What follows belongs to an exercise in optimizing a design on an open flow for a short achievable clock period and few clock cycles; a production flow would make more cautious choices.
Only simulation tests tie the RTL to the original design; equivalence was not proved.
The series may have gaps, and a smaller design here may also do less where the tests do not look.
No activity file was given, so power comes from the tool's default toggle rates.

==> run_1/metal_density.png <==
The die is cut into 24 by 24 equal tiles; white is low, dark blue is high, scaled to the fullest tile. Values are wire area over tile area, all layers added.
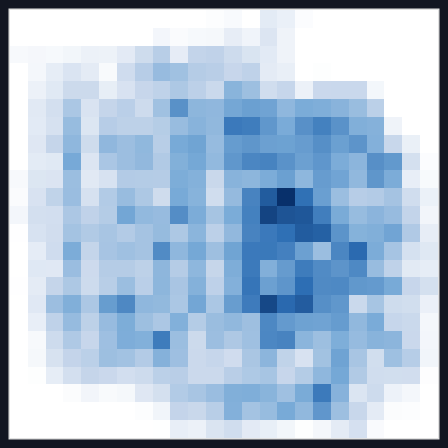
==> run_1/wires.png <==
Two of the layers only.
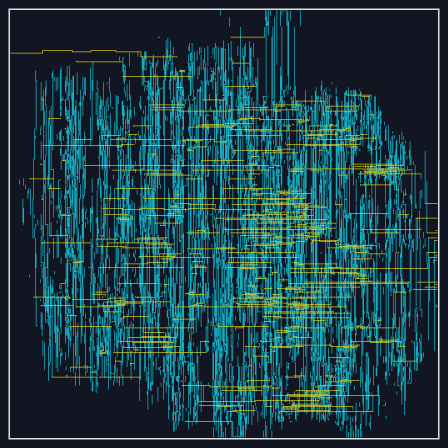
==> run_1/layer_met2.png <==
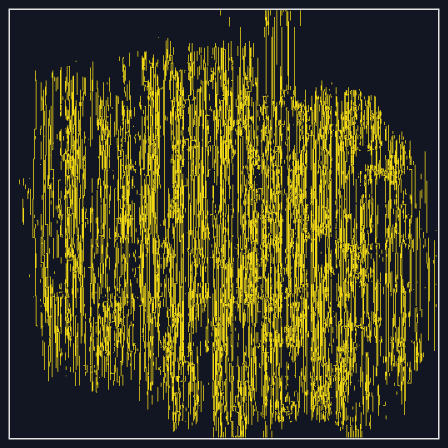
==> run_1/power_grid.png <==
Bar = 50 um. Pins as bars on the die edge. Tap cells in grey.
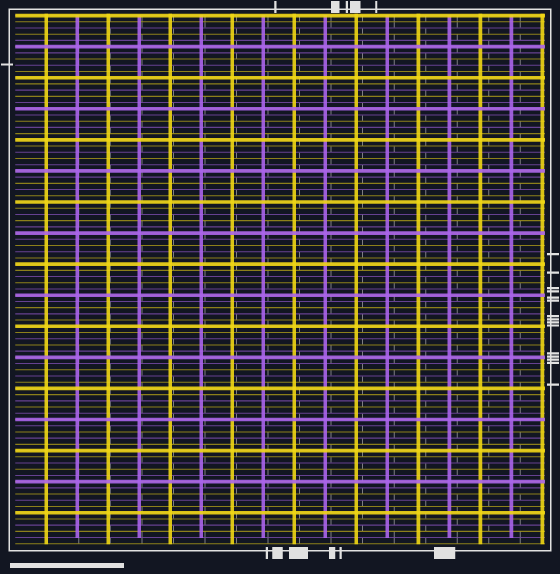
==> design/flow/config.mk <==
export PLATFORM = sky130hd
export DESIGN_NAME = opc6cpu
export DESIGN_NICKNAME = opc6cpu
export VERILOG_FILES = /design/flow/design.v
export SDC_FILE = /design/flow/constraint.sdc
export NUM_CORES = 4
export LEC_CHECK = 0
export CAP_MARGIN = 20
export CORE_MARGIN = 2
export CORE_UTILIZATION = 40
export SLEW_MARGIN = 20
==> design/flow/constraint.sdc <==
create_clock -name core_clock -period 8.0 [get_ports {clk}]
set_input_delay 1.6000 -clock core_clock [delete_from_list [all_inputs] [get_ports {clk}]]
set_output_delay 1.6000 -clock core_clock [all_outputs]
set_load 0.01 [all_outputs]
==> design/flow/design.v <==
module opc6cpu(
    input[15:0] din,             
    input clk,                  
    input reset_b,              
    input[1:0] int_b,            
    input clken,                 
    output vpa,
    output vda,
    output vio,
    output[15:0] dout,           
    output[15:0] address,        
    output rnw);                 
    parameter MOV=5'h0,AND=5'h1,OR=5'h2,XOR=5'h3,ADD=5'h4,ADC=5'h5,STO=5'h6,LD=5'h7,ROR=5'h8,JSR=5'h9,SUB=5'hA,SBC=5'hB,INC=5'hC,LSR=5'hD,DEC=5'hE,ASR=5'hF;
    parameter HLT=5'h10,BSWP=5'h11,PPSR=5'h12,GPSR=5'h13,RTI=5'h14,NOT=5'h15,OUT=5'h16,IN=5'h17,PUSH=5'h18,POP=5'h19,CMP=5'h1A,CMPC=5'h1B;    
    parameter FET0=3'h0,FET1=3'h1,EAD=3'h2,RDM=3'h3,EXEC=3'h4,WRM=3'h5,INT=3'h6;     
    parameter EI=3,S=2,C=1,Z=0,IRLEN=12,IRLD=16,IRSTO=17,IRNPRED=18,IRWBK=19,INT_VECTOR0=16'h0002,INT_VECTOR1=16'h0004;
    parameter P0=15,P1=14,P2=13;     
    reg [15:0] OR_q;            
    reg [15:0] PC_q;             
    reg [15:0] PCI_q;           
    reg [15:0] result;           
    reg [19:0] IR_q;            
    reg [15:0] RF_q[15:0];       
    reg [2:0]  FSM_q;            
    reg [3:0]  swiid;            
    reg [3:0]  PSRI_q;           
    reg [7:0]  PSR_q ;           
    reg        zero,carry,sign,enable_int;       
    reg        reset_s0_b,reset_s1_b,pred_q;    
    wire [4:0]  op            = {IR_q[IRNPRED],IR_q[11:8]};          
    wire [4:0]  op_d          = { (din[15:13]==3'b001),din[11:8] };  
    wire        pred_d        = (din[15:13]==3'b001) || (din[P2] ^ (din[P1] ? (din[P0] ? sign : zero): (din[P0] ? carry : 1)));  
    wire        pred_din      = (din[15:13]==3'b001) || (din[P2] ^ (din[P1] ? (din[P0] ? PSR_q[S]:PSR_q[Z]):(din[P0] ? PSR_q[C]:1)));  
    wire [15:0] RF_w_p2       = (IR_q[7:4]==4'hF) ? PC_q: {16{(IR_q[7:4]!=4'h0)}} & RF_q[IR_q[7:4]];                           
    wire [15:0] RF_dout       = (IR_q[3:0]==4'hF) ? PC_q: {16{(IR_q[3:0]!=4'h0)}} & RF_q[IR_q[3:0]];                           
    wire [15:0] operand       = (IR_q[IRLEN]||IR_q[IRLD]||(op==INC)||(op==DEC)||(IR_q[IRWBK]))?OR_q:RF_w_p2;      
    assign rnw                = !(FSM_q==WRM);
    assign dout               = RF_w_p2;
    assign address            = (FSM_q==WRM||FSM_q==RDM)? ((op==POP)? RF_dout: OR_q)  : PC_q;
    assign vpa                = (FSM_q==FET0)||(FSM_q==FET1)||(FSM_q==EXEC);             
    assign vda                = ((FSM_q==RDM)||(FSM_q==WRM)) & !((op==IN)||(op==OUT));   
    assign vio                = ((FSM_q==RDM)||(FSM_q==WRM)) & ((op==IN)||(op==OUT));    
    always @( * ) begin
        case (op)
            AND,OR               :{carry,result} = {PSR_q[C],(IR_q[8])?(RF_dout & operand):(RF_dout | operand)};
            ADD,ADC,INC          :{carry,result} = RF_dout + operand + (IR_q[8] & PSR_q[C]);
            SUB,SBC,CMP,CMPC,DEC :{carry,result} = RF_dout + (operand ^ 16'hFFFF) + ((IR_q[8])?PSR_q[C]:1);
            XOR,GPSR             :{carry,result} = (IR_q[IRNPRED])?{PSR_q[C],8'b0,PSR_q}:{PSR_q[C],RF_dout ^ operand};
            NOT,BSWP             :{result,carry} = (IR_q[10])? {~operand,PSR_q[C]} : {operand[7:0],operand[15:8],PSR_q[C]};
            ROR,ASR,LSR          :{result,carry} = {(IR_q[10]==0)?PSR_q[C]:(IR_q[8]==1)?operand[15]:1'b0,operand};
            default              :{carry,result} = {PSR_q[C],operand} ;  
        endcase  
        {swiid,enable_int,sign,carry,zero} = (op==PPSR)?operand[7:0]:(IR_q[3:0]!=4'hF)?{PSR_q[7:3],result[15],carry,!(|result)}:PSR_q;
    end  
    always @(posedge clk)
        if (clken) begin
            {reset_s0_b,reset_s1_b,pred_q} <= {reset_b,reset_s0_b,(FSM_q==FET0)?pred_din:pred_d};
            if (!reset_s1_b)
                {PC_q,PCI_q,PSRI_q,PSR_q,FSM_q} <= 0;
            else begin
                case (FSM_q)
                    FET0   : FSM_q <= (din[IRLEN]) ? FET1 : (!pred_din) ? FET0 : ((din[11:8]==LD)||(din[11:8]==STO)||(op_d==PUSH)||(op_d==POP)) ? EAD : EXEC;
                    FET1   : FSM_q <= (!pred_q )? FET0: ((IR_q[3:0]!=0) || (IR_q[IRLD]) || IR_q[IRSTO])?EAD:EXEC;
                    EAD    : FSM_q <= (IR_q[IRLD]) ? RDM : (IR_q[IRSTO]) ? WRM : EXEC;
                    EXEC   : FSM_q <= ((!(&int_b) & PSR_q[EI])||((op==PPSR) && (|swiid)))?INT:((IR_q[3:0]==4'hF)||(op==JSR))?FET0:
                                      (din[IRLEN]) ? FET1 : (!pred_d) ? FET0 : ((din[11:8]==LD)||(din[11:8]==STO)||(op_d==POP)||(op_d==PUSH))?EAD:EXEC;
                    WRM    : FSM_q <= (!(&int_b) & PSR_q[EI])?INT:FET0;
                    default: FSM_q <= (FSM_q==RDM)? EXEC : FET0;   
                endcase  
                OR_q <= ((FSM_q==FET0)||(FSM_q==EXEC))?({16{op_d==PUSH}}^({12'b0,(op_d==DEC)||(op_d==INC)?din[7:4]:{3'b0,(op_d==POP)}})):(FSM_q==EAD)?RF_w_p2+OR_q:din;
                if ( FSM_q == INT )
                    {PC_q,PCI_q,PSRI_q,PSR_q[EI]} <= {(!int_b[1])?INT_VECTOR1:INT_VECTOR0,PC_q,PSR_q[3:0],1'b0}; 
                else if ((FSM_q==FET0)||(FSM_q==FET1)) 
                    PC_q  <= PC_q + 1;
                else if ( FSM_q == EXEC) begin
                    PC_q <= (op==RTI)?PCI_q: ((IR_q[3:0]==4'hF)||(op==JSR))?result:(((!(&int_b)) && PSR_q[EI])||((op==PPSR)&&(|swiid)))?PC_q:PC_q + 1;
                    PSR_q <= (op==RTI)?{4'b0,PSRI_q}:{swiid,enable_int,sign,carry,zero};  
                end
                if (((FSM_q==EXEC) && !((op==CMP)||(op==CMPC))) || (((FSM_q==WRM)||(FSM_q==RDM)) && IR_q[IRWBK]))
                    RF_q[IR_q[3:0]] <= (op==JSR)? PC_q : result ;
                if ((FSM_q==FET0)||(FSM_q==EXEC))
                    IR_q <= {(op_d==PUSH)||(op_d==POP),(din[15:13]==3'b001),(din[11:8]==STO)||(op_d==PUSH),(din[11:8]==LD)||(op_d==POP),din};
                else if ((FSM_q==EAD && (IR_q[IRLD]||IR_q[IRSTO]))||(FSM_q==RDM))
                    IR_q[7:0] <= {IR_q[3:0],IR_q[7:4]};  
            end 
        end
endmodule
==> design/flow/run.sh <==
#!/bin/bash
# synth_recipe.tcl (not shown) runs the flow's synth.tcl, then flattens the netlist and writes it again
# the make line also repeats each setting of config.mk as NAME=value (left out here)
make -C /OpenROAD-flow-scripts/flow DESIGN_CONFIG=/design/flow/config.mk WORK_HOME=/design/flow/orfs CLKGATE_MAP_FILE= SYNTH_SCRIPT=/design/flow/synth_recipe.tcl finish
==> impl_metrics.py, run 1 <==
metrics = {
    "hold_path": {
        "hp-class": "reg2reg",
        "hold_depth": 0,
        "holdPathEnd": "reset_s1_b",
        "worstHoldStart": "reset_s0_b",
    },
    "final_layout": {
        "num-clock-buffers": 47,
        "dominant_cells": "multi-input gates",
        "clk_share_pct": 4.75,
        "fin_cells": 2565,
        "fill_cells": 4935,
        "multi_input_area_share_pct": 43.2,
        "fin_util_pct": 45.3,
        "seq_share_pct": 42.6,
        "layout.nonclk_buf_share_pct": 4.79,
        "seq_area_um2": 10300,
        "buffers": 133,
        "multi_input_area_um2": 10500,
        "final_area_um2": 24300,
        "final_common_cell": "edfxtp_1",
        "layout_common_cells": "339 x edfxtp_1, 158 x nand2_1, 102 x nor2_1",
        "finalNetCount": 1932,
        "num-multi-input-gates": 1254,
        "drive_gt1_share_pct": 15.8,
    },
    "critical_path": {
        "r2r_start": "IR_q[4]",
        "cpMaxStageDelayCell": "fa_1",
        "crit_chain": "and4_1, buf_4, nor4b_4, buf_4, a22oi_1, nand3_1, nor2_1, nor2_1, inv_1, fa_1, fa_1, nor2b_1, o2111ai_1, and3_1, nand3_1, o211ai_1, a21oi_1, a2bb2oi_1, nand4b_1, or4b_1, o31a_1, mux2i_1, nand3_1, a21oi_1",
        "crit_buf_inv": 3,
        "cp_top_family": "simple AND/OR/NAND/NOR gates",
        "cp_common_cell": "nand3_1",
        "crit_path_start_kind": "register",
        "cp_num_cells": 24,
        "endpoint": "FSM_q[2]",
        "critPathCaptureType": "register",
        "rr_endpoint": "FSM_q[2]",
        "ff2ff_path_depth": 24,
        "cp.arrival_ns": 7.20,
        "crit_start": "IR_q[4]",
    },
    "global_route": {
        "use_met1_pct": 34.8,
        "grt_max_degree": 60,
        "grt_pass1_vias": 15900,
        "antenna_found_initial": 2,
        "busiest_layer": "met2",
        "grt_pass1_wl_um": 109000,
    },
    "clock_network": {
        "tritoncts": "built",
        "clock_latency_ns": 0.58,
        "clkTransAtPathRegs_ns": 0.06,
        "cts-buffers-inserted": 40,
        "cts_sinks": 347,
        "cts_buffer_depth": 3,
        "cts_resized": 0,
        "cts_setup_buffers": 0,
    },
    "yosys": {
        "synthFlopType": "edfxtp_1",
        "synth_top_area_share_pct": 47.1,
        "synth_edf_count": 339,
        "ys_ff_latch": 347,
        "yosys_warnings": 1,
        "synth_adder_area_share_pct": 4.11,
        "synthTopCellsByCount": "339 x edfxtp_1, 158 x nand2_1, 115 x nor2_1",
        "yosysSeqAreaShare_pct": 47.9,
        "async_flop_share_pct": 0,
        "ys_types": 92,
        "synth_top_family_by_area": "multiplexers",
        "synth_cells": 1803,
    },
    "pwr": {
        "power_leakage_nw": 8.63,
        "clkPwrFrac_pct": 32.9,
        "power_density_nw_per_um2": 208,
        "seqPwrFrac_pct": 43.1,
        "clockNetworkPower_mw": 1.66,
        "p_sw_mw": 1.57,
        "power.total_mw": 5.06,
        "pg_seq_mw": 2.18,
        "comb_cell_power_mw": 1.21,
        "p_sw_share_pct": 31.0,
    },
    "sta": {
        "hold_violations": 0,
        "min_period_ns": 6.78,
        "timing.fmax_mhz": 147,
        "worstMarginPinSlew_ns": 1.20,
        "fin_setup_tns_ns": 0,
        "fin_ws_ns": 1.22,
        "holdWs_ns": 0.423,
        "setup_violations": 0,
    },
    "drt": {
        "highest_layer": "met4",
        "drtPass1Iterations": 6,
        "vias_per_cell": 6.43,
        "drt-initial-drc-count": 1958,
        "route.detailed.drc": 0,
        "met3_length_um": 6070,
        "dr_wl_met2_um": 34500,
    },
    "placement": {
        "dp.cells": 2497,
        "gp_congestion": 0.948,
        "portBuffers": 56,
    },
    "flow_run": {
        "max_cap_violations": 0,
    },
    "run_status": {
        "outcome": "finished clean",
    },
    "die": {
        "row_count": 85,
        "floorplan.initialDensity_pct": 40.3,
        "nWellTaps": 696,
        "dieArea_um2": 55900,
    },
}
Testbench counts for the RTL of run 1, summed over its fixed seeds: cycles 160,398.
About metal_density.png:
The fullest tile reaches 0.78. The mean over all tiles is 0.22. The densest ninth of the die: centre. 17% of the tiles are over half the peak. 19% of the tiles are nearly empty.
routed vias: 16500
drt wl/cell: 29.1 um
total wire length: 74500 um

About wires.png:
metal 2: shown in cyan, wire length 34.5 mm. metal 3: shown in yellow, wire length 6070 um.
GRT Util Overall: 26.3%

About layer_met2.png:
1643 nets have wire on it. The layer holds 46% of the routed length.
met2 Resource Use GR: 41.6%

About power_grid.png:
VDD: shown in purple. VSS: shown in yellow.
17 straps on met4. The core has 85 rows. 17 straps on met5. 57 signal pins sit on the boundary. 86 met1 rails follow the rows.
die height: 236 um
core box area: 53600 um2
Die W: 236 um

==> run_1/layout.png <==
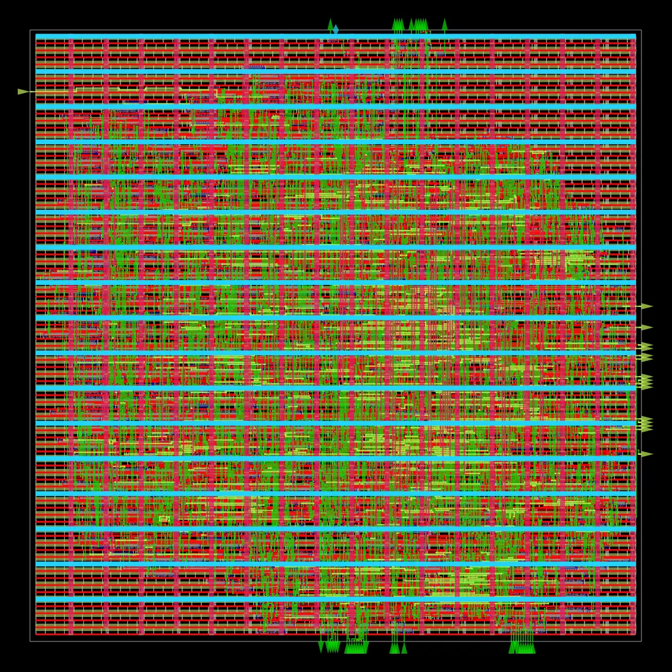

==> run 2: a larger rewrite; changed files in full <==
==> design/flow/design.v <==
module opc6cpu(
    input[15:0] din,             
    input clk,
    input reset_b,
    input[1:0] int_b,            
    input clken,                 
    output vpa,
    output vda,
    output vio,
    output[15:0] dout,           
    output[15:0] address,        
    output rnw);                 
    parameter MOV=5'h0,AND=5'h1,OR=5'h2,XOR=5'h3,ADD=5'h4,ADC=5'h5,STO=5'h6,LD=5'h7,ROR=5'h8,JSR=5'h9,SUB=5'hA,SBC=5'hB,INC=5'hC,LSR=5'hD,DEC=5'hE,ASR=5'hF;
    parameter HLT=5'h10,BSWP=5'h11,PPSR=5'h12,GPSR=5'h13,RTI=5'h14,NOT=5'h15,OUT=5'h16,IN=5'h17,PUSH=5'h18,POP=5'h19,CMP=5'h1A,CMPC=5'h1B;
    parameter FET0=3'h0,FET1=3'h1,EAD=3'h2,RDM=3'h3,EXEC=3'h4,WRM=3'h5,INT=3'h6;
    parameter EI=3,S=2,C=1,Z=0,IRLEN=12,IRLD=16,IRSTO=17,IRNPRED=18,IRWBK=19,INT_VECTOR0=16'h0002,INT_VECTOR1=16'h0004;
    parameter P0=15,P1=14,P2=13;
    reg [15:0] OR_q;
    reg [15:0] PC_q;
    reg [15:0] PCI_q;
    reg [15:0] result;
    reg [19:0] IR_q;
    reg [15:0] RF_q[14:1];
    reg [2:0]  FSM_q;
    reg [3:0]  swiid;
    reg [3:0]  PSRI_q;
    reg [7:0]  PSR_q;
    reg        zero,carry,sign,enable_int;
    reg        pred_q;
    wire [4:0]  op            = {IR_q[IRNPRED],IR_q[11:8]};
    wire [4:0]  op_d          = { (din[15:13]==3'b001),din[11:8] };
    wire        pred_d        = (din[15:13]==3'b001) || (din[P2] ^ (din[P1] ? (din[P0] ? sign : zero): (din[P0] ? carry : 1)));
    wire        pred_din      = (din[15:13]==3'b001) || (din[P2] ^ (din[P1] ? (din[P0] ? PSR_q[S]:PSR_q[Z]):(din[P0] ? PSR_q[C]:1)));
    wire [15:0] PC_p1         = PC_q + 16'd1;
    wire [15:0] PC_p2         = PC_q + 16'd2;
    wire [15:0] RF_src        = ((IR_q[7:4]==4'h0)||(IR_q[7:4]==4'hF)) ? 16'h0 : RF_q[IR_q[7:4]];
    wire [15:0] RF_w_p2       = (IR_q[7:4]==4'hF) ? PC_q : RF_src;
    wire [15:0] RF_dout       = (IR_q[3:0]==4'hF) ? PC_q : ((IR_q[3:0]==4'h0) ? 16'h0 : RF_q[IR_q[3:0]]);
    wire [15:0] operand       = (IR_q[IRLEN]||IR_q[IRLD]||(op==INC)||(op==DEC)||(IR_q[IRWBK]))?OR_q:RF_w_p2;
    wire        d_long        = din[IRLEN];
    wire        d_mem         = (din[11:8]==LD[3:0])||(din[11:8]==STO[3:0])||(op_d==PUSH)||(op_d==POP);
    wire [19:0] d_ir          = {(op_d==PUSH)||(op_d==POP),(din[15:13]==3'b001),(din[11:8]==STO[3:0])||(op_d==PUSH),(din[11:8]==LD[3:0])||(op_d==POP),din};
    wire [15:0] d_or          = {16{op_d==PUSH}}^({12'b0,(op_d==DEC)||(op_d==INC)?din[7:4]:{3'b0,(op_d==POP)}});
    wire [15:0] f1_src        = (IR_q[7:4]==4'hF) ? PC_p1 : RF_src;
    wire        f1_mem        = IR_q[IRLD] || IR_q[IRSTO];
    wire [15:0] f1_ea         = ((IR_q[3:0]==4'h0) && !f1_mem) ? din : f1_src + din;
    wire        f1_jsr        = (op==JSR);
    wire        f1_jmp        = f1_jsr || ((op==MOV) && (IR_q[3:0]==4'hF));
    wire        hw_int        = !(&int_b) & PSR_q[EI];
    assign rnw                = !(FSM_q==WRM);
    assign dout               = RF_w_p2;
    assign address            = (FSM_q==WRM||FSM_q==RDM)? ((op==POP)? RF_dout: OR_q)  : PC_q;
    assign vpa                = (FSM_q==FET0)||(FSM_q==FET1)||(FSM_q==EXEC);
    assign vda                = ((FSM_q==RDM)||(FSM_q==WRM)) & !((op==IN)||(op==OUT));
    assign vio                = ((FSM_q==RDM)||(FSM_q==WRM)) & ((op==IN)||(op==OUT));
    always @( * ) begin
        case (op)
            AND,OR               :{carry,result} = {PSR_q[C],(IR_q[8])?(RF_dout & operand):(RF_dout | operand)};
            ADD,ADC,INC          :{carry,result} = RF_dout + operand + (IR_q[8] & PSR_q[C]);
            SUB,SBC,CMP,CMPC,DEC :{carry,result} = RF_dout + (operand ^ 16'hFFFF) + ((IR_q[8])?PSR_q[C]:1);
            XOR,GPSR             :{carry,result} = (IR_q[IRNPRED])?{PSR_q[C],8'b0,PSR_q}:{PSR_q[C],RF_dout ^ operand};
            NOT,BSWP             :{result,carry} = (IR_q[10])? {~operand,PSR_q[C]} : {operand[7:0],operand[15:8],PSR_q[C]};
            ROR,ASR,LSR          :{result,carry} = {(IR_q[10]==0)?PSR_q[C]:(IR_q[8]==1)?operand[15]:1'b0,operand};
            default              :{carry,result} = {PSR_q[C],operand} ;
        endcase
        {swiid,enable_int,sign,carry,zero} = (op==PPSR)?operand[7:0]:(IR_q[3:0]!=4'hF)?{PSR_q[7:3],result[15],carry,!(|result)}:PSR_q;
    end
    always @(posedge clk)
        if (clken) begin
            if (!reset_b)
                {PC_q,PCI_q,PSRI_q,PSR_q,FSM_q} <= 0;
            else begin
                case (FSM_q)
                    FET0: begin
                        IR_q <= d_ir;
                        OR_q <= d_or;
                        pred_q <= pred_din;
                        if (d_long && !pred_din) begin
                            PC_q  <= PC_p2;
                            FSM_q <= FET0;
                        end else begin
                            PC_q  <= PC_p1;
                            FSM_q <= d_long ? FET1 : (!pred_din) ? FET0 : d_mem ? EAD : EXEC;
                        end
                    end
                    FET1: begin
                        OR_q <= f1_ea;
                        PC_q <= PC_p1;
                        if (!pred_q)
                            FSM_q <= FET0;
                        else if (IR_q[IRLD]) begin
                            FSM_q <= RDM;
                            IR_q[7:0] <= {IR_q[3:0],IR_q[7:4]};
                        end else if (IR_q[IRSTO]) begin
                            FSM_q <= WRM;
                            IR_q[7:0] <= {IR_q[3:0],IR_q[7:4]};
                        end else if (f1_jmp) begin
                            PC_q  <= f1_ea;
                            FSM_q <= hw_int ? INT : FET0;
                            if (f1_jsr) begin
                                if ((IR_q[3:0]!=4'h0) && (IR_q[3:0]!=4'hF))
                                    RF_q[IR_q[3:0]] <= PC_p1;
                                if (IR_q[3:0]!=4'hF)
                                    PSR_q[S:Z] <= {f1_ea[15],PSR_q[C],!(|f1_ea)};
                            end
                        end else
                            FSM_q <= EXEC;
                    end
                    EAD: begin
                        OR_q <= RF_w_p2 + OR_q;
                        FSM_q <= (IR_q[IRLD]) ? RDM : (IR_q[IRSTO]) ? WRM : EXEC;
                        if (IR_q[IRLD]||IR_q[IRSTO])
                            IR_q[7:0] <= {IR_q[3:0],IR_q[7:4]};
                    end
                    RDM: begin
                        OR_q <= din;
                        FSM_q <= EXEC;
                        if (IR_q[IRWBK] && (IR_q[3:0]!=4'h0) && (IR_q[3:0]!=4'hF))
                            RF_q[IR_q[3:0]] <= result;
                        IR_q[7:0] <= {IR_q[3:0],IR_q[7:4]};
                    end
                    EXEC: begin
                        IR_q <= d_ir;
                        OR_q <= d_or;
                        pred_q <= pred_d;
                        PSR_q <= (op==RTI)?{4'b0,PSRI_q}:{swiid,enable_int,sign,carry,zero};
                        if (!((op==CMP)||(op==CMPC)) && (IR_q[3:0]!=4'h0) && (IR_q[3:0]!=4'hF))
                            RF_q[IR_q[3:0]] <= (op==JSR)? PC_q : result;
                        if (hw_int || ((op==PPSR) && (|swiid))) begin
                            FSM_q <= INT;
                            PC_q <= (op==RTI)?PCI_q: ((IR_q[3:0]==4'hF)||(op==JSR))?result:PC_q;
                        end else if ((IR_q[3:0]==4'hF)||(op==JSR)) begin
                            FSM_q <= FET0;
                            PC_q <= (op==RTI)?PCI_q:result;
                        end else if (op==RTI) begin
                            PC_q <= PCI_q;
                            FSM_q <= d_long ? FET1 : (!pred_d) ? FET0 : d_mem ? EAD : EXEC;
                        end else if (d_long && !pred_d) begin
                            PC_q <= PC_p2;
                            FSM_q <= FET0;
                        end else begin
                            PC_q <= PC_p1;
                            FSM_q <= d_long ? FET1 : (!pred_d) ? FET0 : d_mem ? EAD : EXEC;
                        end
                    end
                    WRM: begin
                        FSM_q <= hw_int ? INT : FET0;
                        if (IR_q[IRWBK] && (IR_q[3:0]!=4'h0) && (IR_q[3:0]!=4'hF))
                            RF_q[IR_q[3:0]] <= result;
                    end
                    INT: begin
                        {PC_q,PCI_q,PSRI_q,PSR_q[EI]} <= {(!int_b[1])?INT_VECTOR1:INT_VECTOR0,PC_q,PSR_q[3:0],1'b0};
                        FSM_q <= FET0;
                    end
                    default: FSM_q <= FET0;
                endcase
            end
        end
endmodule
==> run_2/layout.png <==
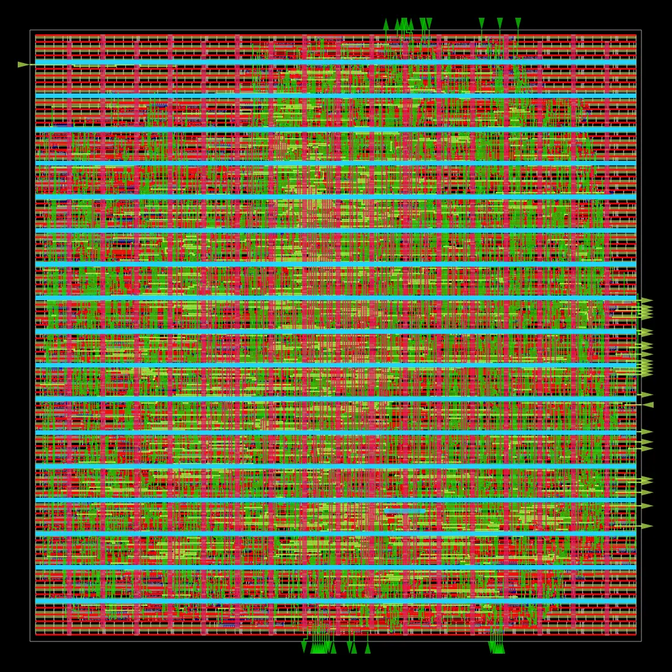
area of the die: 61000 um2
total wire length: 108000 um
Die W: 247 um
die height: 247 um

==> run_2/metal_density.png <==
The die is cut into 25 by 25 equal tiles; white is low, dark blue is high, scaled to the fullest tile. Values are wire area over tile area, all layers added.
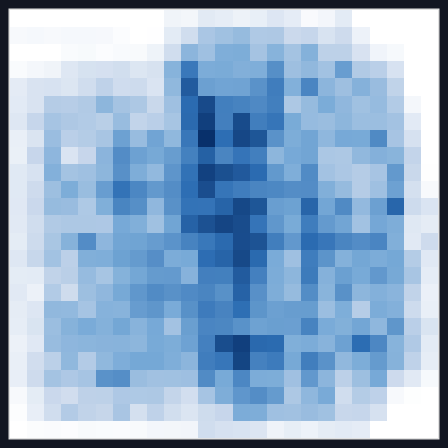
7.8% of the tiles are nearly empty. The mean over all tiles is 0.31. 32% of the tiles are over half the peak. The fullest tile reaches 0.79.
routed vias: 22000
drt wl/cell: 32.4 um

==> run_2/wires.png <==
Two of the layers only.
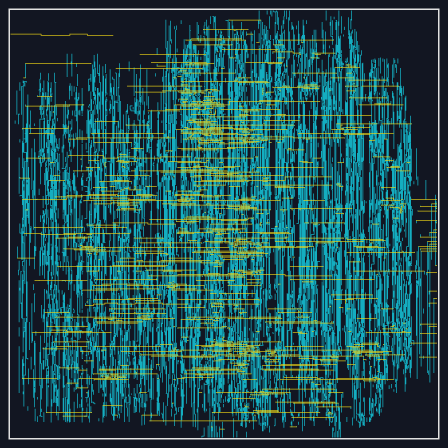
metal 3: shown in yellow, wire length 9530 um. metal 2: shown in cyan, wire length 49.3 mm.
GRT Util Overall: 35.2%

==> run 2 against run 1 <==
Still clean on timing, DRC and antenna. Fmax decreased by 10%. Cell area increased by 9.6%. Sequential share of layout area decreased by 7.6 points.
==> impl_metrics.py, run 2 <==
metrics = {
    "run_status": {
        "outcome": "finished clean",
    },
    "sta": {
        "timing.fmax_mhz": 132,
        "setup_violations": 0,
        "holdWs_ns": 0.601,
        "slew_headroom_pct": 22.4,
        "worstMarginPinSlew_ns": 1.16,
        "hold_violations": 0,
        "fin_ws_ns": 0.442,
        "fin_setup_tns_ns": 0,
        "fin_crit_sh_pct": 94.5,
        "min_period_ns": 7.56,
    },
    "final_layout": {
        "layout_common_cells": "305 x edfxtp_1, 240 x nand2_1, 205 x nor2_1",
        "final_area_um2": 26600,
        "final_common_cell": "edfxtp_1",
        "seq_area_um2": 9340,
        "finalNetCount": 2641,
        "multi_input_area_um2": 13200,
        "num-multi-input-gates": 1897,
        "seq_share_pct": 35.1,
        "buffers": 199,
        "drive_gt1_share_pct": 13.8,
        "num-clock-buffers": 41,
        "layout.nonclk_buf_share_pct": 6.22,
        "seq_cell_count": 313,
        "fin_util_pct": 45.4,
        "clk_share_pct": 4.19,
        "area_growth_pct": 12.8,
        "fill_cells": 5709,
        "dominant_cells": "multi-input gates",
        "multi_input_area_share_pct": 49.6,
        "fin_cells": 3336,
    },
    "critical_path": {
        "ff2ff_path_depth": 21,
        "cp_max_fo": 39,
        "cpMaxStageDelayCell": "dfxtp_4",
        "crit_type": "reg2reg",
        "critPathCaptureType": "register",
        "rr_endpoint": "PC_q[0]",
        "endpoint": "PC_q[0]",
        "cp_top_family": "compound AO/OA/AOI/OAI gates",
        "crit_buf_inv": 2,
        "cp.arrival_ns": 7.89,
        "crit_chain": "buf_4, mux2_1, o211a_1, o21ai_1, o211ai_2, o21bai_2, inv_1, ha_1, or3_1, or2_2, o32ai_1, o21ba_2, mux2i_1, o21ai_0, o32a_1, nor3_2, nand4b_2, nor2_2, mux4_2, o21a_1, o221a_1",
        "crit_path_start_kind": "register",
        "cp_num_cells": 21,
        "max_stage_delay_ns": 0.75,
    },
    "pwr": {
        "power.total_mw": 5.49,
        "power_leakage_nw": 9.79,
        "seqPwrFrac_pct": 36.1,
        "clockNetworkPower_mw": 1.61,
        "comb_power_share_pct": 34.6,
        "p_sw_mw": 2.03,
        "top_power_group": "sequential cells",
        "clkPwrFrac_pct": 29.3,
        "power_density_nw_per_um2": 206,
        "pg_seq_mw": 1.98,
        "p_sw_share_pct": 37.0,
        "comb_cell_power_mw": 1.90,
    },
    "yosys": {
        "synthTopCellsByCount": "305 x edfxtp_1, 240 x nand2_1, 217 x nor2_1",
        "async_flop_share_pct": 0,
        "syn_area_um2": 23600,
        "synth_top_family_by_area": "compound AO/OA/AOI/OAI gates",
        "yosysSeqAreaShare_pct": 39.5,
        "yosys.area_share.simple_pct": 16.3,
        "synth_edf_count": 305,
        "synth_cells": 2483,
        "synth_xor_area_share_pct": 2.30,
        "synthTopCellsByArea": "edfxtp_1 39%, mux4_2 5.3%, mux2i_1 5.0%",
        "synth_adder_area_share_pct": 4.72,
        "ys_ff_latch": 313,
        "synth_top_area_share_pct": 38.8,
        "yosys_warnings": 1,
        "synth_compound_area_share_pct": 20.5,
        "synth_area_per_cell_um2": 9.50,
        "synth_most_common_cell": "edfxtp_1",
        "synthFlopType": "edfxtp_1",
        "ys_types": 100,
    },
    "hold_path": {
        "hp-class": "reg2reg",
        "hold_depth": 2,
        "worstHoldStart": "PSRI_q[3]",
        "holdPathEnd": "PSR_q[3]",
    },
    "drt": {
        "vias_per_cell": 6.60,
        "dr_wl_met2_um": 49300,
        "wl_met1_um": 40300,
        "drt-initial-drc-count": 2414,
        "met3_length_um": 9530,
        "highest_layer": "met5",
        "drtPass1Iterations": 6,
        "route.detailed.drc": 0,
        "ant_nets": 0,
    },
    "clock_network": {
        "clock_latency_ns": 0.57,
        "cts_buffer_depth": 3,
        "cts_sinks": 313,
        "tritoncts": "built",
        "cts-buffers-inserted": 36,
        "clock-root-buffer": "clkbuf_16",
        "cts_setup_buffers": 0,
        "cts_resized": 0,
        "clkTransAtPathRegs_ns": 0.07,
    },
    "global_route": {
        "busiest_layer": "met2",
        "grt_max_degree": 53,
        "grt_use_met2_pct": 57.0,
        "use_met1_pct": 42.4,
        "grt_pass1_vias": 21000,
        "gr-total-overflow": 0,
        "antenna_found_initial": 5,
        "grt_pass1_wl_um": 153000,
    },
    "die": {
        "row_count": 89,
        "pin_count": 57,
        "core_area_um2": 58700,
        "nWellTaps": 773,
        "floorplan.initialDensity_pct": 40.2,
    },
    "placement": {
        "portBuffers": 56,
        "placed_cell_area_um2": 25500,
        "gp_congestion": 1.02,
        "dp_hpwl_um": 81300,
        "dp.cells": 3267,
    },
    "flow_run": {
        "max_cap_violations": 0,
    },
}
Testbench counts for the RTL of run 2, summed over its fixed seeds: cycles 116,086.
==> run_2/layer_met2.png <==
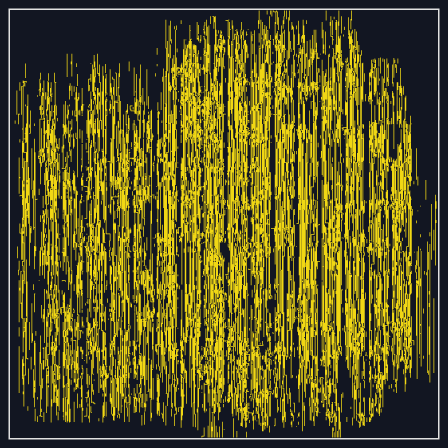

==> inputs of run 3 (changes only) <==
--- a/design/flow/config.mk
+++ b/design/flow/config.mk
@@ -8,4 +8,5 @@
 export CAP_MARGIN = 20
 export CORE_MARGIN = 2
 export CORE_UTILIZATION = 40
+export SETUP_SLACK_MARGIN = 3.5
 export SLEW_MARGIN = 20
==> run_3/layer_met2.png <==
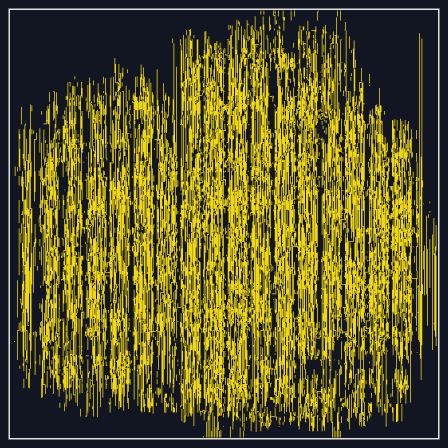
The layer carries 51.6 mm of wire. The longest straight run is 178 um. The wires run mostly vertical. The layer holds 43% of the routed length.
met2 Resource Use GR: 56.5%
routed vias: 24700

==> run_3/layout.png <==
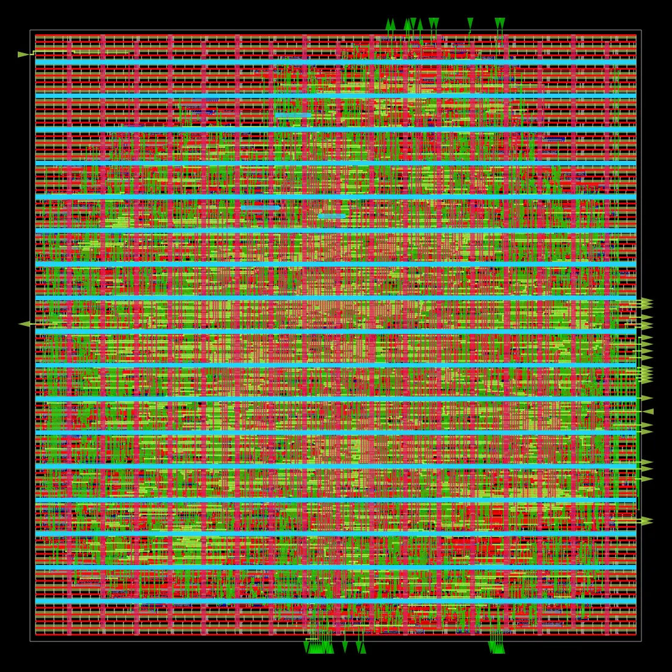
Site Rows: 89
total wire length: 121000 um
Final Cell Area: 32500 um2

==> run 3 against run 2 <==
Total power grew 22%. Critical path depth is the same. Register-to-register slack gained 1.3 ns. Sequential share of layout area shrank 6.3 points. Cell area grew 22%. Largest cell class unchanged.
==> impl_metrics.py, run 3 <==
metrics = {
    "pwr": {
        "clkPwrFrac_pct": 26.5,
        "comb_power_share_pct": 44.4,
        "clockNetworkPower_mw": 1.77,
        "power_leakage_nw": 12.2,
        "power_density_nw_per_um2": 206,
        "p_sw_share_pct": 37.5,
        "top_power_group": "combinational cells",
        "comb_cell_power_mw": 2.97,
    },
    "clock_network": {
        "tritoncts": "built",
        "cts_resized": 547,
        "clock-root-buffer": "clkbuf_16",
        "cts-buffers-inserted": 37,
        "cts_sinks": 313,
    },
    "hold_path": {
        "hold_depth": 2,
        "holdPathEnd": "PSR_q[3]",
    },
    "final_layout": {
        "fin_cells": 3636,
        "drive_gt1_share_pct": 35.5,
        "num-clock-buffers": 41,
        "seq_cell_count": 313,
        "area_growth_pct": 37.7,
        "layout.nonclk_buf_share_pct": 15.0,
        "multi_input_area_um2": 15700,
        "final_common_cell": "edfxtp_1",
        "multi_input_area_share_pct": 48.3,
    },
    "global_route": {
        "use_met1_pct": 45.4,
        "gr-total-overflow": 0,
        "antenna_found_initial": 9,
        "grt_pass1_wl_um": 167000,
        "grt_pass1_vias": 22900,
        "busiest_layer": "met2",
    },
    "critical_path": {
        "crit_chain": "buf_4, and4_4, buf_6, nor2_1, nand2_1, o31ai_4, inv_1, ha_1, a221oi_2, o21ai_4, a211oi_2, buf_4, o21ai_2, and3_1, or4_1, o211ai_1, and3_4, nand2_1, mux4_2, o21a_1, o221a_1",
        "cp.arrival_ns": 6.60,
        "crit_path_start_kind": "register",
        "ff2ff_path_depth": 21,
        "cp_top_family": "compound AO/OA/AOI/OAI gates",
        "crit_buf_inv": 4,
        "r2r_start": "IR_q[6]",
        "endpoint": "PC_q[0]",
        "rr_endpoint": "PC_q[0]",
        "cp_num_cells": 21,
        "critPathCaptureType": "register",
    },
    "placement": {
        "dp.cells": 3241,
    },
    "run_status": {
        "outcome": "finished clean",
    },
    "yosys": {
        "synth_edf_count": 305,
        "synth_top_family_by_area": "compound AO/OA/AOI/OAI gates",
        "synth_compound_area_share_pct": 20.5,
        "synth_area_per_cell_um2": 9.50,
        "ys_types": 100,
        "ys_ff_latch": 313,
        "synth_top_area_share_pct": 38.8,
        "synthTopCellsByCount": "305 x edfxtp_1, 240 x nand2_1, 217 x nor2_1",
        "async_flop_share_pct": 0,
    },
    "drt": {
        "drt-initial-drc-count": 3551,
        "drtPass1Iterations": 8,
        "ant_nets": 0,
        "highest_layer": "met5",
        "route.detailed.drc": 0,
    },
    "flow_run": {
        "max_cap_violations": 0,
    },
    "sta": {
        "worstMarginPinSlew_ns": 1.21,
        "fin_setup_tns_ns": 0,
        "min_period_ns": 6.27,
        "setup_violations": 0,
        "timing.fmax_mhz": 159,
        "holdWs_ns": 0.597,
    },
    "die": {
        "pin_count": 57,
        "dieArea_um2": 61000,
    },
}
==> run_3/power_grid.png <==
Bar = 50 um. Pins as bars on the die edge. Tap cells in grey.
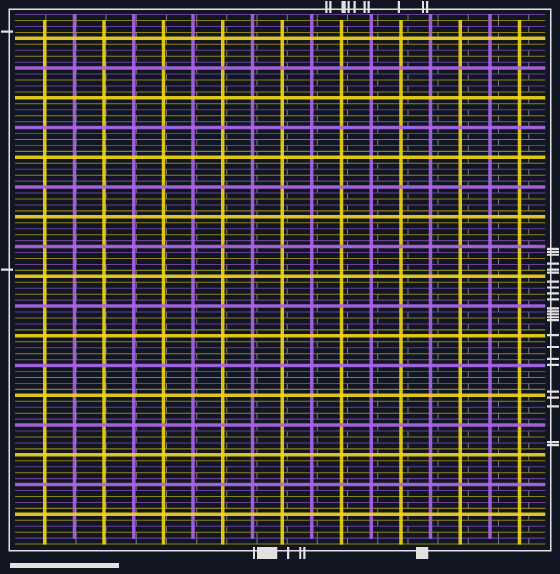
VDD: shown in purple. VSS: shown in yellow.
90 met1 rails follow the rows. The core has 89 rows. 17 straps on met4. 773 tap cells. 17 straps on met5.
Peak VDD IR: 278 uV
core box area: 58700 um2

==> run_3/wires.png <==
Two of the layers only.
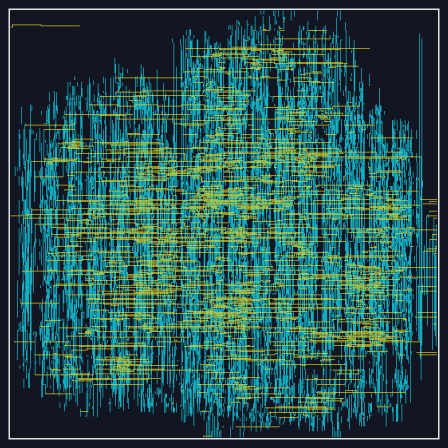

--- run 4 (changed files replaced; the others as in run 3) ---
==> design/flow/design.v <==
module opc6cpu(
    input[15:0] din,             
    input clk,
    input reset_b,
    input[1:0] int_b,            
    input clken,                 
    output vpa,
    output vda,
    output vio,
    output[15:0] dout,           
    output[15:0] address,        
    output rnw);                 
    localparam MOV=5'h0,AND=5'h1,OR=5'h2,XOR=5'h3,ADD=5'h4,ADC=5'h5,STO=5'h6,LD=5'h7,ROR=5'h8,JSR=5'h9,SUB=5'hA,SBC=5'hB,INC=5'hC,LSR=5'hD,DEC=5'hE,ASR=5'hF;
    localparam HLT=5'h10,BSWP=5'h11,PPSR=5'h12,GPSR=5'h13,RTI=5'h14,NOT=5'h15,OUT=5'h16,IN=5'h17,PUSH=5'h18,POP=5'h19,CMP=5'h1A,CMPC=5'h1B;
    localparam EI=3,S=2,C=1,Z=0,INT_VECTOR0=16'h0002,INT_VECTOR1=16'h0004;
    reg s_fet0, s_fet1, s_ead, s_rdm, s_exec, s_wrm, s_int;
    reg [15:0] RF_q[14:1];
    reg [15:0] PC_q, PCI_q;
    reg [3:0]  PSRI_q;
    reg [7:0]  PSR_q;
    reg [4:0]  op_q;
    reg [3:0]  src_q, dst_q;
    reg        ld_q, sto_q, wbk_q, io_q, useor_q, src15_q, dst15_q, pred_q, direct_q;
    reg [15:0] OR_q, A_q, B_q;
    reg [15:0] addr_q, dout_q;
    reg        vpa_q, vda_q, vio_q, rnw_q;
    assign address = addr_q;
    assign dout    = dout_q;
    assign vpa     = vpa_q;
    assign vda     = vda_q;
    assign vio     = vio_q;
    assign rnw     = rnw_q;
    wire [15:0] Ad      = dst15_q ? PC_q : A_q;       
    wire [15:0] Bs      = src15_q ? PC_q : B_q;       
    wire [15:0] operand = useor_q ? OR_q : Bs;
    reg  [15:0] result;
    reg         zero, carry, sign, enable_int;
    reg  [3:0]  swiid;
    always @( * ) begin
        case (op_q)
            AND,OR               :{carry,result} = {PSR_q[C],(op_q[0])?(Ad & operand):(Ad | operand)};
            ADD,ADC,INC          :{carry,result} = Ad + operand + (op_q[0] & PSR_q[C]);
            SUB,SBC,CMP,CMPC,DEC :{carry,result} = Ad + (operand ^ 16'hFFFF) + ((op_q[0])?PSR_q[C]:1);
            XOR,GPSR             :{carry,result} = (op_q[4])?{PSR_q[C],8'b0,PSR_q}:{PSR_q[C],Ad ^ operand};
            NOT,BSWP             :{result,carry} = (op_q[2])? {~operand,PSR_q[C]} : {operand[7:0],operand[15:8],PSR_q[C]};
            ROR,ASR,LSR          :{result,carry} = {(op_q[2]==0)?PSR_q[C]:(op_q[0]==1)?operand[15]:1'b0,operand};
            default              :{carry,result} = {PSR_q[C],operand} ;
        endcase
        {swiid,enable_int,sign,carry,zero} = (op_q==PPSR)?operand[7:0]:(!dst15_q)?{PSR_q[7:3],result[15],carry,!(|result)}:PSR_q;
    end
    wire        x_jsr   = (op_q==JSR);
    wire        x_rti   = (op_q==RTI);
    wire        x_we    = s_exec && !((op_q==CMP)||(op_q==CMPC)) && !dst15_q && (dst_q!=4'h0);
    wire [15:0] x_wdata = x_jsr ? PC_q : result;
    wire        hw_int  = !(&int_b) && PSR_q[EI];
    wire        x_toint = hw_int || ((op_q==PPSR) && (|swiid));
    wire        x_jump  = dst15_q || x_jsr;
    wire        d_page2 = (din[15:13]==3'b001);
    wire [4:0]  d_op    = {d_page2,din[11:8]};
    wire        d_long  = din[12];
    wire        d_ld    = (din[11:8]==4'h7) || (d_op==POP);
    wire        d_sto   = (din[11:8]==4'h6) || (d_op==PUSH);
    wire        d_wbk   = (d_op==PUSH) || (d_op==POP);
    wire        d_io    = (d_op==IN) || (d_op==OUT);
    wire        d_useor = d_long || d_ld || (d_op==INC) || (d_op==DEC) || d_wbk;
    wire [15:0] d_or    = {16{d_op==PUSH}}^({12'b0,(d_op==DEC)||(d_op==INC)?din[7:4]:{3'b0,(d_op==POP)}});
    wire [3:0]  d_src   = din[7:4];
    wire [3:0]  d_dst   = din[3:0];
    wire        pred_old = d_page2 || (din[13] ^ (din[14] ? (din[15] ? PSR_q[S] : PSR_q[Z]) : (din[15] ? PSR_q[C] : 1'b1)));
    wire        pred_new = d_page2 || (din[13] ^ (din[14] ? (din[15] ? sign : zero) : (din[15] ? carry : 1'b1)));
    wire        p       = s_exec ? pred_new : pred_old;
    wire [15:0] rf_s    = ((d_src==4'h0)||(d_src==4'hF)) ? 16'h0 : RF_q[d_src];
    wire [15:0] rf_d    = ((d_dst==4'h0)||(d_dst==4'hF)) ? 16'h0 : RF_q[d_dst];
    wire [15:0] src_f   = (x_we && (d_src==dst_q)) ? x_wdata : rf_s;
    wire [15:0] dst_f   = (x_we && (d_dst==dst_q)) ? x_wdata : rf_d;
    wire [15:0] PC_p1   = PC_q + 16'd1;
    wire [15:0] PC_p2   = PC_q + 16'd2;
    wire [15:0] PCI_p1  = PCI_q + 16'd1;
    wire        rti_d   = s_exec && x_rti;
    wire [15:0] nb1     = rti_d ? PCI_q  : PC_p1;
    wire [15:0] nb2     = rti_d ? PCI_p1 : PC_p2;
    wire [15:0] val_src = (d_src==4'hF) ? PC_p1 : src_f;    
    wire [15:0] val_dst = (d_dst==4'hF) ? PC_p1 : dst_f;
    wire        d_smem  = !d_long && (d_ld || d_sto);
    wire        d_sjmp  = !d_long && !d_page2 && (din[11:8]==4'h0) && (d_dst==4'hF) && !hw_int && !rti_d;
    wire        d_direct= d_smem && (d_op!=PUSH) && !rti_d;
    wire [15:0] f1_src  = src15_q ? PC_p1 : B_q;
    wire        f1_mem  = ld_q || sto_q;
    wire [15:0] f1_ea   = ((dst_q==4'h0) && !f1_mem) ? din : f1_src + din;
    wire        f1_jmp  = x_jsr || ((op_q==MOV) && dst15_q);
    wire [15:0] e_ea    = Bs + OR_q;
    always @(posedge clk)
        if (clken) begin
            if (!reset_b) begin
                {s_fet0,s_fet1,s_ead,s_rdm,s_exec,s_wrm,s_int} <= 7'b1000000;
                {PC_q,PCI_q,PSRI_q,PSR_q} <= 0;
                addr_q <= 16'h0;
                {vpa_q,vda_q,vio_q,rnw_q} <= 4'b1001;
            end else begin
                {s_fet0,s_fet1,s_ead,s_rdm,s_exec,s_wrm,s_int} <= 7'b0;
                {vpa_q,vda_q,vio_q,rnw_q} <= 4'b0001;
                if (s_fet0 || (s_exec && !x_toint && !x_jump)) begin
                    op_q    <= d_op;
                    src_q   <= d_src;
                    dst_q   <= d_dst;
                    ld_q    <= d_ld;
                    sto_q   <= d_sto;
                    wbk_q   <= d_wbk;
                    io_q    <= d_io;
                    useor_q <= d_useor;
                    src15_q <= (d_src==4'hF);
                    dst15_q <= (d_dst==4'hF);
                    OR_q    <= d_or;
                    A_q     <= dst_f;
                    B_q     <= src_f;
                    dout_q  <= val_dst;
                    pred_q  <= p;
                    direct_q<= d_direct;
                    if (!p) begin
                        s_fet0 <= 1'b1;
                        PC_q   <= d_long ? nb2 : nb1;
                        addr_q <= d_long ? nb2 : nb1;
                        vpa_q  <= 1'b1;
                    end else if (d_long) begin
                        s_fet1 <= 1'b1;
                        PC_q   <= nb1;
                        addr_q <= nb1;
                        vpa_q  <= 1'b1;
                    end else if (d_sjmp) begin
                        s_fet0 <= 1'b1;
                        PC_q   <= val_src;
                        addr_q <= val_src;
                        vpa_q  <= 1'b1;
                    end else if (d_direct) begin
                        s_rdm  <= d_ld;
                        s_wrm  <= d_sto;
                        PC_q   <= nb1;
                        addr_q <= val_src;
                        vda_q  <= !d_io;
                        vio_q  <= d_io;
                        rnw_q  <= !d_sto;
                    end else if (d_smem) begin
                        s_ead  <= 1'b1;
                        PC_q   <= nb1;
                    end else begin
                        s_exec <= 1'b1;
                        PC_q   <= nb1;
                        addr_q <= nb1;
                        vpa_q  <= 1'b1;
                    end
                end
                if (s_exec) begin
                    PSR_q <= x_rti ? {4'b0,PSRI_q} : {swiid,enable_int,sign,carry,zero};
                    if (x_we)
                        RF_q[dst_q] <= x_wdata;
                    if (x_toint) begin
                        s_int <= 1'b1;
                        PC_q  <= x_rti ? PCI_q : x_jump ? result : PC_q;
                    end else if (x_jump) begin
                        s_fet0 <= 1'b1;
                        PC_q   <= x_rti ? PCI_q : result;
                        addr_q <= x_rti ? PCI_q : result;
                        vpa_q  <= 1'b1;
                    end
                end
                if (s_fet1) begin
                    if (!pred_q) begin
                        s_fet0 <= 1'b1;
                        PC_q   <= PC_p1;
                        addr_q <= PC_p1;
                        vpa_q  <= 1'b1;
                    end else if (ld_q) begin
                        s_rdm  <= 1'b1;
                        OR_q   <= f1_ea;
                        PC_q   <= PC_p1;
                        addr_q <= (op_q==POP) ? f1_src : f1_ea;
                        vda_q  <= !io_q;
                        vio_q  <= io_q;
                    end else if (sto_q) begin
                        s_wrm  <= 1'b1;
                        OR_q   <= f1_ea;
                        PC_q   <= PC_p1;
                        addr_q <= f1_ea;
                        dout_q <= dst15_q ? PC_p1 : A_q;
                        vda_q  <= !io_q;
                        vio_q  <= io_q;
                        rnw_q  <= 1'b0;
                    end else if (f1_jmp) begin
                        PC_q   <= f1_ea;
                        addr_q <= f1_ea;
                        if (hw_int)
                            s_int <= 1'b1;
                        else begin
                            s_fet0 <= 1'b1;
                            vpa_q  <= 1'b1;
                        end
                        if (x_jsr) begin
                            if (!dst15_q && (dst_q!=4'h0))
                                RF_q[dst_q] <= PC_p1;
                            if (!dst15_q)
                                PSR_q[S:Z] <= {f1_ea[15],PSR_q[C],!(|f1_ea)};
                        end
                    end else begin
                        s_exec <= 1'b1;
                        OR_q   <= f1_ea;
                        PC_q   <= PC_p1;
                        addr_q <= PC_p1;
                        vpa_q  <= 1'b1;
                    end
                end
                if (s_ead) begin
                    OR_q <= e_ea;
                    if (ld_q) begin
                        s_rdm  <= 1'b1;
                        addr_q <= (op_q==POP) ? Bs : e_ea;
                        vda_q  <= !io_q;
                        vio_q  <= io_q;
                    end else if (sto_q) begin
                        s_wrm  <= 1'b1;
                        addr_q <= e_ea;
                        dout_q <= dst15_q ? PC_q : A_q;
                        vda_q  <= !io_q;
                        vio_q  <= io_q;
                        rnw_q  <= 1'b0;
                    end else begin
                        s_exec <= 1'b1;
                        addr_q <= PC_q;
                        vpa_q  <= 1'b1;
                    end
                end
                if (s_rdm) begin
                    OR_q   <= din;
                    s_exec <= 1'b1;
                    addr_q <= PC_q;
                    vpa_q  <= 1'b1;
                    if (wbk_q && !src15_q && (src_q!=4'h0))
                        RF_q[src_q] <= direct_q ? B_q + 16'd1 : OR_q;
                end
                if (s_wrm) begin
                    addr_q <= PC_q;
                    if (hw_int)
                        s_int <= 1'b1;
                    else begin
                        s_fet0 <= 1'b1;
                        vpa_q  <= 1'b1;
                    end
                    if (wbk_q && !src15_q && (src_q!=4'h0))
                        RF_q[src_q] <= OR_q;
                end
                if (s_int) begin
                    {PC_q,PCI_q,PSRI_q,PSR_q[EI]} <= {(!int_b[1])?INT_VECTOR1:INT_VECTOR0,PC_q,PSR_q[3:0],1'b0};
                    addr_q <= (!int_b[1])?INT_VECTOR1:INT_VECTOR0;
                    s_fet0 <= 1'b1;
                    vpa_q  <= 1'b1;
                end
                if (!(s_fet0|s_fet1|s_ead|s_rdm|s_exec|s_wrm|s_int)) begin
                    s_fet0 <= 1'b1;
                    addr_q <= PC_q;
                    vpa_q  <= 1'b1;
                end
            end
        end
endmodule
==> design/flow/config.mk <==
export PLATFORM = sky130hd
export DESIGN_NAME = opc6cpu
export DESIGN_NICKNAME = opc6cpu
export VERILOG_FILES = /design/flow/design.v
export SDC_FILE = /design/flow/constraint.sdc
export NUM_CORES = 4
export LEC_CHECK = 0
export CAP_MARGIN = 20
export CORE_MARGIN = 2
export CORE_UTILIZATION = 40
export SLEW_MARGIN = 20
==> run_4/wires.png <==
Two of the layers only.
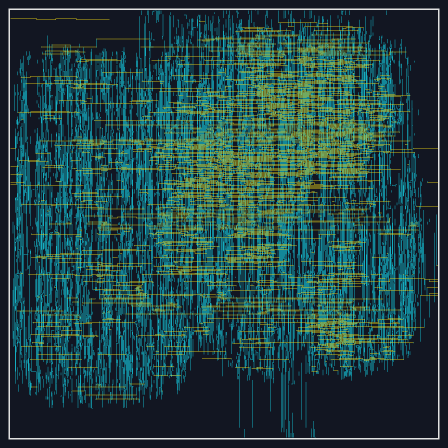
metal 3: shown in yellow, wire length 19900 um. metal 2: shown in cyan, wire length 64.9 mm.
drt wl/cell: 32.9 um
total wire length: 158000 um
routed vias: 32400
GRT Util Overall: 37.3%

==> run_4/layer_met2.png <==
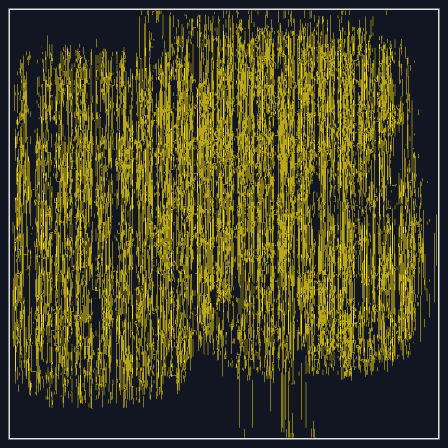
The wires run mostly vertical. 3002 nets have wire on it.
met2 Resource Use GR: 53.7%

==> run 4 against run 3 <==
Critical endpoint is now addr_q[15]. Largest power group is now sequential cells. Clock-buffer cell count rose by 19. Die area rose by 36%. Area after synthesis rose by 36%. Highest routed layer unchanged. Sequential share of layout area rose by 3.1 points. Final cell count rose by 32%. Critical path type unchanged. Wire length rose by 30%.
==> impl_metrics.py, run 4 <==
metrics = {
    "run_status": {
        "outcome": "finished clean",
    },
    "final_layout": {
        "seq_cell_count": 381,
        "num-multi-input-gates": 2931,
        "final_common_cell": "nor2_1",
        "seq_share_pct": 31.9,
        "multi_input_area_um2": 19300,
        "multi_input_area_share_pct": 53.9,
        "clk_share_pct": 4.39,
        "buffers": 226,
        "dominant_cells": "multi-input gates",
        "area_growth_pct": 11.5,
        "layout.nonclk_buf_share_pct": 5.08,
        "fin_cells": 4793,
        "final_area_um2": 35900,
        "drive_gt1_share_pct": 12.2,
    },
    "critical_path": {
        "crit_path_start_kind": "register",
        "cpMaxStageDelayCell": "a32oi_1",
        "cp_max_fo": 16,
        "critPathCaptureType": "register",
        "cp_num_cells": 16,
        "crit_chain": "mux2_2, mux2i_2, ha_1, inv_1, a21o_1, a211oi_1, and3_1, o21ai_0, a32oi_1, or4_4, nor4b_4, and4_1, nor4_1, o21ai_0, o211ai_1, nand3_1",
        "ff2ff_path_depth": 16,
        "crit_buf_inv": 1,
        "max_stage_delay_ns": 1.03,
        "cp_top_family": "compound AO/OA/AOI/OAI gates",
        "r2r_start": "src15_q",
    },
    "sta": {
        "setup_violations": 0,
        "holdWs_ns": 0.590,
        "fin_crit_sh_pct": 89.8,
        "fin_setup_tns_ns": 0,
        "min_period_ns": 7.18,
        "hold_violations": 0,
    },
    "placement": {
        "portBuffers": 56,
        "dp_hpwl_um": 113000,
    },
    "drt": {
        "met3_length_um": 19900,
        "dr_wl_met2_um": 64900,
        "vias_per_cell": 6.76,
        "drt-initial-drc-count": 5156,
        "drtPass1Iterations": 10,
        "ant_nets": 0,
        "route.detailed.drc": 0,
        "highest_layer": "met5",
    },
    "yosys": {
        "synth_top_area_share_pct": 35.5,
        "synth_compound_area_share_pct": 22.4,
        "synth_cells": 3724,
        "synthFlopType": "edfxtp_1",
        "async_flop_share_pct": 0,
        "ys_ff_latch": 381,
        "yosys.area_share.simple_pct": 17.0,
        "synthTopCellsByCount": "451 x nor2_1, 422 x nand2_1, 400 x a21oi_1",
        "synth_most_common_cell": "nor2_1",
        "synth_top_family_by_area": "compound AO/OA/AOI/OAI gates",
        "synth_edf_count": 381,
    },
    "pwr": {
        "power.total_mw": 6.77,
        "comb_cell_power_mw": 2.10,
        "peakVddDrop_uv": 173,
        "seqPwrFrac_pct": 35.8,
        "power_density_nw_per_um2": 189,
        "comb_power_share_pct": 31.0,
        "clkPwrFrac_pct": 33.1,
        "top_power_group": "sequential cells",
        "p_sw_share_pct": 37.4,
    },
    "global_route": {
        "gr-total-overflow": 0,
        "grt_max_degree": 72,
    },
    "clock_network": {
        "cts_resized": 0,
        "clock_latency_ns": 0.65,
        "cts_setup_buffers": 0,
        "cts-buffers-inserted": 48,
        "clock-root-buffer": "clkbuf_16",
        "cts_sinks": 381,
        "clkTransAtPathRegs_ns": 0.07,
    },
    "flow_run": {
        "max_cap_violations": 0,
    },
    "hold_path": {
        "hold_depth": 2,
        "worstHoldStart": "PSR_q[5]",
    },
    "die": {
        "die_w_um": 288,
        "row_count": 104,
        "pin_count": 57,
        "die_h_um": 288,
        "dieArea_um2": 82800,
    },
}
Testbench counts for the RTL of run 4, summed over its fixed seeds: cycles 110,430.
==> run_4/congestion.png <==
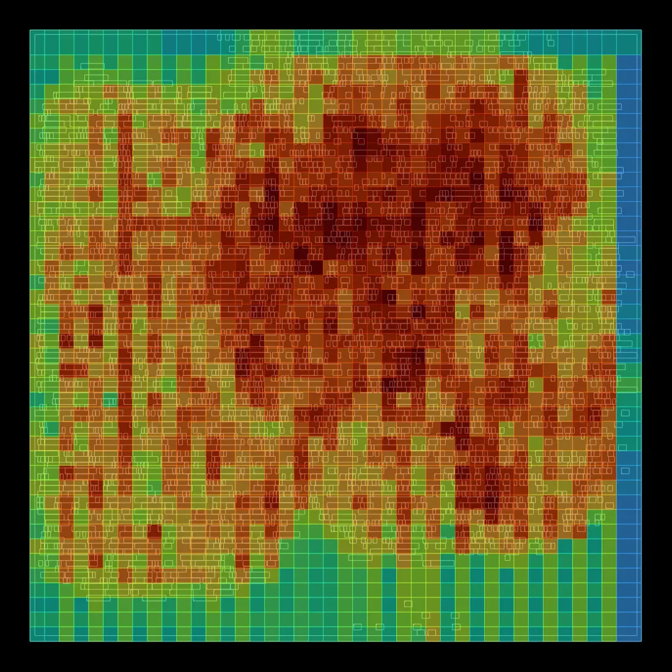
GR Util met1: 48.9%
most used routing layer: met2
M3 GR Usage: 11.2%
fin util: 44.8%

==> run_4/metal_density.png <==
The die is cut into 29 by 29 equal tiles; white is low, dark blue is high, scaled to the fullest tile. Values are wire area over tile area, all layers added.
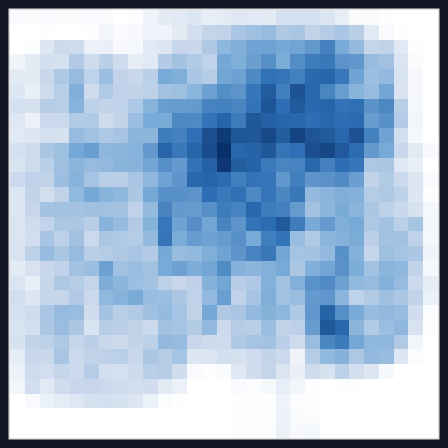

--- run 5 (changed files replaced; the others as in run 4) ---
==> design/flow/design.v <==
module opc6cpu(
    input[15:0] din,             
    input clk,
    input reset_b,
    input[1:0] int_b,            
    input clken,                 
    output vpa,
    output vda,
    output vio,
    output[15:0] dout,           
    output[15:0] address,        
    output rnw);                 
    localparam MOV=5'h0,AND=5'h1,OR=5'h2,XOR=5'h3,ADD=5'h4,ADC=5'h5,STO=5'h6,LD=5'h7,ROR=5'h8,JSR=5'h9,SUB=5'hA,SBC=5'hB,INC=5'hC,LSR=5'hD,DEC=5'hE,ASR=5'hF;
    localparam HLT=5'h10,BSWP=5'h11,PPSR=5'h12,GPSR=5'h13,RTI=5'h14,NOT=5'h15,OUT=5'h16,IN=5'h17,PUSH=5'h18,POP=5'h19,CMP=5'h1A,CMPC=5'h1B;
    localparam EI=3,S=2,C=1,Z=0,INT_VECTOR0=16'h0002,INT_VECTOR1=16'h0004;
    function [16:0] add16(input [15:0] a, input [15:0] b, input ci);
        reg [15:0] g, p, gg, pp, gn, pn;
        reg [16:0] c;
        integer i, d;
        begin
            g = a & b;
            p = a ^ b;
            gg = g; pp = p;
            for (d = 1; d < 16; d = d * 2) begin
                gn = gg; pn = pp;
                for (i = d; i < 16; i = i + 1) begin
                    gn[i] = gg[i] | (pp[i] & gg[i-d]);
                    pn[i] = pp[i] & pp[i-d];
                end
                gg = gn; pp = pn;
            end
            c[0] = ci;
            for (i = 1; i < 17; i = i + 1) c[i] = gg[i-1] | (pp[i-1] & ci);
            add16 = {c[16], p ^ c[15:0]};
        end
    endfunction
    function zero16(input [15:0] a, input [15:0] b, input ci);
        reg [15:0] k;
        begin
            k = {a[14:0] | b[14:0], ci};
            zero16 = ~|(a ^ b ^ k);
        end
    endfunction
    reg s_fet0, s_fet1, s_ead, s_rdm, s_exec, s_wrm, s_int;
    reg [15:0] RF_q[14:1];
    reg [15:0] PC_q, PCI_q;
    reg [3:0]  PSRI_q;
    reg [7:0]  PSR_q;
    reg [4:0]  op_q;
    reg [3:0]  src_q, dst_q;
    reg        ld_q, sto_q, wbk_q, io_q, src15_q, dst15_q, pred_q, direct_q;
    reg        c_log, c_add, c_sub, c_xor, c_gpsr, c_not, c_bswp, c_shr, c_def, c_ppsr, c_cmp, c_jsr, c_rti, c_wr;
    reg [15:0] OR_q, A_q, B_q, OPD_q, OPX_q;
    reg        cin_q;
    reg [15:0] addr_q, dout_q;
    reg        vpa_q, vda_q, vio_q, rnw_q;
    assign address = addr_q;
    assign dout    = dout_q;
    assign vpa     = vpa_q;
    assign vda     = vda_q;
    assign vio     = vio_q;
    assign rnw     = rnw_q;
    wire        cin     = cin_q;
    wire [16:0] sum     = add16(A_q, OPX_q, cin);
    wire        sum_z   = zero16(A_q, OPX_q, cin);
    wire [15:0] r_log   = op_q[0] ? (A_q & OPD_q) : (A_q | OPD_q);
    wire [15:0] r_xor   = A_q ^ OPD_q;
    wire [15:0] r_gpsr  = {8'b0,PSR_q};
    wire [15:0] r_not   = ~OPD_q;
    wire [15:0] r_bswp  = {OPD_q[7:0],OPD_q[15:8]};
    wire [15:0] r_shr   = {(op_q[2]==0)?PSR_q[C]:(op_q[0]==1)?OPD_q[15]:1'b0,OPD_q[15:1]};
    wire [15:0] result  = ({16{c_add|c_sub}} & sum[15:0]) | ({16{c_log}} & r_log) | ({16{c_xor}} & r_xor) |
                          ({16{c_gpsr}} & r_gpsr) | ({16{c_not}} & r_not) | ({16{c_bswp}} & r_bswp) |
                          ({16{c_shr}} & r_shr) | ({16{c_def}} & OPD_q);
    wire        r_zero  = ((c_add|c_sub) & sum_z) | (c_log & ~|r_log) | (c_xor & ~|r_xor) | (c_gpsr & ~|r_gpsr) |
                          (c_not & ~|r_not) | (c_bswp & ~|OPD_q) | (c_shr & ~|r_shr) | (c_def & ~|OPD_q);
    wire        r_carry = ((c_add|c_sub) & sum[16]) | (c_shr & OPD_q[0]) | (!(c_add|c_sub|c_shr) & PSR_q[C]);
    wire [7:0]  psr_x   = c_ppsr ? OPD_q[7:0] : (!dst15_q) ? {PSR_q[7:3],result[15],r_carry,r_zero} : PSR_q;
    wire [3:0]  swiid   = psr_x[7:4];
    wire        x_we    = s_exec && c_wr;
    wire [15:0] x_wdata = c_jsr ? PC_q : result;
    wire        hw_int  = !(&int_b) && PSR_q[EI];
    wire        x_toint = hw_int || (c_ppsr && (|swiid));
    wire        x_jump  = dst15_q || c_jsr;
    wire        d_page2 = (din[15:13]==3'b001);
    wire [4:0]  d_op    = {d_page2,din[11:8]};
    wire        d_long  = din[12];
    wire        d_ld    = (din[11:8]==4'h7) || (d_op==POP);
    wire        d_sto   = (din[11:8]==4'h6) || (d_op==PUSH);
    wire        d_wbk   = (d_op==PUSH) || (d_op==POP);
    wire        d_io    = (d_op==IN) || (d_op==OUT);
    wire        d_useor = d_long || d_ld || (d_op==INC) || (d_op==DEC) || d_wbk;
    wire [15:0] d_or    = {16{d_op==PUSH}}^({12'b0,(d_op==DEC)||(d_op==INC)?din[7:4]:{3'b0,(d_op==POP)}});
    wire [3:0]  d_src   = din[7:4];
    wire [3:0]  d_dst   = din[3:0];
    wire        d_log   = (d_op==AND)||(d_op==OR);
    wire        d_add   = (d_op==ADD)||(d_op==ADC)||(d_op==INC);
    wire        d_sub   = (d_op==SUB)||(d_op==SBC)||(d_op==CMP)||(d_op==CMPC)||(d_op==DEC);
    wire        d_xor   = (d_op==XOR);
    wire        d_gpsr  = (d_op==GPSR);
    wire        d_not   = (d_op==NOT);
    wire        d_bswp  = (d_op==BSWP);
    wire        d_shr   = (d_op==ROR)||(d_op==ASR)||(d_op==LSR);
    wire        d_def   = !(d_log|d_add|d_sub|d_xor|d_gpsr|d_not|d_bswp|d_shr);
    wire        d_cmp   = (d_op==CMP)||(d_op==CMPC);
    wire        d_wr    = !d_cmp && (d_dst!=4'h0) && (d_dst!=4'hF);
    wire        pred_old = d_page2 || (din[13] ^ (din[14] ? (din[15] ? PSR_q[S] : PSR_q[Z]) : (din[15] ? PSR_q[C] : 1'b1)));
    wire        pred_new = d_page2 || (din[13] ^ (din[14] ? (din[15] ? psr_x[S] : psr_x[Z]) : (din[15] ? psr_x[C] : 1'b1)));
    wire        p       = s_exec ? pred_new : pred_old;
    wire [15:0] rf_s    = ((d_src==4'h0)||(d_src==4'hF)) ? 16'h0 : RF_q[d_src];
    wire [15:0] rf_d    = ((d_dst==4'h0)||(d_dst==4'hF)) ? 16'h0 : RF_q[d_dst];
    wire [15:0] src_f   = (x_we && (d_src==dst_q)) ? x_wdata : rf_s;
    wire [15:0] dst_f   = (x_we && (d_dst==dst_q)) ? x_wdata : rf_d;
    wire [15:0] PC_p1   = PC_q + 16'd1;
    wire [15:0] PC_p2   = PC_q + 16'd2;
    wire [15:0] PCI_p1  = PCI_q + 16'd1;
    wire        rti_d   = s_exec && c_rti;
    wire [15:0] nb1     = rti_d ? PCI_q  : PC_p1;       
    wire [15:0] nb2     = rti_d ? PCI_p1 : PC_p2;       
    wire [15:0] val_src = (d_src==4'hF) ? PC_p1 : src_f;    
    wire [15:0] val_dst = (d_dst==4'hF) ? PC_p1 : dst_f;
    wire [15:0] ex_src  = (d_src==4'hF) ? nb1 : src_f;      
    wire [15:0] ex_dst  = (d_dst==4'hF) ? nb1 : dst_f;
    wire [15:0] d_opd   = d_useor ? d_or : ex_src;
    wire        d_smem  = !d_long && (d_ld || d_sto);
    wire        d_sjmp  = !d_long && !d_page2 && (din[11:8]==4'h0) && (d_dst==4'hF) && !hw_int && !rti_d;
    wire        d_direct= d_smem && (d_op!=PUSH) && !rti_d;
    wire [15:0] f1_src  = src15_q ? PC_p1 : B_q;
    wire        f1_mem  = ld_q || sto_q;
    wire [16:0] f1_add  = add16(f1_src, din, 1'b0);
    wire [15:0] f1_sum  = f1_add[15:0];
    wire [15:0] f1_ea   = ((dst_q==4'h0) && !f1_mem) ? din : f1_sum;
    wire        f1_z    = zero16(f1_src, din, 1'b0);
    wire        f1_jmp  = c_jsr || ((op_q==MOV) && dst15_q);
    wire [15:0] e_src   = src15_q ? PC_q : B_q;
    wire [15:0] e_ea    = e_src + OR_q;
    wire        disp    = s_fet0 || (s_exec && !x_toint && !x_jump);    
    wire        ld_d    = s_fet0 || s_exec;                               
    wire        C_next  = s_exec ? (c_rti ? PSRI_q[C] : psr_x[C]) : PSR_q[C];
    wire [15:0] vec     = (!int_b[1]) ? INT_VECTOR1 : INT_VECTOR0;
    always @(posedge clk)
        if (clken) begin
            if (ld_d) begin
                op_q    <= d_op;
                src_q   <= d_src;
                dst_q   <= d_dst;
                ld_q    <= d_ld;
                sto_q   <= d_sto;
                wbk_q   <= d_wbk;
                io_q    <= d_io;
                src15_q <= (d_src==4'hF);
                dst15_q <= (d_dst==4'hF);
                {c_log,c_add,c_sub,c_xor,c_gpsr,c_not,c_bswp,c_shr,c_def} <= {d_log,d_add,d_sub,d_xor,d_gpsr,d_not,d_bswp,d_shr,d_def};
                c_ppsr  <= (d_op==PPSR);
                c_cmp   <= d_cmp;
                c_jsr   <= (d_op==JSR);
                c_rti   <= (d_op==RTI);
                c_wr    <= d_wr;
                cin_q   <= d_sub ? (din[8] ? C_next : 1'b1) : (din[8] & C_next);
                OR_q    <= d_or;
                A_q     <= ex_dst;
                B_q     <= src_f;
                OPD_q   <= d_opd;
                OPX_q   <= d_opd ^ {16{d_sub}};
                dout_q  <= val_dst;
                pred_q  <= p;
                direct_q<= d_direct;
            end
            if (s_fet1) begin
                OR_q   <= f1_ea;
                OPD_q  <= f1_ea;
                OPX_q  <= f1_ea ^ {16{c_sub}};
                if (dst15_q)
                    A_q <= PC_p1;
                dout_q <= dst15_q ? PC_p1 : A_q;
            end
            if (s_ead) begin
                OR_q   <= e_ea;
                OPD_q  <= e_ea;
                OPX_q  <= e_ea ^ {16{c_sub}};
                dout_q <= dst15_q ? PC_q : A_q;
            end
            if (s_rdm) begin
                OR_q   <= din;
                OPD_q  <= din;
                OPX_q  <= din ^ {16{c_sub}};
            end
            if (x_we)
                RF_q[dst_q] <= x_wdata;
            if (s_fet1 && pred_q && !ld_q && !sto_q && c_jsr && !dst15_q && (dst_q!=4'h0))
                RF_q[dst_q] <= PC_p1;
            if ((s_rdm || s_wrm) && wbk_q && !src15_q && (src_q!=4'h0))
                RF_q[src_q] <= (s_rdm && direct_q) ? B_q + 16'd1 : OR_q;
        end
    always @(posedge clk)
        if (clken) begin
            if (!reset_b) begin
                {s_fet0,s_fet1,s_ead,s_rdm,s_exec,s_wrm,s_int} <= 7'b1000000;
                {PC_q,PCI_q,PSRI_q,PSR_q} <= 0;
                addr_q <= 16'h0;
                {vpa_q,vda_q,vio_q,rnw_q} <= 4'b1001;
            end else begin
                {s_fet0,s_fet1,s_ead,s_rdm,s_exec,s_wrm,s_int} <= 7'b0;
                {vpa_q,vda_q,vio_q,rnw_q} <= 4'b0001;
                if (disp) begin
                    if (!p) begin
                        s_fet0 <= 1'b1;
                        PC_q   <= d_long ? nb2 : nb1;
                        addr_q <= d_long ? nb2 : nb1;
                        vpa_q  <= 1'b1;
                    end else if (d_long) begin
                        s_fet1 <= 1'b1;
                        PC_q   <= nb1;
                        addr_q <= nb1;
                        vpa_q  <= 1'b1;
                    end else if (d_sjmp) begin
                        s_fet0 <= 1'b1;
                        PC_q   <= val_src;
                        addr_q <= val_src;
                        vpa_q  <= 1'b1;
                    end else if (d_direct) begin
                        s_rdm  <= d_ld;
                        s_wrm  <= d_sto;
                        PC_q   <= nb1;
                        addr_q <= val_src;
                        vda_q  <= !d_io;
                        vio_q  <= d_io;
                        rnw_q  <= !d_sto;
                    end else if (d_smem) begin
                        s_ead  <= 1'b1;
                        PC_q   <= nb1;
                    end else begin
                        s_exec <= 1'b1;
                        PC_q   <= nb1;
                        addr_q <= nb1;
                        vpa_q  <= 1'b1;
                    end
                end
                if (s_exec) begin
                    PSR_q <= c_rti ? {4'b0,PSRI_q} : psr_x;
                    if (x_toint) begin
                        s_int <= 1'b1;
                        PC_q  <= c_rti ? PCI_q : x_jump ? result : PC_q;
                    end else if (x_jump) begin
                        s_fet0 <= 1'b1;
                        PC_q   <= c_rti ? PCI_q : result;
                        addr_q <= c_rti ? PCI_q : result;
                        vpa_q  <= 1'b1;
                    end
                end
                if (s_fet1) begin
                    if (!pred_q) begin
                        s_fet0 <= 1'b1;
                        PC_q   <= PC_p1;
                        addr_q <= PC_p1;
                        vpa_q  <= 1'b1;
                    end else if (ld_q) begin
                        s_rdm  <= 1'b1;
                        PC_q   <= PC_p1;
                        addr_q <= (op_q==POP) ? f1_src : f1_ea;
                        vda_q  <= !io_q;
                        vio_q  <= io_q;
                    end else if (sto_q) begin
                        s_wrm  <= 1'b1;
                        PC_q   <= PC_p1;
                        addr_q <= f1_ea;
                        vda_q  <= !io_q;
                        vio_q  <= io_q;
                        rnw_q  <= 1'b0;
                    end else if (f1_jmp) begin
                        PC_q   <= f1_ea;
                        addr_q <= f1_ea;
                        if (hw_int)
                            s_int <= 1'b1;
                        else begin
                            s_fet0 <= 1'b1;
                            vpa_q  <= 1'b1;
                        end
                        if (c_jsr && !dst15_q)
                            PSR_q[S:Z] <= {f1_ea[15],PSR_q[C],(dst_q==4'h0) ? !(|din) : f1_z};
                    end else begin
                        s_exec <= 1'b1;
                        PC_q   <= PC_p1;
                        addr_q <= PC_p1;
                        vpa_q  <= 1'b1;
                    end
                end
                if (s_ead) begin
                    if (ld_q) begin
                        s_rdm  <= 1'b1;
                        addr_q <= (op_q==POP) ? e_src : e_ea;
                        vda_q  <= !io_q;
                        vio_q  <= io_q;
                    end else if (sto_q) begin
                        s_wrm  <= 1'b1;
                        addr_q <= e_ea;
                        vda_q  <= !io_q;
                        vio_q  <= io_q;
                        rnw_q  <= 1'b0;
                    end else begin
                        s_exec <= 1'b1;
                        addr_q <= PC_q;
                        vpa_q  <= 1'b1;
                    end
                end
                if (s_rdm) begin
                    s_exec <= 1'b1;
                    addr_q <= PC_q;
                    vpa_q  <= 1'b1;
                end
                if (s_wrm) begin
                    addr_q <= PC_q;
                    if (hw_int)
                        s_int <= 1'b1;
                    else begin
                        s_fet0 <= 1'b1;
                        vpa_q  <= 1'b1;
                    end
                end
                if (s_int) begin
                    {PC_q,PCI_q,PSRI_q,PSR_q[EI]} <= {vec,PC_q,PSR_q[3:0],1'b0};
                    addr_q <= vec;
                    s_fet0 <= 1'b1;
                    vpa_q  <= 1'b1;
                end
                if (!(s_fet0|s_fet1|s_ead|s_rdm|s_exec|s_wrm|s_int)) begin
                    s_fet0 <= 1'b1;
                    addr_q <= PC_q;
                    vpa_q  <= 1'b1;
                end
            end
        end
endmodule
==> design/flow/config.mk <==
export PLATFORM = sky130hd
export DESIGN_NAME = opc6cpu
export DESIGN_NICKNAME = opc6cpu
export VERILOG_FILES = /design/flow/design.v
export SDC_FILE = /design/flow/constraint.sdc
export NUM_CORES = 4
export LEC_CHECK = 0
export CAP_MARGIN = 20
export CORE_MARGIN = 2
export CORE_UTILIZATION = 40
export SETUP_SLACK_MARGIN = 4
export SLEW_MARGIN = 20
==> run_5/metal_density.png <==
The die is cut into 30 by 30 equal tiles; white is low, dark blue is high, scaled to the fullest tile. Values are wire area over tile area, all layers added.
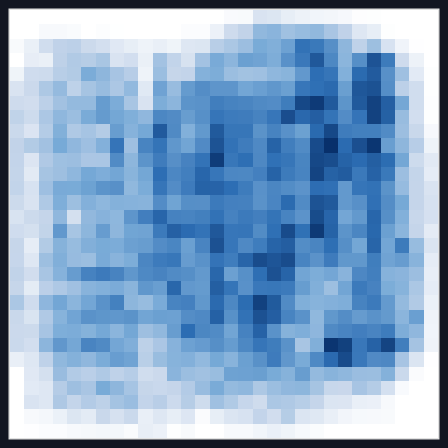
The fullest tile reaches 0.86. 8.1% of the tiles are nearly empty. The emptiest ninth of the die: upper left. The densest ninth of the die: centre. 43% of the tiles are over half the peak.
total wire length: 188000 um
routed vias: 35800
drt wl/cell: 35.4 um
GRT Util Overall: 40.7%

==> run_5/congestion.png <==
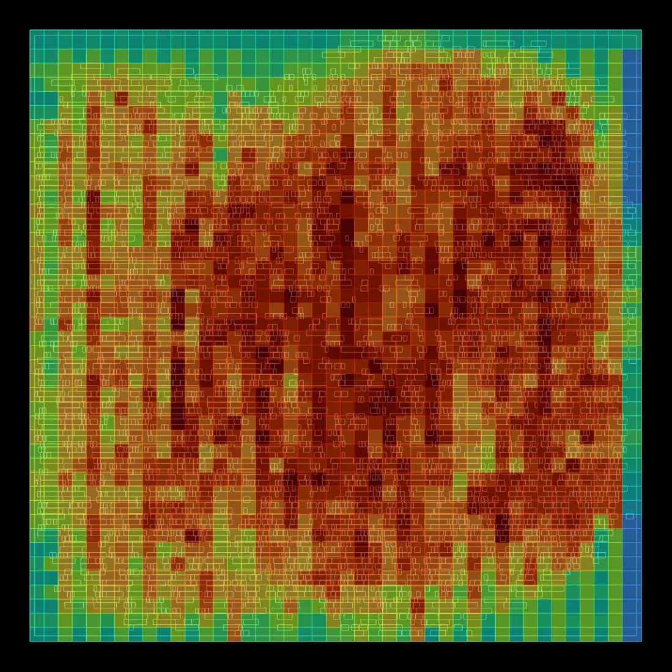
GR Util met1: 50.7%
met2 Resource Use GR: 61.9%
fin util: 50.2%
M3 GR Usage: 9.19%

==> run 5 against run 4 <==
Cell area is 21% higher. Worst hold slack gained 0.036 ns. Synthesized cell count grew 6.3%. Global-route usage increased by 3.4 points. Combinational power increased by 78%. Via count is 10% higher. Clock-buffer cell count grew 4. Sequential power is 17% higher. Die area is 8.1% higher. Register-to-register slack gained 2.8 ns. Clock power is 13% higher. Critical path depth rose by 3. Critical path type unchanged. Largest power group is now combinational cells.
==> impl_metrics.py, run 5 <==
metrics = {
    "run_status": {
        "outcome": "finished clean",
    },
    "global_route": {
        "busiest_layer": "met2",
        "antenna_found_initial": 6,
        "gr-total-overflow": 0,
        "grt_max_degree": 57,
        "grt_pass1_vias": 32900,
        "grt_pass1_wl_um": 259000,
    },
    "final_layout": {
        "buffers": 457,
        "seq_area_um2": 12800,
        "finalNetCount": 4250,
        "final_area_um2": 43400,
        "diodes": 5,
        "fin_cells": 5319,
        "area_growth_pct": 24.7,
        "multi_input_area_share_pct": 52.1,
        "fill_cells": 8132,
        "num-clock-buffers": 64,
        "layout_common_cells": "495 x nor2_1, 426 x edfxtp_1, 404 x a21oi_1",
        "clk_share_pct": 4.10,
        "num-multi-input-gates": 3066,
        "seq_cell_count": 426,
        "final_common_cell": "nor2_1",
        "largest_register_ffs": 224,
        "multi_input_area_um2": 22600,
        "drive_gt1_share_pct": 23.0,
        "dominant_cells": "multi-input gates",
        "inverters_excl_clock": 109,
        "layout.nonclk_buf_share_pct": 9.97,
        "seq_share_pct": 29.4,
    },
    "die": {
        "dieArea_um2": 89500,
        "nWellTaps": 1155,
        "pin_count": 57,
        "core_area_um2": 86500,
        "die_h_um": 299,
        "row_count": 108,
        "die_w_um": 299,
        "floorplan.initialDensity_pct": 40.3,
    },
    "clock_network": {
        "clock_latency_ns": 0.67,
        "cts_setup_buffers": 130,
        "htreeDepth": 2,
        "cts_resized": 325,
        "cts_buffer_depth": 3,
        "clock-root-buffer": "clkbuf_16",
        "tritoncts": "built",
        "cts-buffers-inserted": 54,
        "cts_sinks": 426,
        "hold_buffers": 0,
        "clkTransAtPathRegs_ns": 0.07,
    },
    "sta": {
        "setup_violations": 0,
        "timing.fmax_mhz": 228,
        "slew_headroom_pct": 13.2,
        "finalMaxSlewViolations": 0,
        "holdWs_ns": 0.625,
        "fin_ws_ns": 3.62,
        "fin_worst_skew_ns": 0.0577,
        "rsz0062_at_grt": "yes",
        "fin_setup_tns_ns": 0,
        "fin_crit_sh_pct": 54.8,
        "min_period_ns": 4.38,
        "worstMarginPinSlew_ns": 1.29,
        "hold_violations": 0,
    },
    "yosys": {
        "ys_ff_latch": 426,
        "synthTopCellsByArea": "edfxtp_1 37%, a21oi_1 6.6%, mux2i_1 5.8%",
        "synth_edf_count": 426,
        "synth_most_common_cell": "nor2_1",
        "synth_top_cell_by_area": "edfxtp_1",
        "synth_compound_area_share_pct": 22.7,
        "async_flop_share_pct": 0,
        "synthTopCellsByCount": "509 x nor2_1, 459 x a21oi_1, 426 x edfxtp_1",
        "synth_fp_nets": 4093,
        "synth_cells": 3957,
        "yosys_warnings": 1,
        "syn_area_um2": 34800,
        "synth_top_area_share_pct": 36.7,
        "synth_xor_area_share_pct": 4.40,
        "synth_area_per_cell_um2": 8.80,
        "yosysSeqAreaShare_pct": 36.7,
        "synthFlopType": "edfxtp_1",
        "synth_top_family_by_area": "compound AO/OA/AOI/OAI gates",
        "yosys.area_share.simple_pct": 15.8,
        "synth_adder_area_share_pct": 4.19,
        "ys_types": 88,
        "synth_mux_area_share_pct": 11.1,
    },
    "pwr": {
        "pg_seq_mw": 2.84,
        "clockNetworkPower_mw": 2.54,
        "comb_power_share_pct": 41.0,
        "power_density_nw_per_um2": 210,
        "p_sw_share_pct": 40.1,
        "clkPwrFrac_pct": 27.9,
        "p_sw_mw": 3.66,
        "seqPwrFrac_pct": 31.1,
        "comb_cell_power_mw": 3.73,
        "power.total_mw": 9.12,
        "top_power_group": "combinational cells",
        "peakVddDrop_uv": 183,
        "p_int_mw": 5.46,
        "power_leakage_nw": 16.2,
    },
    "critical_path": {
        "ff2ff_path_depth": 19,
        "crit_path_start_kind": "register",
        "cp.required_ns": 8.41,
        "cp_top_family": "simple AND/OR/NAND/NOR gates",
        "crit_chain": "buf_12, ha_4, and4_4, and3_4, buf_4, nand3_4, xnor2_4, a21oi_4, buf_12, ha_4, nand3_1, o211ai_1, nand2_1, xor2_2, buf_4, buf_4, nand2_1, a31o_2, a32o_1",
        "cpMaxStageDelayCell": "edfxtp_1",
        "critPathCaptureType": "register",
        "cp_common_cell": "buf_4",
        "endpoint": "addr_q[14]",
        "rr_endpoint": "addr_q[14]",
        "max_stage_delay_ns": 0.40,
        "cp_max_fo": 8,
        "r2r_start": "PC_q[1]",
        "cp_num_cells": 19,
        "cp.arrival_ns": 4.79,
        "crit_type": "reg2reg",
        "crit_buf_inv": 5,
        "crit_start": "PC_q[1]",
    },
    "drt": {
        "highest_layer": "met5",
        "drt-initial-drc-count": 4999,
        "ant_nets": 0,
        "route.detailed.drc": 0,
        "dr_wl_met2_um": 81400,
        "wl_met1_um": 67900,
        "drtPass1Iterations": 9,
        "vias_per_cell": 6.72,
        "met3_length_um": 21100,
    },
    "placement": {
        "dp_slack_ns": 1.71,
        "dp.cells": 4997,
        "portBuffers": 56,
        "gp_congestion": 1.09,
        "placed_cell_area_um2": 37200,
        "dp_hpwl_um": 131000,
    },
    "hold_path": {
        "hp-class": "reg2reg",
        "hold_depth": 2,
        "worstHoldStart": "PSRI_q[3]",
        "holdPathEnd": "PSR_q[3]",
    },
    "flow_run": {
        "max_cap_violations": 0,
    },
}
Testbench counts for the RTL of run 5, summed over its fixed seeds: cycles 110,430.
==> run_5/wires.png <==
Two of the layers only.
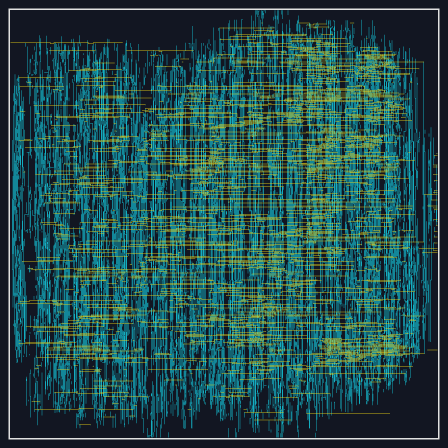
metal 2: shown in cyan, wire length 81.4 mm. metal 3: shown in yellow, wire length 21.1 mm.

==> run_5/power_grid.png <==
Bar = 100 um. Pins as bars on the die edge. Tap cells in grey.
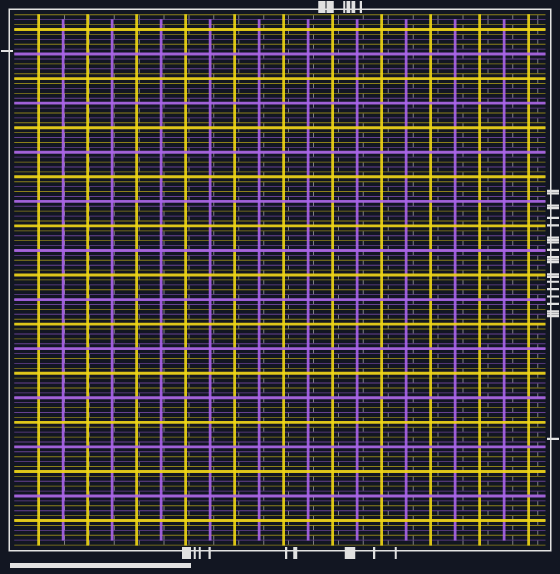

==> inputs of run 6 (changes only) <==
--- a/design/flow/design.v
+++ b/design/flow/design.v
@@ -14,23 +14,22 @@
     localparam HLT=5'h10,BSWP=5'h11,PPSR=5'h12,GPSR=5'h13,RTI=5'h14,NOT=5'h15,OUT=5'h16,IN=5'h17,PUSH=5'h18,POP=5'h19,CMP=5'h1A,CMPC=5'h1B;
     localparam EI=3,S=2,C=1,Z=0,INT_VECTOR0=16'h0002,INT_VECTOR1=16'h0004;
     function [16:0] add16(input [15:0] a, input [15:0] b, input ci);
-        reg [15:0] g, p, gg, pp, gn, pn;
+        reg [15:0] p, gg, pp, gn, pn;
         reg [16:0] c;
         integer i, d;
         begin
-            g = a & b;
             p = a ^ b;
-            gg = g; pp = p;
+            gg = a; pp = p;
             for (d = 1; d < 16; d = d * 2) begin
                 gn = gg; pn = pp;
                 for (i = d; i < 16; i = i + 1) begin
-                    gn[i] = gg[i] | (pp[i] & gg[i-d]);
+                    gn[i] = pp[i] ? gg[i-d] : gg[i];
                     pn[i] = pp[i] & pp[i-d];
                 end
                 gg = gn; pp = pn;
             end
             c[0] = ci;
-            for (i = 1; i < 17; i = i + 1) c[i] = gg[i-1] | (pp[i-1] & ci);
+            for (i = 1; i < 17; i = i + 1) c[i] = pp[i-1] ? ci : gg[i-1];
             add16 = {c[16], p ^ c[15:0]};
         end
     endfunction
@@ -52,6 +51,8 @@
     reg        c_log, c_add, c_sub, c_xor, c_gpsr, c_not, c_bswp, c_shr, c_def, c_ppsr, c_cmp, c_jsr, c_rti, c_wr;
     reg [15:0] OR_q, A_q, B_q, OPD_q, OPX_q;
     reg        cin_q;
+    reg        rst_q;
+    reg [1:0]  intb_q;
     reg [15:0] addr_q, dout_q;
     reg        vpa_q, vda_q, vio_q, rnw_q;
     assign address = addr_q;
@@ -79,7 +80,7 @@
     wire [3:0]  swiid   = psr_x[7:4];
     wire        x_we    = s_exec && c_wr;
     wire [15:0] x_wdata = c_jsr ? PC_q : result;
-    wire        hw_int  = !(&int_b) && PSR_q[EI];
+    wire        hw_int  = !(&intb_q) && PSR_q[EI];
     wire        x_toint = hw_int || (c_ppsr && (|swiid));
     wire        x_jump  = dst15_q || c_jsr;
     wire        d_page2 = (din[15:13]==3'b001);
@@ -111,9 +112,12 @@
     wire [15:0] rf_d    = ((d_dst==4'h0)||(d_dst==4'hF)) ? 16'h0 : RF_q[d_dst];
     wire [15:0] src_f   = (x_we && (d_src==dst_q)) ? x_wdata : rf_s;
     wire [15:0] dst_f   = (x_we && (d_dst==dst_q)) ? x_wdata : rf_d;
-    wire [15:0] PC_p1   = PC_q + 16'd1;
-    wire [15:0] PC_p2   = PC_q + 16'd2;
-    wire [15:0] PCI_p1  = PCI_q + 16'd1;
+    wire [16:0] PC_a1   = add16(PC_q, 16'd1, 1'b0);
+    wire [15:0] PC_p1   = PC_a1[15:0];
+    wire [16:0] PC_a2   = add16(PC_q, 16'd2, 1'b0);
+    wire [15:0] PC_p2   = PC_a2[15:0];
+    wire [16:0] PCI_a1  = add16(PCI_q, 16'd1, 1'b0);
+    wire [15:0] PCI_p1  = PCI_a1[15:0];
     wire        rti_d   = s_exec && c_rti;
     wire [15:0] nb1     = rti_d ? PCI_q  : PC_p1;       
     wire [15:0] nb2     = rti_d ? PCI_p1 : PC_p2;       
@@ -133,11 +137,13 @@
     wire        f1_z    = zero16(f1_src, din, 1'b0);
     wire        f1_jmp  = c_jsr || ((op_q==MOV) && dst15_q);
     wire [15:0] e_src   = src15_q ? PC_q : B_q;
-    wire [15:0] e_ea    = e_src + OR_q;
+    wire [16:0] e_add   = add16(e_src, OR_q, 1'b0);
+    wire [15:0] e_ea    = e_add[15:0];
+    wire [16:0] B_a1    = add16(B_q, 16'd1, 1'b0);
     wire        disp    = s_fet0 || (s_exec && !x_toint && !x_jump);    
     wire        ld_d    = s_fet0 || s_exec;                               
     wire        C_next  = s_exec ? (c_rti ? PSRI_q[C] : psr_x[C]) : PSR_q[C];
-    wire [15:0] vec     = (!int_b[1]) ? INT_VECTOR1 : INT_VECTOR0;
+    wire [15:0] vec     = (!intb_q[1]) ? INT_VECTOR1 : INT_VECTOR0;
     always @(posedge clk)
         if (clken) begin
             if (ld_d) begin
@@ -190,11 +196,13 @@
             if (s_fet1 && pred_q && !ld_q && !sto_q && c_jsr && !dst15_q && (dst_q!=4'h0))
                 RF_q[dst_q] <= PC_p1;
             if ((s_rdm || s_wrm) && wbk_q && !src15_q && (src_q!=4'h0))
-                RF_q[src_q] <= (s_rdm && direct_q) ? B_q + 16'd1 : OR_q;
+                RF_q[src_q] <= (s_rdm && direct_q) ? B_a1[15:0] : OR_q;
         end
     always @(posedge clk)
         if (clken) begin
-            if (!reset_b) begin
+            rst_q  <= !reset_b;
+            intb_q <= int_b;
+            if (rst_q) begin
                 {s_fet0,s_fet1,s_ead,s_rdm,s_exec,s_wrm,s_int} <= 7'b1000000;
                 {PC_q,PCI_q,PSRI_q,PSR_q} <= 0;
                 addr_q <= 16'h0;
--- a/design/flow/config.mk
+++ b/design/flow/config.mk
@@ -5,8 +5,8 @@
 export SDC_FILE = /design/flow/constraint.sdc
 export NUM_CORES = 4
 export LEC_CHECK = 0
-export CAP_MARGIN = 20
+export CAP_MARGIN = 40
 export CORE_MARGIN = 2
 export CORE_UTILIZATION = 40
 export SETUP_SLACK_MARGIN = 4
-export SLEW_MARGIN = 20
+export SLEW_MARGIN = 40
==> run_6/power_grid.png <==
Bar = 100 um. Pins as bars on the die edge. Tap cells in grey.
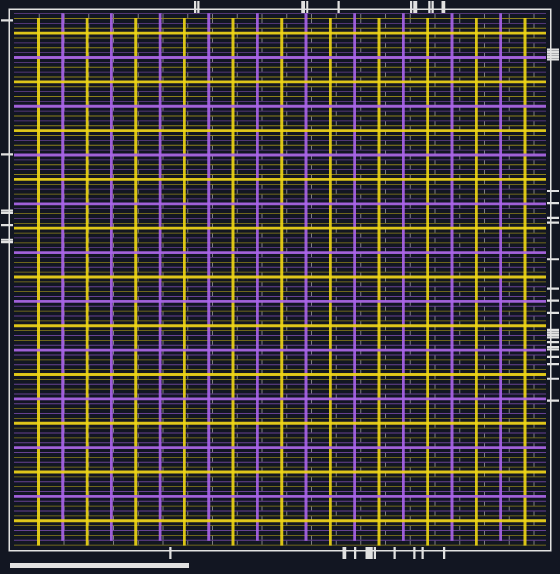
VDD: shown in purple. VSS: shown in yellow.
110 met1 rails follow the rows. 21 straps on met5. 1165 tap cells. 57 signal pins sit on the boundary. 21 straps on met4.
die height: 301 um
Die W: 301 um
core box area: 88000 um2
Peak VDD IR: 191 uV

==> run_6/wires.png <==
Two of the layers only.
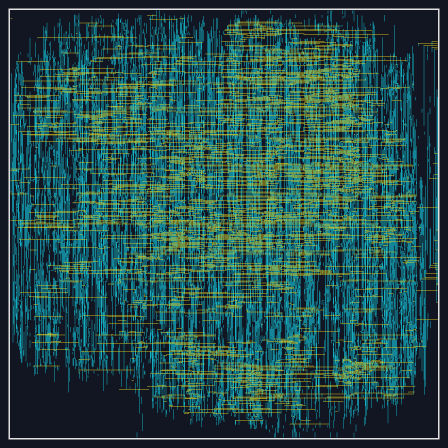
metal 2: shown in cyan, wire length 84.2 mm. metal 3: shown in yellow, wire length 25.6 mm.
total wire length: 201000 um
routed vias: 38000

==> run_6/layer_met2.png <==
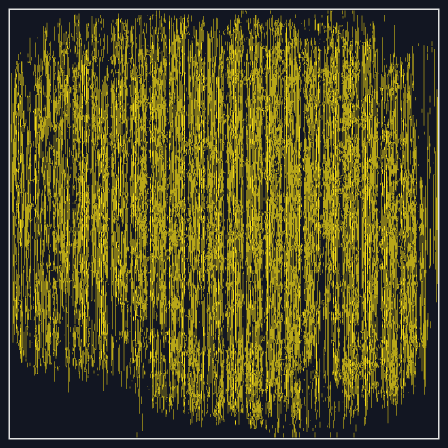
3563 nets have wire on it. The layer carries 84.2 mm of wire. The layer holds 42% of the routed length.
met2 Resource Use GR: 63.9%

==> run 6 against run 5 <==
Critical path type unchanged. Wire length rose by 6.6%. Register-to-register slack worse by 0.27 ns. Worst hold slack worse by 0.048 ns. Cell area is 3.6% higher. Critical endpoint is now addr_q[13]. Critical path depth grew 3. Largest power group unchanged. Die area grew 1.4%. Largest cell class unchanged. First-iteration DRC count increased by 27%. Final cell count is 3.6% higher. Fmax is 5.9% lower. Global-route usage is 2.3 points higher.
==> impl_metrics.py, run 6 <==
metrics = {
    "global_route": {
        "grt_util_met3_pct": 13.2,
        "grt_pass1_vias": 34700,
        "antenna_found_initial": 10,
        "grt_max_degree": 49,
        "grt_pass1_wl_um": 275000,
        "grt_use_total_pct": 43.0,
        "busiest_layer": "met2",
        "use_met1_pct": 52.6,
        "gr-total-overflow": 0,
    },
    "yosys": {
        "synth_mux_area_share_pct": 9.39,
        "ys_types": 98,
        "synth_fp_nets": 4206,
        "synth_top_area_share_pct": 36.5,
        "ys_ff_latch": 429,
        "synth_xor_area_share_pct": 4.05,
        "synth_adder_area_share_pct": 3.07,
        "synthFlopType": "edfxtp_1",
        "syn_area_um2": 35300,
        "synth_most_common_cell": "nor2_1",
        "yosysSeqAreaShare_pct": 36.5,
        "synthTopCellsByCount": "508 x nor2_1, 435 x a21oi_1, 429 x edfxtp_1",
        "synth_cells": 4108,
        "synth_top_family_by_area": "compound AO/OA/AOI/OAI gates",
        "synth_area_per_cell_um2": 8.60,
        "synth_compound_area_share_pct": 23.7,
        "yosys_warnings": 1,
        "synth_edf_count": 429,
        "yosys.area_share.simple_pct": 17.9,
        "synth_top_cell_by_area": "edfxtp_1",
        "synthTopCellsByArea": "edfxtp_1 36%, a21oi_1 6.2%, nor2_1 5.4%",
        "async_flop_share_pct": 0,
    },
    "final_layout": {
        "fin_util_pct": 51.2,
        "buffers": 509,
        "dominant_cells": "multi-input gates",
        "fill_cells": 8260,
        "fin_cells": 5511,
        "layout.nonclk_buf_share_pct": 10.7,
        "seq_share_pct": 28.6,
        "clk_share_pct": 3.89,
        "layout_common_cells": "485 x nor2_1, 429 x edfxtp_1, 372 x a21oi_1",
        "final_area_um2": 45000,
        "num-clock-buffers": 62,
        "diodes": 3,
        "inverters_excl_clock": 122,
        "num-multi-input-gates": 3187,
        "final_common_cell": "nor2_1",
        "drive_gt1_share_pct": 25.7,
        "seq_cell_count": 429,
        "multi_input_area_share_pct": 52.3,
        "seq_area_um2": 12900,
        "largest_register_ffs": 224,
        "finalNetCount": 4399,
        "multi_input_area_um2": 23500,
        "area_growth_pct": 27.4,
    },
    "sta": {
        "timing.fmax_mhz": 215,
        "fin_worst_skew_ns": 0.0846,
        "setup_violations": 0,
        "min_period_ns": 4.66,
        "fin_ws_ns": 3.34,
        "hold_violations": 0,
        "slew_headroom_pct": 31.7,
        "fin_setup_tns_ns": 0,
        "holdWs_ns": 0.577,
        "finalMaxSlewViolations": 0,
        "fin_crit_sh_pct": 58.2,
        "rsz0062_at_grt": "yes",
        "worstMarginPinSlew_ns": 1.02,
    },
    "clock_network": {
        "cts_sinks": 429,
        "clkTransAtPathRegs_ns": 0.07,
        "cts_buffer_depth": 3,
        "clock-root-buffer": "clkbuf_16",
        "tritoncts": "built",
        "cts_setup_buffers": 146,
        "hold_buffers": 0,
        "cts-buffers-inserted": 52,
        "cts_resized": 429,
        "htreeDepth": 2,
        "clock_latency_ns": 0.69,
    },
    "critical_path": {
        "rrSetupSlack_ns": 3.34,
        "cp.required_ns": 8.32,
        "crit_type": "reg2reg",
        "max_stage_delay_ns": 0.42,
        "endpoint": "addr_q[13]",
        "crit_path_start_kind": "register",
        "cp_top_family": "compound AO/OA/AOI/OAI gates",
        "rr_endpoint": "addr_q[13]",
        "crit_start": "PC_q[1]",
        "crit_buf_inv": 7,
        "cp.arrival_ns": 4.98,
        "cpMaxStageDelayCell": "edfxtp_1",
        "r2r_start": "PC_q[1]",
        "ff2ff_path_depth": 22,
        "critPathCaptureType": "register",
        "cp_num_cells": 22,
        "cp_max_fo": 7,
        "crit_chain": "buf_12, ha_4, buf_12, and4_4, xnor2_4, a21oi_2, inv_2, ha_4, buf_8, clkinvlp_4, a21oi_4, o311ai_4, buf_4, a311o_1, o211ai_1, o41ai_4, xnor2_2, buf_4, nor2_4, a211oi_2, nor4_2, nor4_1",
    },
    "drt": {
        "wl_met1_um": 71100,
        "vias_per_cell": 6.90,
        "route.detailed.drc": 0,
        "avgRoutedWirePerCell_um": 36.4,
        "dr_wl_met2_um": 84200,
        "highest_layer": "met5",
        "drt-initial-drc-count": 6338,
        "ant_nets": 0,
        "met3_length_um": 25600,
        "drtPass1Iterations": 9,
    },
    "hold_path": {
        "worstHoldStart": "PSRI_q[3]",
        "hp-class": "reg2reg",
        "holdPathEnd": "PSR_q[3]",
        "hold_depth": 2,
    },
    "placement": {
        "dp_slack_ns": 1.80,
        "dp.cells": 5153,
        "dp_hpwl_um": 142000,
        "portBuffers": 56,
        "placed_cell_area_um2": 37900,
        "gp_congestion": 1.10,
    },
    "pwr": {
        "clkPwrFrac_pct": 26.3,
        "p_sw_share_pct": 40.7,
        "p_sw_mw": 3.90,
        "pg_seq_mw": 2.90,
        "power_leakage_nw": 16.1,
        "p_int_mw": 5.68,
        "seqPwrFrac_pct": 30.3,
        "comb_cell_power_mw": 4.15,
        "clockNetworkPower_mw": 2.52,
        "comb_power_share_pct": 43.3,
        "power.total_mw": 9.58,
        "power_density_nw_per_um2": 213,
        "top_power_group": "combinational cells",
    },
    "die": {
        "floorplan.initialDensity_pct": 40.2,
        "dieArea_um2": 90700,
        "nWellTaps": 1165,
        "pin_count": 57,
        "row_count": 109,
    },
    "flow_run": {
        "max_cap_violations": 0,
    },
    "run_status": {
        "outcome": "finished clean",
    },
}
Testbench counts for the RTL of run 6, summed over its fixed seeds: cycles 110,478.
==> run_6/layout.png <==
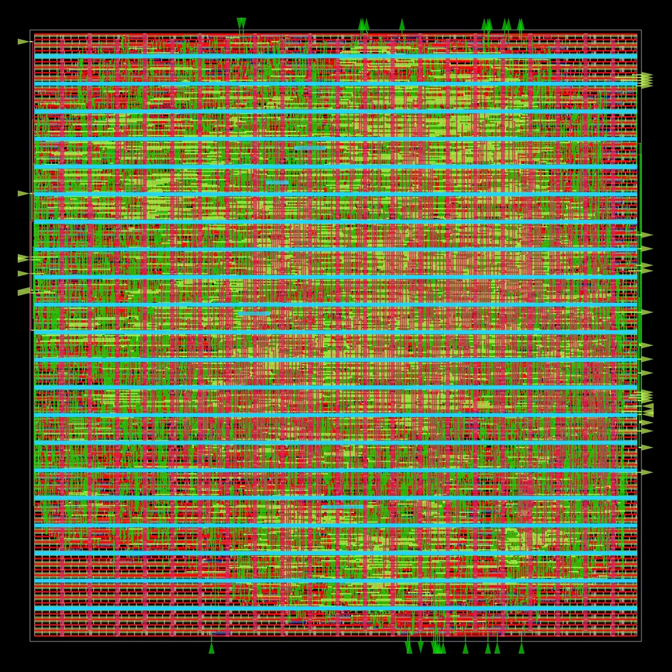

==> inputs of run 7 (changes only) <==
--- a/design/flow/design.v
+++ b/design/flow/design.v
@@ -51,6 +51,7 @@
     reg        c_log, c_add, c_sub, c_xor, c_gpsr, c_not, c_bswp, c_shr, c_def, c_ppsr, c_cmp, c_jsr, c_rti, c_wr;
     reg [15:0] OR_q, A_q, B_q, OPD_q, OPX_q;
     reg        cin_q;
+    reg [15:0] F1S_q;      
     reg        rst_q;
     reg [1:0]  intb_q;
     reg [15:0] addr_q, dout_q;
@@ -129,7 +130,7 @@
     wire        d_smem  = !d_long && (d_ld || d_sto);
     wire        d_sjmp  = !d_long && !d_page2 && (din[11:8]==4'h0) && (d_dst==4'hF) && !hw_int && !rti_d;
     wire        d_direct= d_smem && (d_op!=PUSH) && !rti_d;
-    wire [15:0] f1_src  = src15_q ? PC_p1 : B_q;
+    wire [15:0] f1_src  = F1S_q;
     wire        f1_mem  = ld_q || sto_q;
     wire [16:0] f1_add  = add16(f1_src, din, 1'b0);
     wire [15:0] f1_sum  = f1_add[15:0];
@@ -166,6 +167,7 @@
                 OR_q    <= d_or;
                 A_q     <= ex_dst;
                 B_q     <= src_f;
+                F1S_q   <= (d_src==4'hF) ? nb2 : src_f;
                 OPD_q   <= d_opd;
                 OPX_q   <= d_opd ^ {16{d_sub}};
                 dout_q  <= val_dst;
==> run_7/layout.png <==
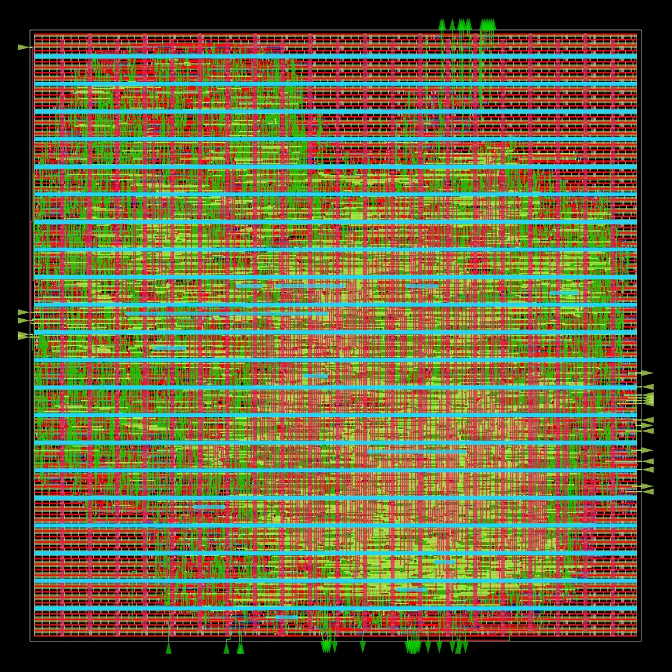
io pins: 57
total wire length: 182000 um
fin cells: 5355
area of the die: 90800 um2

==> run_7/congestion.png <==
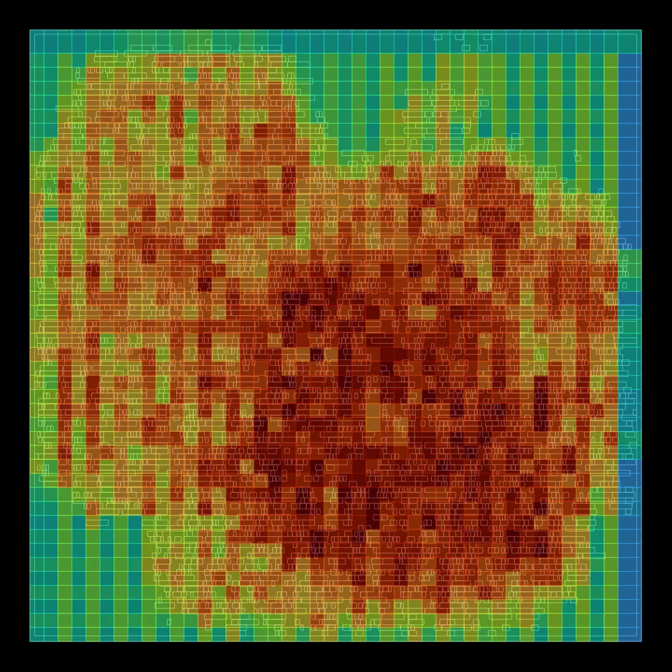
M3 GR Usage: 14.7%
met2 Resource Use GR: 54.1%
GR Util met1: 49.3%
GRT Util Overall: 38.7%

==> run_7/power_grid.png <==
Bar = 100 um. Pins as bars on the die edge. Tap cells in grey.
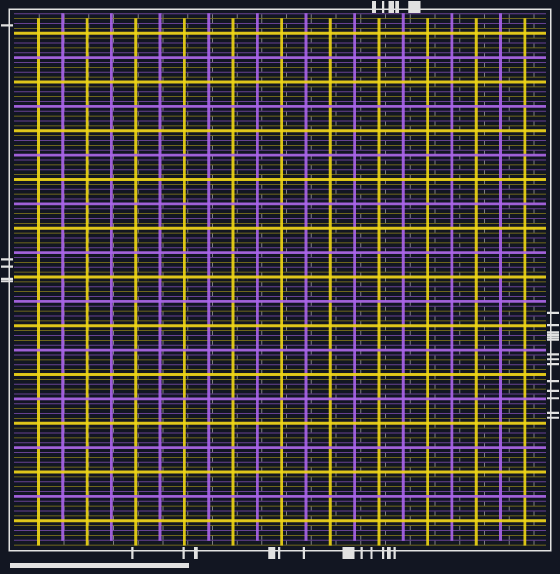
VSS: shown in yellow. VDD: shown in purple.
110 met1 rails follow the rows. 57 signal pins sit on the boundary. 1165 tap cells. 21 straps on met4. 21 straps on met5.
Die W: 301 um
die height: 301 um
Peak VDD IR: 182 uV

==> run 7 against run 6 <==
First-iteration DRC count up 0.77%. Critical path depth down 7. Wire length down 9.4%. Largest power group unchanged.
==> impl_metrics.py, run 7 <==
metrics = {
    "yosys": {
        "yosys.area_share.simple_pct": 16.5,
        "synth_most_common_cell": "nand2_1",
        "syn_area_um2": 35400,
        "yosys_warnings": 1,
        "synthFlopType": "edfxtp_1",
        "synth_cells": 4011,
        "synthTopCellsByArea": "edfxtp_1 38%, o21ai_0 6.1%, nand2_1 5.5%",
        "synth_mux_area_share_pct": 11.4,
        "synth_top_family_by_area": "compound AO/OA/AOI/OAI gates",
        "synth_top_area_share_pct": 37.8,
        "synth_top_cell_by_area": "edfxtp_1",
        "synthTopCellsByCount": "520 x nand2_1, 445 x edfxtp_1, 432 x o21ai_0",
        "synth_adder_area_share_pct": 2.98,
        "synth_fp_nets": 4109,
        "yosysSeqAreaShare_pct": 37.8,
        "ys_types": 94,
        "synth_compound_area_share_pct": 21.4,
        "synth_area_per_cell_um2": 8.81,
        "synth_edf_count": 445,
    },
    "critical_path": {
        "crit_type": "reg2reg",
        "cpMaxStageDelayCell": "edfxtp_1",
        "crit_path_start_kind": "register",
        "cp.required_ns": 8.52,
        "crit_start": "OPX_q[0]",
        "ff2ff_path_depth": 15,
        "cp_num_cells": 15,
        "rrSetupSlack_ns": 3.83,
        "cp_top_family": "compound AO/OA/AOI/OAI gates",
        "r2r_start": "OPX_q[0]",
        "cp_max_fo": 5,
        "endpoint": "PC_q[3]",
        "rr_endpoint": "PC_q[3]",
        "crit_chain": "inv_2, ha_4, mux2i_4, a211oi_4, o211ai_2, o21ai_4, mux2i_2, o211ai_1, a211oi_4, buf_4, or2_4, buf_4, a21oi_2, a2111o_1, a31oi_1",
    },
    "placement": {
        "dp_hpwl_um": 125000,
        "dp.cells": 5054,
        "gp_congestion": 1.10,
        "dp_slack_ns": 2.14,
        "placed_cell_area_um2": 38000,
        "portBuffers": 56,
    },
    "final_layout": {
        "final_common_cell": "nand2_1",
        "multi_input_area_um2": 22300,
        "seq_share_pct": 30.8,
        "num-clock-buffers": 62,
        "final_area_um2": 43400,
        "inverters_excl_clock": 121,
        "drive_gt1_share_pct": 21.9,
        "buffers": 415,
        "finalNetCount": 4239,
        "multi_input_area_share_pct": 51.4,
        "area_growth_pct": 22.8,
        "seq_area_um2": 13400,
        "dominant_cells": "multi-input gates",
        "largest_register_ffs": 224,
        "clk_share_pct": 4.13,
        "fin_util_pct": 49.4,
        "layout_common_cells": "515 x nand2_1, 445 x edfxtp_1, 365 x nor2_1",
        "num-multi-input-gates": 3104,
    },
    "clock_network": {
        "tritoncts": "built",
        "clock_latency_ns": 0.68,
        "clock-root-buffer": "clkbuf_16",
        "cts_resized": 256,
        "hold_buffers": 0,
        "htreeDepth": 2,
        "cts_setup_buffers": 102,
        "cts_sinks": 445,
        "cts_buffer_depth": 3,
    },
    "sta": {
        "min_period_ns": 4.17,
        "fin_worst_skew_ns": 0.0765,
        "finalMaxSlewViolations": 0,
        "holdWs_ns": 0.669,
        "hold_violations": 0,
        "slew_headroom_pct": 31.5,
        "worstMarginPinSlew_ns": 1.02,
        "fin_crit_sh_pct": 52.1,
        "fin_ws_ns": 3.83,
        "timing.fmax_mhz": 240,
        "fin_setup_tns_ns": 0,
        "rsz0062_at_grt": "yes",
    },
    "drt": {
        "ant_nets": 0,
        "drtPass1Iterations": 8,
        "met3_length_um": 27500,
        "wl_met1_um": 65000,
        "vias": 36500,
        "drt-initial-drc-count": 6387,
        "avgRoutedWirePerCell_um": 33.9,
        "route.detailed.drc": 0,
        "vias_per_cell": 6.81,
        "dr_wl_met2_um": 72700,
    },
    "global_route": {
        "grt_pass1_wl_um": 250000,
        "antenna_found_initial": 19,
        "grt_max_degree": 79,
        "grt_pass1_vias": 32600,
    },
    "pwr": {
        "p_sw_share_pct": 40.1,
        "power.total_mw": 9.23,
        "power_density_nw_per_um2": 213,
        "power_leakage_nw": 15.9,
        "clkPwrFrac_pct": 28.0,
        "p_sw_mw": 3.71,
        "p_int_mw": 5.53,
        "pg_seq_mw": 2.99,
        "comb_cell_power_mw": 3.65,
        "top_power_group": "combinational cells",
    },
    "die": {
        "row_count": 109,
        "core_area_um2": 88000,
        "floorplan.initialDensity_pct": 40.2,
        "nWellTaps": 1165,
    },
    "run_status": {
        "outcome": "finished clean",
    },
    "hold_path": {
        "hold_depth": 2,
        "hp-class": "reg2reg",
        "worstHoldStart": "PSRI_q[3]",
    },
    "flow_run": {
        "max_cap_violations": 0,
    },
}
Testbench counts for the RTL of run 7, summed over its fixed seeds: cycles 110,478.
==> run_7/layer_met2.png <==
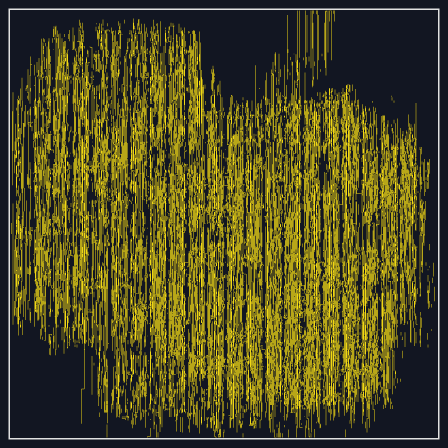

==> inputs of run 8 (changes only) <==
--- a/design/flow/design.v
+++ b/design/flow/design.v
@@ -14,22 +14,23 @@
     localparam HLT=5'h10,BSWP=5'h11,PPSR=5'h12,GPSR=5'h13,RTI=5'h14,NOT=5'h15,OUT=5'h16,IN=5'h17,PUSH=5'h18,POP=5'h19,CMP=5'h1A,CMPC=5'h1B;
     localparam EI=3,S=2,C=1,Z=0,INT_VECTOR0=16'h0002,INT_VECTOR1=16'h0004;
     function [16:0] add16(input [15:0] a, input [15:0] b, input ci);
-        reg [15:0] p, gg, pp, gn, pn;
+        reg [15:0] g, p, gg, pp, gn, pn;
         reg [16:0] c;
         integer i, d;
         begin
+            g = a & b;
             p = a ^ b;
-            gg = a; pp = p;
+            gg = g; pp = p;
             for (d = 1; d < 16; d = d * 2) begin
                 gn = gg; pn = pp;
                 for (i = d; i < 16; i = i + 1) begin
-                    gn[i] = pp[i] ? gg[i-d] : gg[i];
+                    gn[i] = gg[i] | (pp[i] & gg[i-d]);
                     pn[i] = pp[i] & pp[i-d];
                 end
                 gg = gn; pp = pn;
             end
             c[0] = ci;
-            for (i = 1; i < 17; i = i + 1) c[i] = pp[i-1] ? ci : gg[i-1];
+            for (i = 1; i < 17; i = i + 1) c[i] = gg[i-1] | (pp[i-1] & ci);
             add16 = {c[16], p ^ c[15:0]};
         end
     endfunction
@@ -130,6 +131,7 @@
     wire        d_smem  = !d_long && (d_ld || d_sto);
     wire        d_sjmp  = !d_long && !d_page2 && (din[11:8]==4'h0) && (d_dst==4'hF) && !hw_int && !rti_d;
     wire        d_direct= d_smem && (d_op!=PUSH) && !rti_d;
+    wire        d_rtisc = !d_long && (d_op==RTI) && (d_dst==4'hF) && !hw_int && !rti_d;    
     wire [15:0] f1_src  = F1S_q;
     wire        f1_mem  = ld_q || sto_q;
     wire [16:0] f1_add  = add16(f1_src, din, 1'b0);
@@ -141,6 +143,8 @@
     wire [16:0] e_add   = add16(e_src, OR_q, 1'b0);
     wire [15:0] e_ea    = e_add[15:0];
     wire [16:0] B_a1    = add16(B_q, 16'd1, 1'b0);
+    wire [7:0]  psr_n   = c_rti ? {4'b0,PSRI_q} : psr_x;
+    wire [7:0]  f1_psr  = (c_jsr && !dst15_q) ? {PSR_q[7:3],f1_ea[15],PSR_q[C],(dst_q==4'h0) ? !(|din) : f1_z} : PSR_q;
     wire        disp    = s_fet0 || (s_exec && !x_toint && !x_jump);    
     wire        ld_d    = s_fet0 || s_exec;                               
     wire        C_next  = s_exec ? (c_rti ? PSRI_q[C] : psr_x[C]) : PSR_q[C];
@@ -223,6 +227,11 @@
                         PC_q   <= nb1;
                         addr_q <= nb1;
                         vpa_q  <= 1'b1;
+                    end else if (d_rtisc) begin
+                        s_fet0 <= 1'b1;
+                        PC_q   <= PCI_q;
+                        addr_q <= PCI_q;
+                        vpa_q  <= 1'b1;
                     end else if (d_sjmp) begin
                         s_fet0 <= 1'b1;
                         PC_q   <= val_src;
@@ -247,10 +256,15 @@
                     end
                 end
                 if (s_exec) begin
-                    PSR_q <= c_rti ? {4'b0,PSRI_q} : psr_x;
+                    PSR_q <= psr_n;
                     if (x_toint) begin
-                        s_int <= 1'b1;
-                        PC_q  <= c_rti ? PCI_q : x_jump ? result : PC_q;
+                        s_fet0 <= 1'b1;
+                        vpa_q  <= 1'b1;
+                        PC_q   <= vec;
+                        addr_q <= vec;
+                        PCI_q  <= c_rti ? PCI_q : x_jump ? result : PC_q;
+                        PSRI_q <= psr_n[3:0];
+                        PSR_q  <= {psr_n[7:4],1'b0,psr_n[2:0]};
                     end else if (x_jump) begin
                         s_fet0 <= 1'b1;
                         PC_q   <= c_rti ? PCI_q : result;
@@ -278,16 +292,19 @@
                         vio_q  <= io_q;
                         rnw_q  <= 1'b0;
                     end else if (f1_jmp) begin
-                        PC_q   <= f1_ea;
-                        addr_q <= f1_ea;
-                        if (hw_int)
-                            s_int <= 1'b1;
-                        else begin
-                            s_fet0 <= 1'b1;
-                            vpa_q  <= 1'b1;
+                        s_fet0 <= 1'b1;
+                        vpa_q  <= 1'b1;
+                        if (hw_int) begin
+                            PC_q   <= vec;
+                            addr_q <= vec;
+                            PCI_q  <= f1_ea;
+                            PSRI_q <= f1_psr[3:0];
+                            PSR_q  <= {f1_psr[7:4],1'b0,f1_psr[2:0]};
+                        end else begin
+                            PC_q   <= f1_ea;
+                            addr_q <= f1_ea;
+                            PSR_q  <= f1_psr;
                         end
-                        if (c_jsr && !dst15_q)
-                            PSR_q[S:Z] <= {f1_ea[15],PSR_q[C],(dst_q==4'h0) ? !(|din) : f1_z};
                     end else begin
                         s_exec <= 1'b1;
                         PC_q   <= PC_p1;
@@ -319,14 +336,19 @@
                     vpa_q  <= 1'b1;
                 end
                 if (s_wrm) begin
-                    addr_q <= PC_q;
-                    if (hw_int)
-                        s_int <= 1'b1;
-                    else begin
-                        s_fet0 <= 1'b1;
-                        vpa_q  <= 1'b1;
-                    end
+                    s_fet0 <= 1'b1;
+                    vpa_q  <= 1'b1;
+                    if (hw_int) begin
+                        PC_q   <= vec;
+                        addr_q <= vec;
+                        PCI_q  <= PC_q;
+                        PSRI_q <= PSR_q[3:0];
+                        PSR_q[EI] <= 1'b0;
+                    end else
+                        addr_q <= PC_q;
                 end
+                if (disp && p && d_rtisc)
+                    PSR_q <= {4'b0,PSRI_q};
                 if (s_int) begin
                     {PC_q,PCI_q,PSRI_q,PSR_q[EI]} <= {vec,PC_q,PSR_q[3:0],1'b0};
                     addr_q <= vec;
--- a/design/flow/config.mk
+++ b/design/flow/config.mk
@@ -5,8 +5,8 @@
 export SDC_FILE = /design/flow/constraint.sdc
 export NUM_CORES = 4
 export LEC_CHECK = 0
-export CAP_MARGIN = 40
+export CAP_MARGIN = 20
 export CORE_MARGIN = 2
 export CORE_UTILIZATION = 40
 export SETUP_SLACK_MARGIN = 4
-export SLEW_MARGIN = 40
+export SLEW_MARGIN = 20
==> run_8/layer_met2.png <==
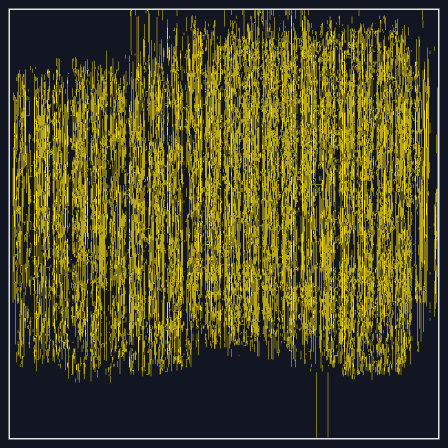
The layer holds 40% of the routed length. 3509 nets have wire on it. The layer carries 76.6 mm of wire.
routed vias: 38100
met2 Resource Use GR: 56.0%
total wire length: 193000 um

==> run_8/power_grid.png <==
Bar = 100 um. Pins as bars on the die edge. Tap cells in grey.
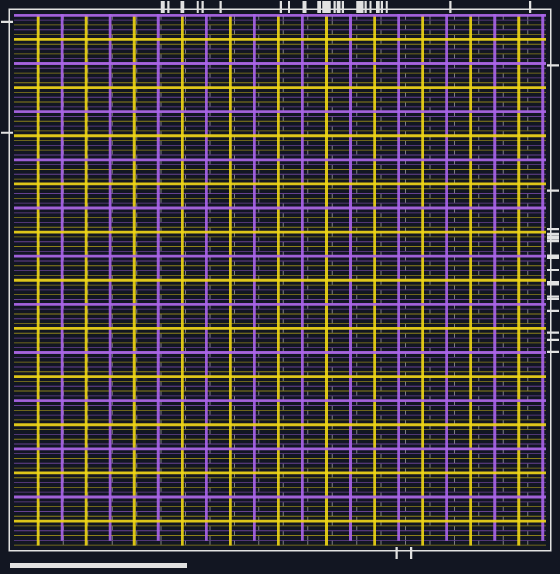
VDD: shown in purple. VSS: shown in yellow.
22 straps on met5. 1176 tap cells.
Peak VDD IR: 201 uV
core box area: 89900 um2

==> run 8 against run 7 <==
Still clean. Combinational power grew 3%. Non-clock buffer count shrank 11. Register-to-register slack gained 0.05 ns. Clock-buffer cell count is the same. Global-route usage grew 1.3 points. Core utilization shrank 0.32 points. Total power grew 0.46%. Flip-flop and latch count shrank 1. Critical endpoint is now addr_q[15]. Highest routed layer unchanged.
==> impl_metrics.py, run 8 <==
metrics = {
    "yosys": {
        "synth_top_family_by_area": "compound AO/OA/AOI/OAI gates",
        "yosys.area_share.simple_pct": 14.9,
        "syn_area_um2": 36200,
        "synth_top_area_share_pct": 36.8,
        "yosysSeqAreaShare_pct": 36.8,
        "synth_most_common_cell": "nor2_1",
        "synth_edf_count": 444,
        "synthTopCellsByCount": "483 x nor2_1, 466 x a21oi_1, 444 x edfxtp_1",
        "synth_fp_nets": 4277,
        "synthFlopType": "edfxtp_1",
        "synth_compound_area_share_pct": 22.8,
        "synthTopCellsByArea": "edfxtp_1 37%, a21oi_1 6.4%, mux2i_1 6.4%",
    },
    "global_route": {
        "grt_util_met3_pct": 17.5,
    },
    "drt": {
        "highest_layer": "met5",
        "drt-initial-drc-count": 7234,
        "met3_length_um": 31000,
        "ant_nets": 0,
        "drtPass1Iterations": 10,
        "wl_met1_um": 67200,
    },
    "final_layout": {
        "fill_cells": 8448,
        "clk_share_pct": 3.85,
        "seq_cell_count": 444,
        "num-clock-buffers": 62,
        "multi_input_area_share_pct": 52.3,
        "layout_common_cells": "467 x nor2_1, 444 x edfxtp_1, 429 x a21oi_1",
        "dominant_cells": "multi-input gates",
        "finalNetCount": 4361,
        "area_growth_pct": 21.7,
        "drive_gt1_share_pct": 20.2,
    },
    "die": {
        "die_w_um": 305,
        "nWellTaps": 1176,
        "floorplan.initialDensity_pct": 40.3,
    },
    "sta": {
        "hold_violations": 0,
        "min_period_ns": 4.18,
        "rsz0062_at_grt": "yes",
        "fin_setup_tns_ns": 0,
        "timing.fmax_mhz": 239,
        "fin_ws_ns": 3.82,
        "holdWs_ns": 0.621,
    },
    "run_status": {
        "outcome": "finished clean",
    },
    "pwr": {
        "comb_cell_power_mw": 3.77,
        "power_leakage_nw": 16.6,
        "seqPwrFrac_pct": 32.4,
        "power_density_nw_per_um2": 210,
        "top_power_group": "combinational cells",
        "clkPwrFrac_pct": 26.9,
    },
    "critical_path": {
        "crit_chain": "buf_12, buf_12, clkinvlp_4, ha_4, a21o_1, or3_4, a211oi_4, o21ai_2, a41oi_2, mux2i_4, xnor2_4, nand2_1, o2111ai_2, o2111a_1, a221o_1",
        "endpoint": "addr_q[15]",
        "crit_buf_inv": 3,
        "rrSetupSlack_ns": 3.88,
        "critPathCaptureType": "register",
        "crit_path_start_kind": "primary input",
        "r2r_start": "OPD_q[7]",
        "max_stage_delay_ns": 0.44,
        "crit_type": "in2reg",
        "crit_start": "din[9]",
    },
    "clock_network": {
        "clock-root-buffer": "clkbuf_16",
        "cts_buffer_depth": 3,
        "clkTransAtPathRegs_ns": 0.06,
        "cts_sinks": 444,
        "htreeDepth": 2,
    },
    "placement": {
        "dp_hpwl_um": 127000,
        "dp_slack_ns": 1.79,
    },
    "hold_path": {
        "hold_depth": 2,
    },
}
Testbench counts for the RTL of run 8, summed over its fixed seeds: cycles 109,470.
==> run_8/congestion.png <==
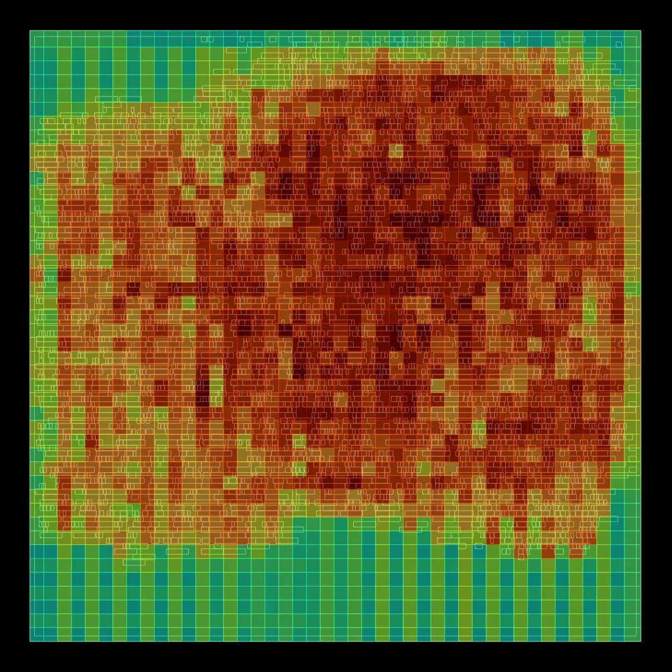
GRT Util Overall: 40.0%
GR Util met1: 49.6%


==> notes/layouts.md <==
Pictures saved along the way, in no particular order.

Routed metal per tile.
picture 1
The die is cut into 30 by 30 equal tiles; white is low, dark blue is high, scaled to the fullest tile. Values are wire area over tile area, all layers added.
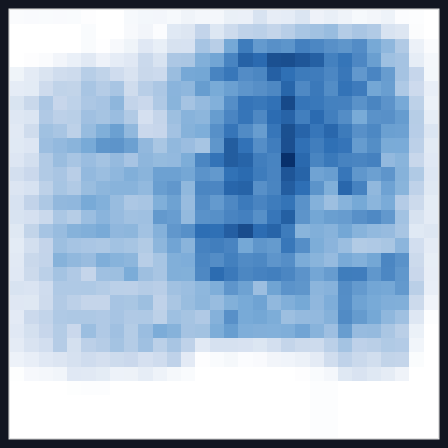
picture 2
The die is cut into 30 by 30 equal tiles; white is low, dark blue is high, scaled to the fullest tile. Values are wire area over tile area, all layers added.
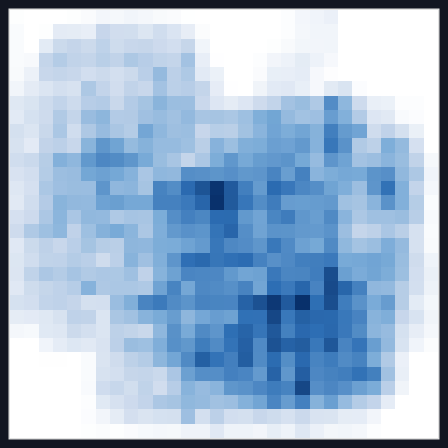
picture 3
The die is cut into 30 by 30 equal tiles; white is low, dark blue is high, scaled to the fullest tile. Values are wire area over tile area, all layers added.
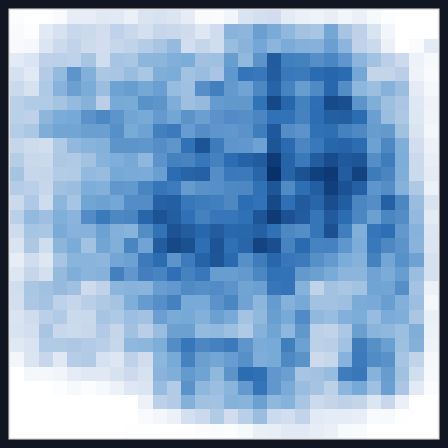
picture 4
The die is cut into 25 by 25 equal tiles; white is low, dark blue is high, scaled to the fullest tile. Values are wire area over tile area, all layers added.
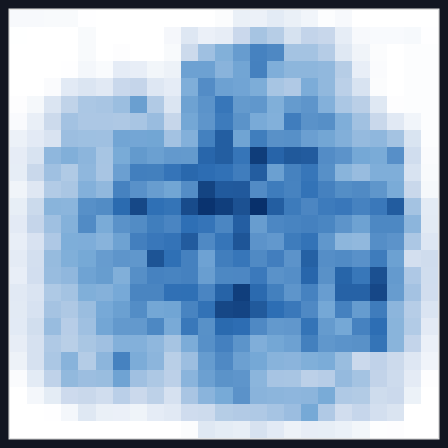
picture 2 -> run 7
picture 3 -> run 6
picture 4 -> run 3
picture 1 -> run 8


==> notes/layouts.md <==
Pictures saved along the way, in no particular order.

Routing congestion map.
panel A
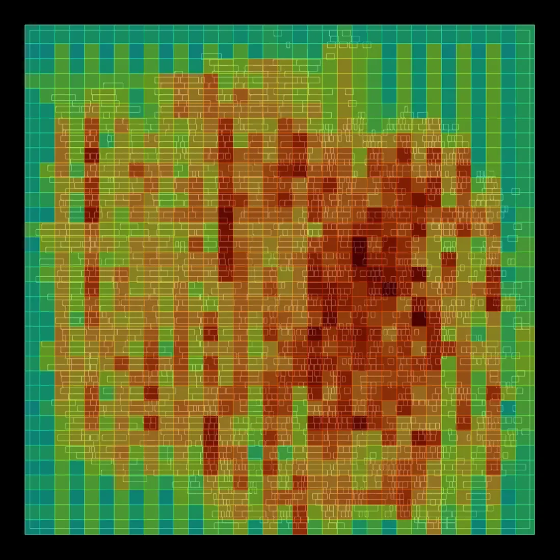
panel B
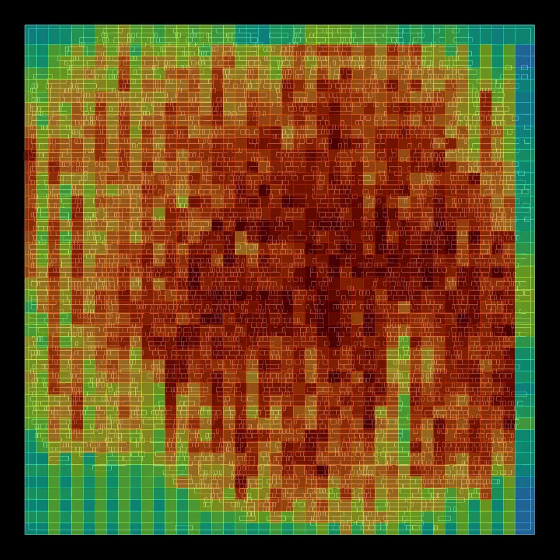
panel C
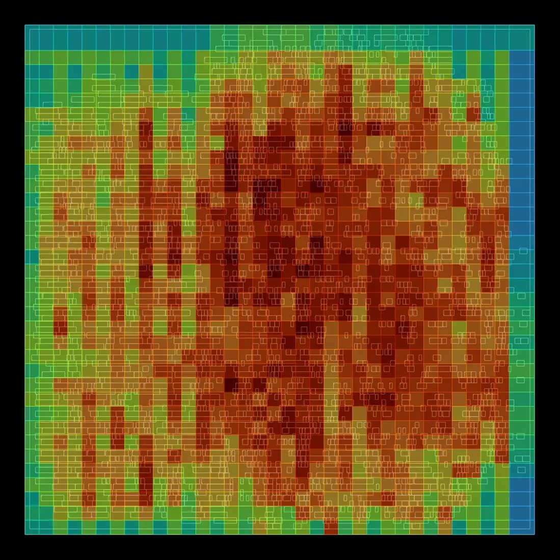
Of these, lowest track usage: panel A
Of these, highest track usage: panel B
Run 2 is panel C.
Run 6 is panel B.
Run 1 is panel A.

[re-timing with driven ports]
The flow's constraints put no driver on any port. The routed layouts listed below were extracted and timed again, unchanged, in two steps. Step 1: set_driving_cell puts a clkbuf_16 on clk and a buf_2 on each other input, an assumption about the parent block. Step 2 adds t to the input delays and takes it off the output delays; t is the mean of the earliest and latest rising clock arrival at the registers after step 1. Input paths then give back, and output paths get back, about the clock's delay inside the block. a / b / c = ideal ports / drivers / drivers and shift; a / b = the first two.
run | t, ns | slack for setup (ns) | worst setup path after step 2 | worst register clock-pin slew, ns | worst slew at a driven data input, ns
run 1 | 0.620 | 1.220 / 1.220 / 1.220 | register to register | 0.06 / 0.06 | 0.04
run 2 | 0.611 | 0.442 / 0.442 / 0.442 | register to register | 0.07 / 0.07 | 0.04
run 3 | 0.639 | 1.728 / 1.728 / 1.728 | register to register | 0.07 / 0.07 | 0.05
run 4 | 0.694 | 0.815 / 0.815 / 0.815 | register to register | 0.07 / 0.07 | 0.03
run 5 | 0.709 | 3.615 / 3.615 / 2.968 | input to register | 0.08 / 0.08 | 0.20
run 6 | 0.717 | 3.341 / 3.341 / 2.756 | input to register | 0.08 / 0.08 | 0.16
run 7 | 0.716 | 3.831 / 3.830 / 3.125 | input to register | 0.07 / 0.07 | 0.20
run 8 | 0.740 | 3.817 / 3.709 / 2.969 | input to register | 0.07 / 0.07 | 0.23
After both steps every run listed still meets setup and hold. For run 8, which loses most, drivers alone change the setup slack by -0.108 ns; drivers and shift together by -0.848 ns.
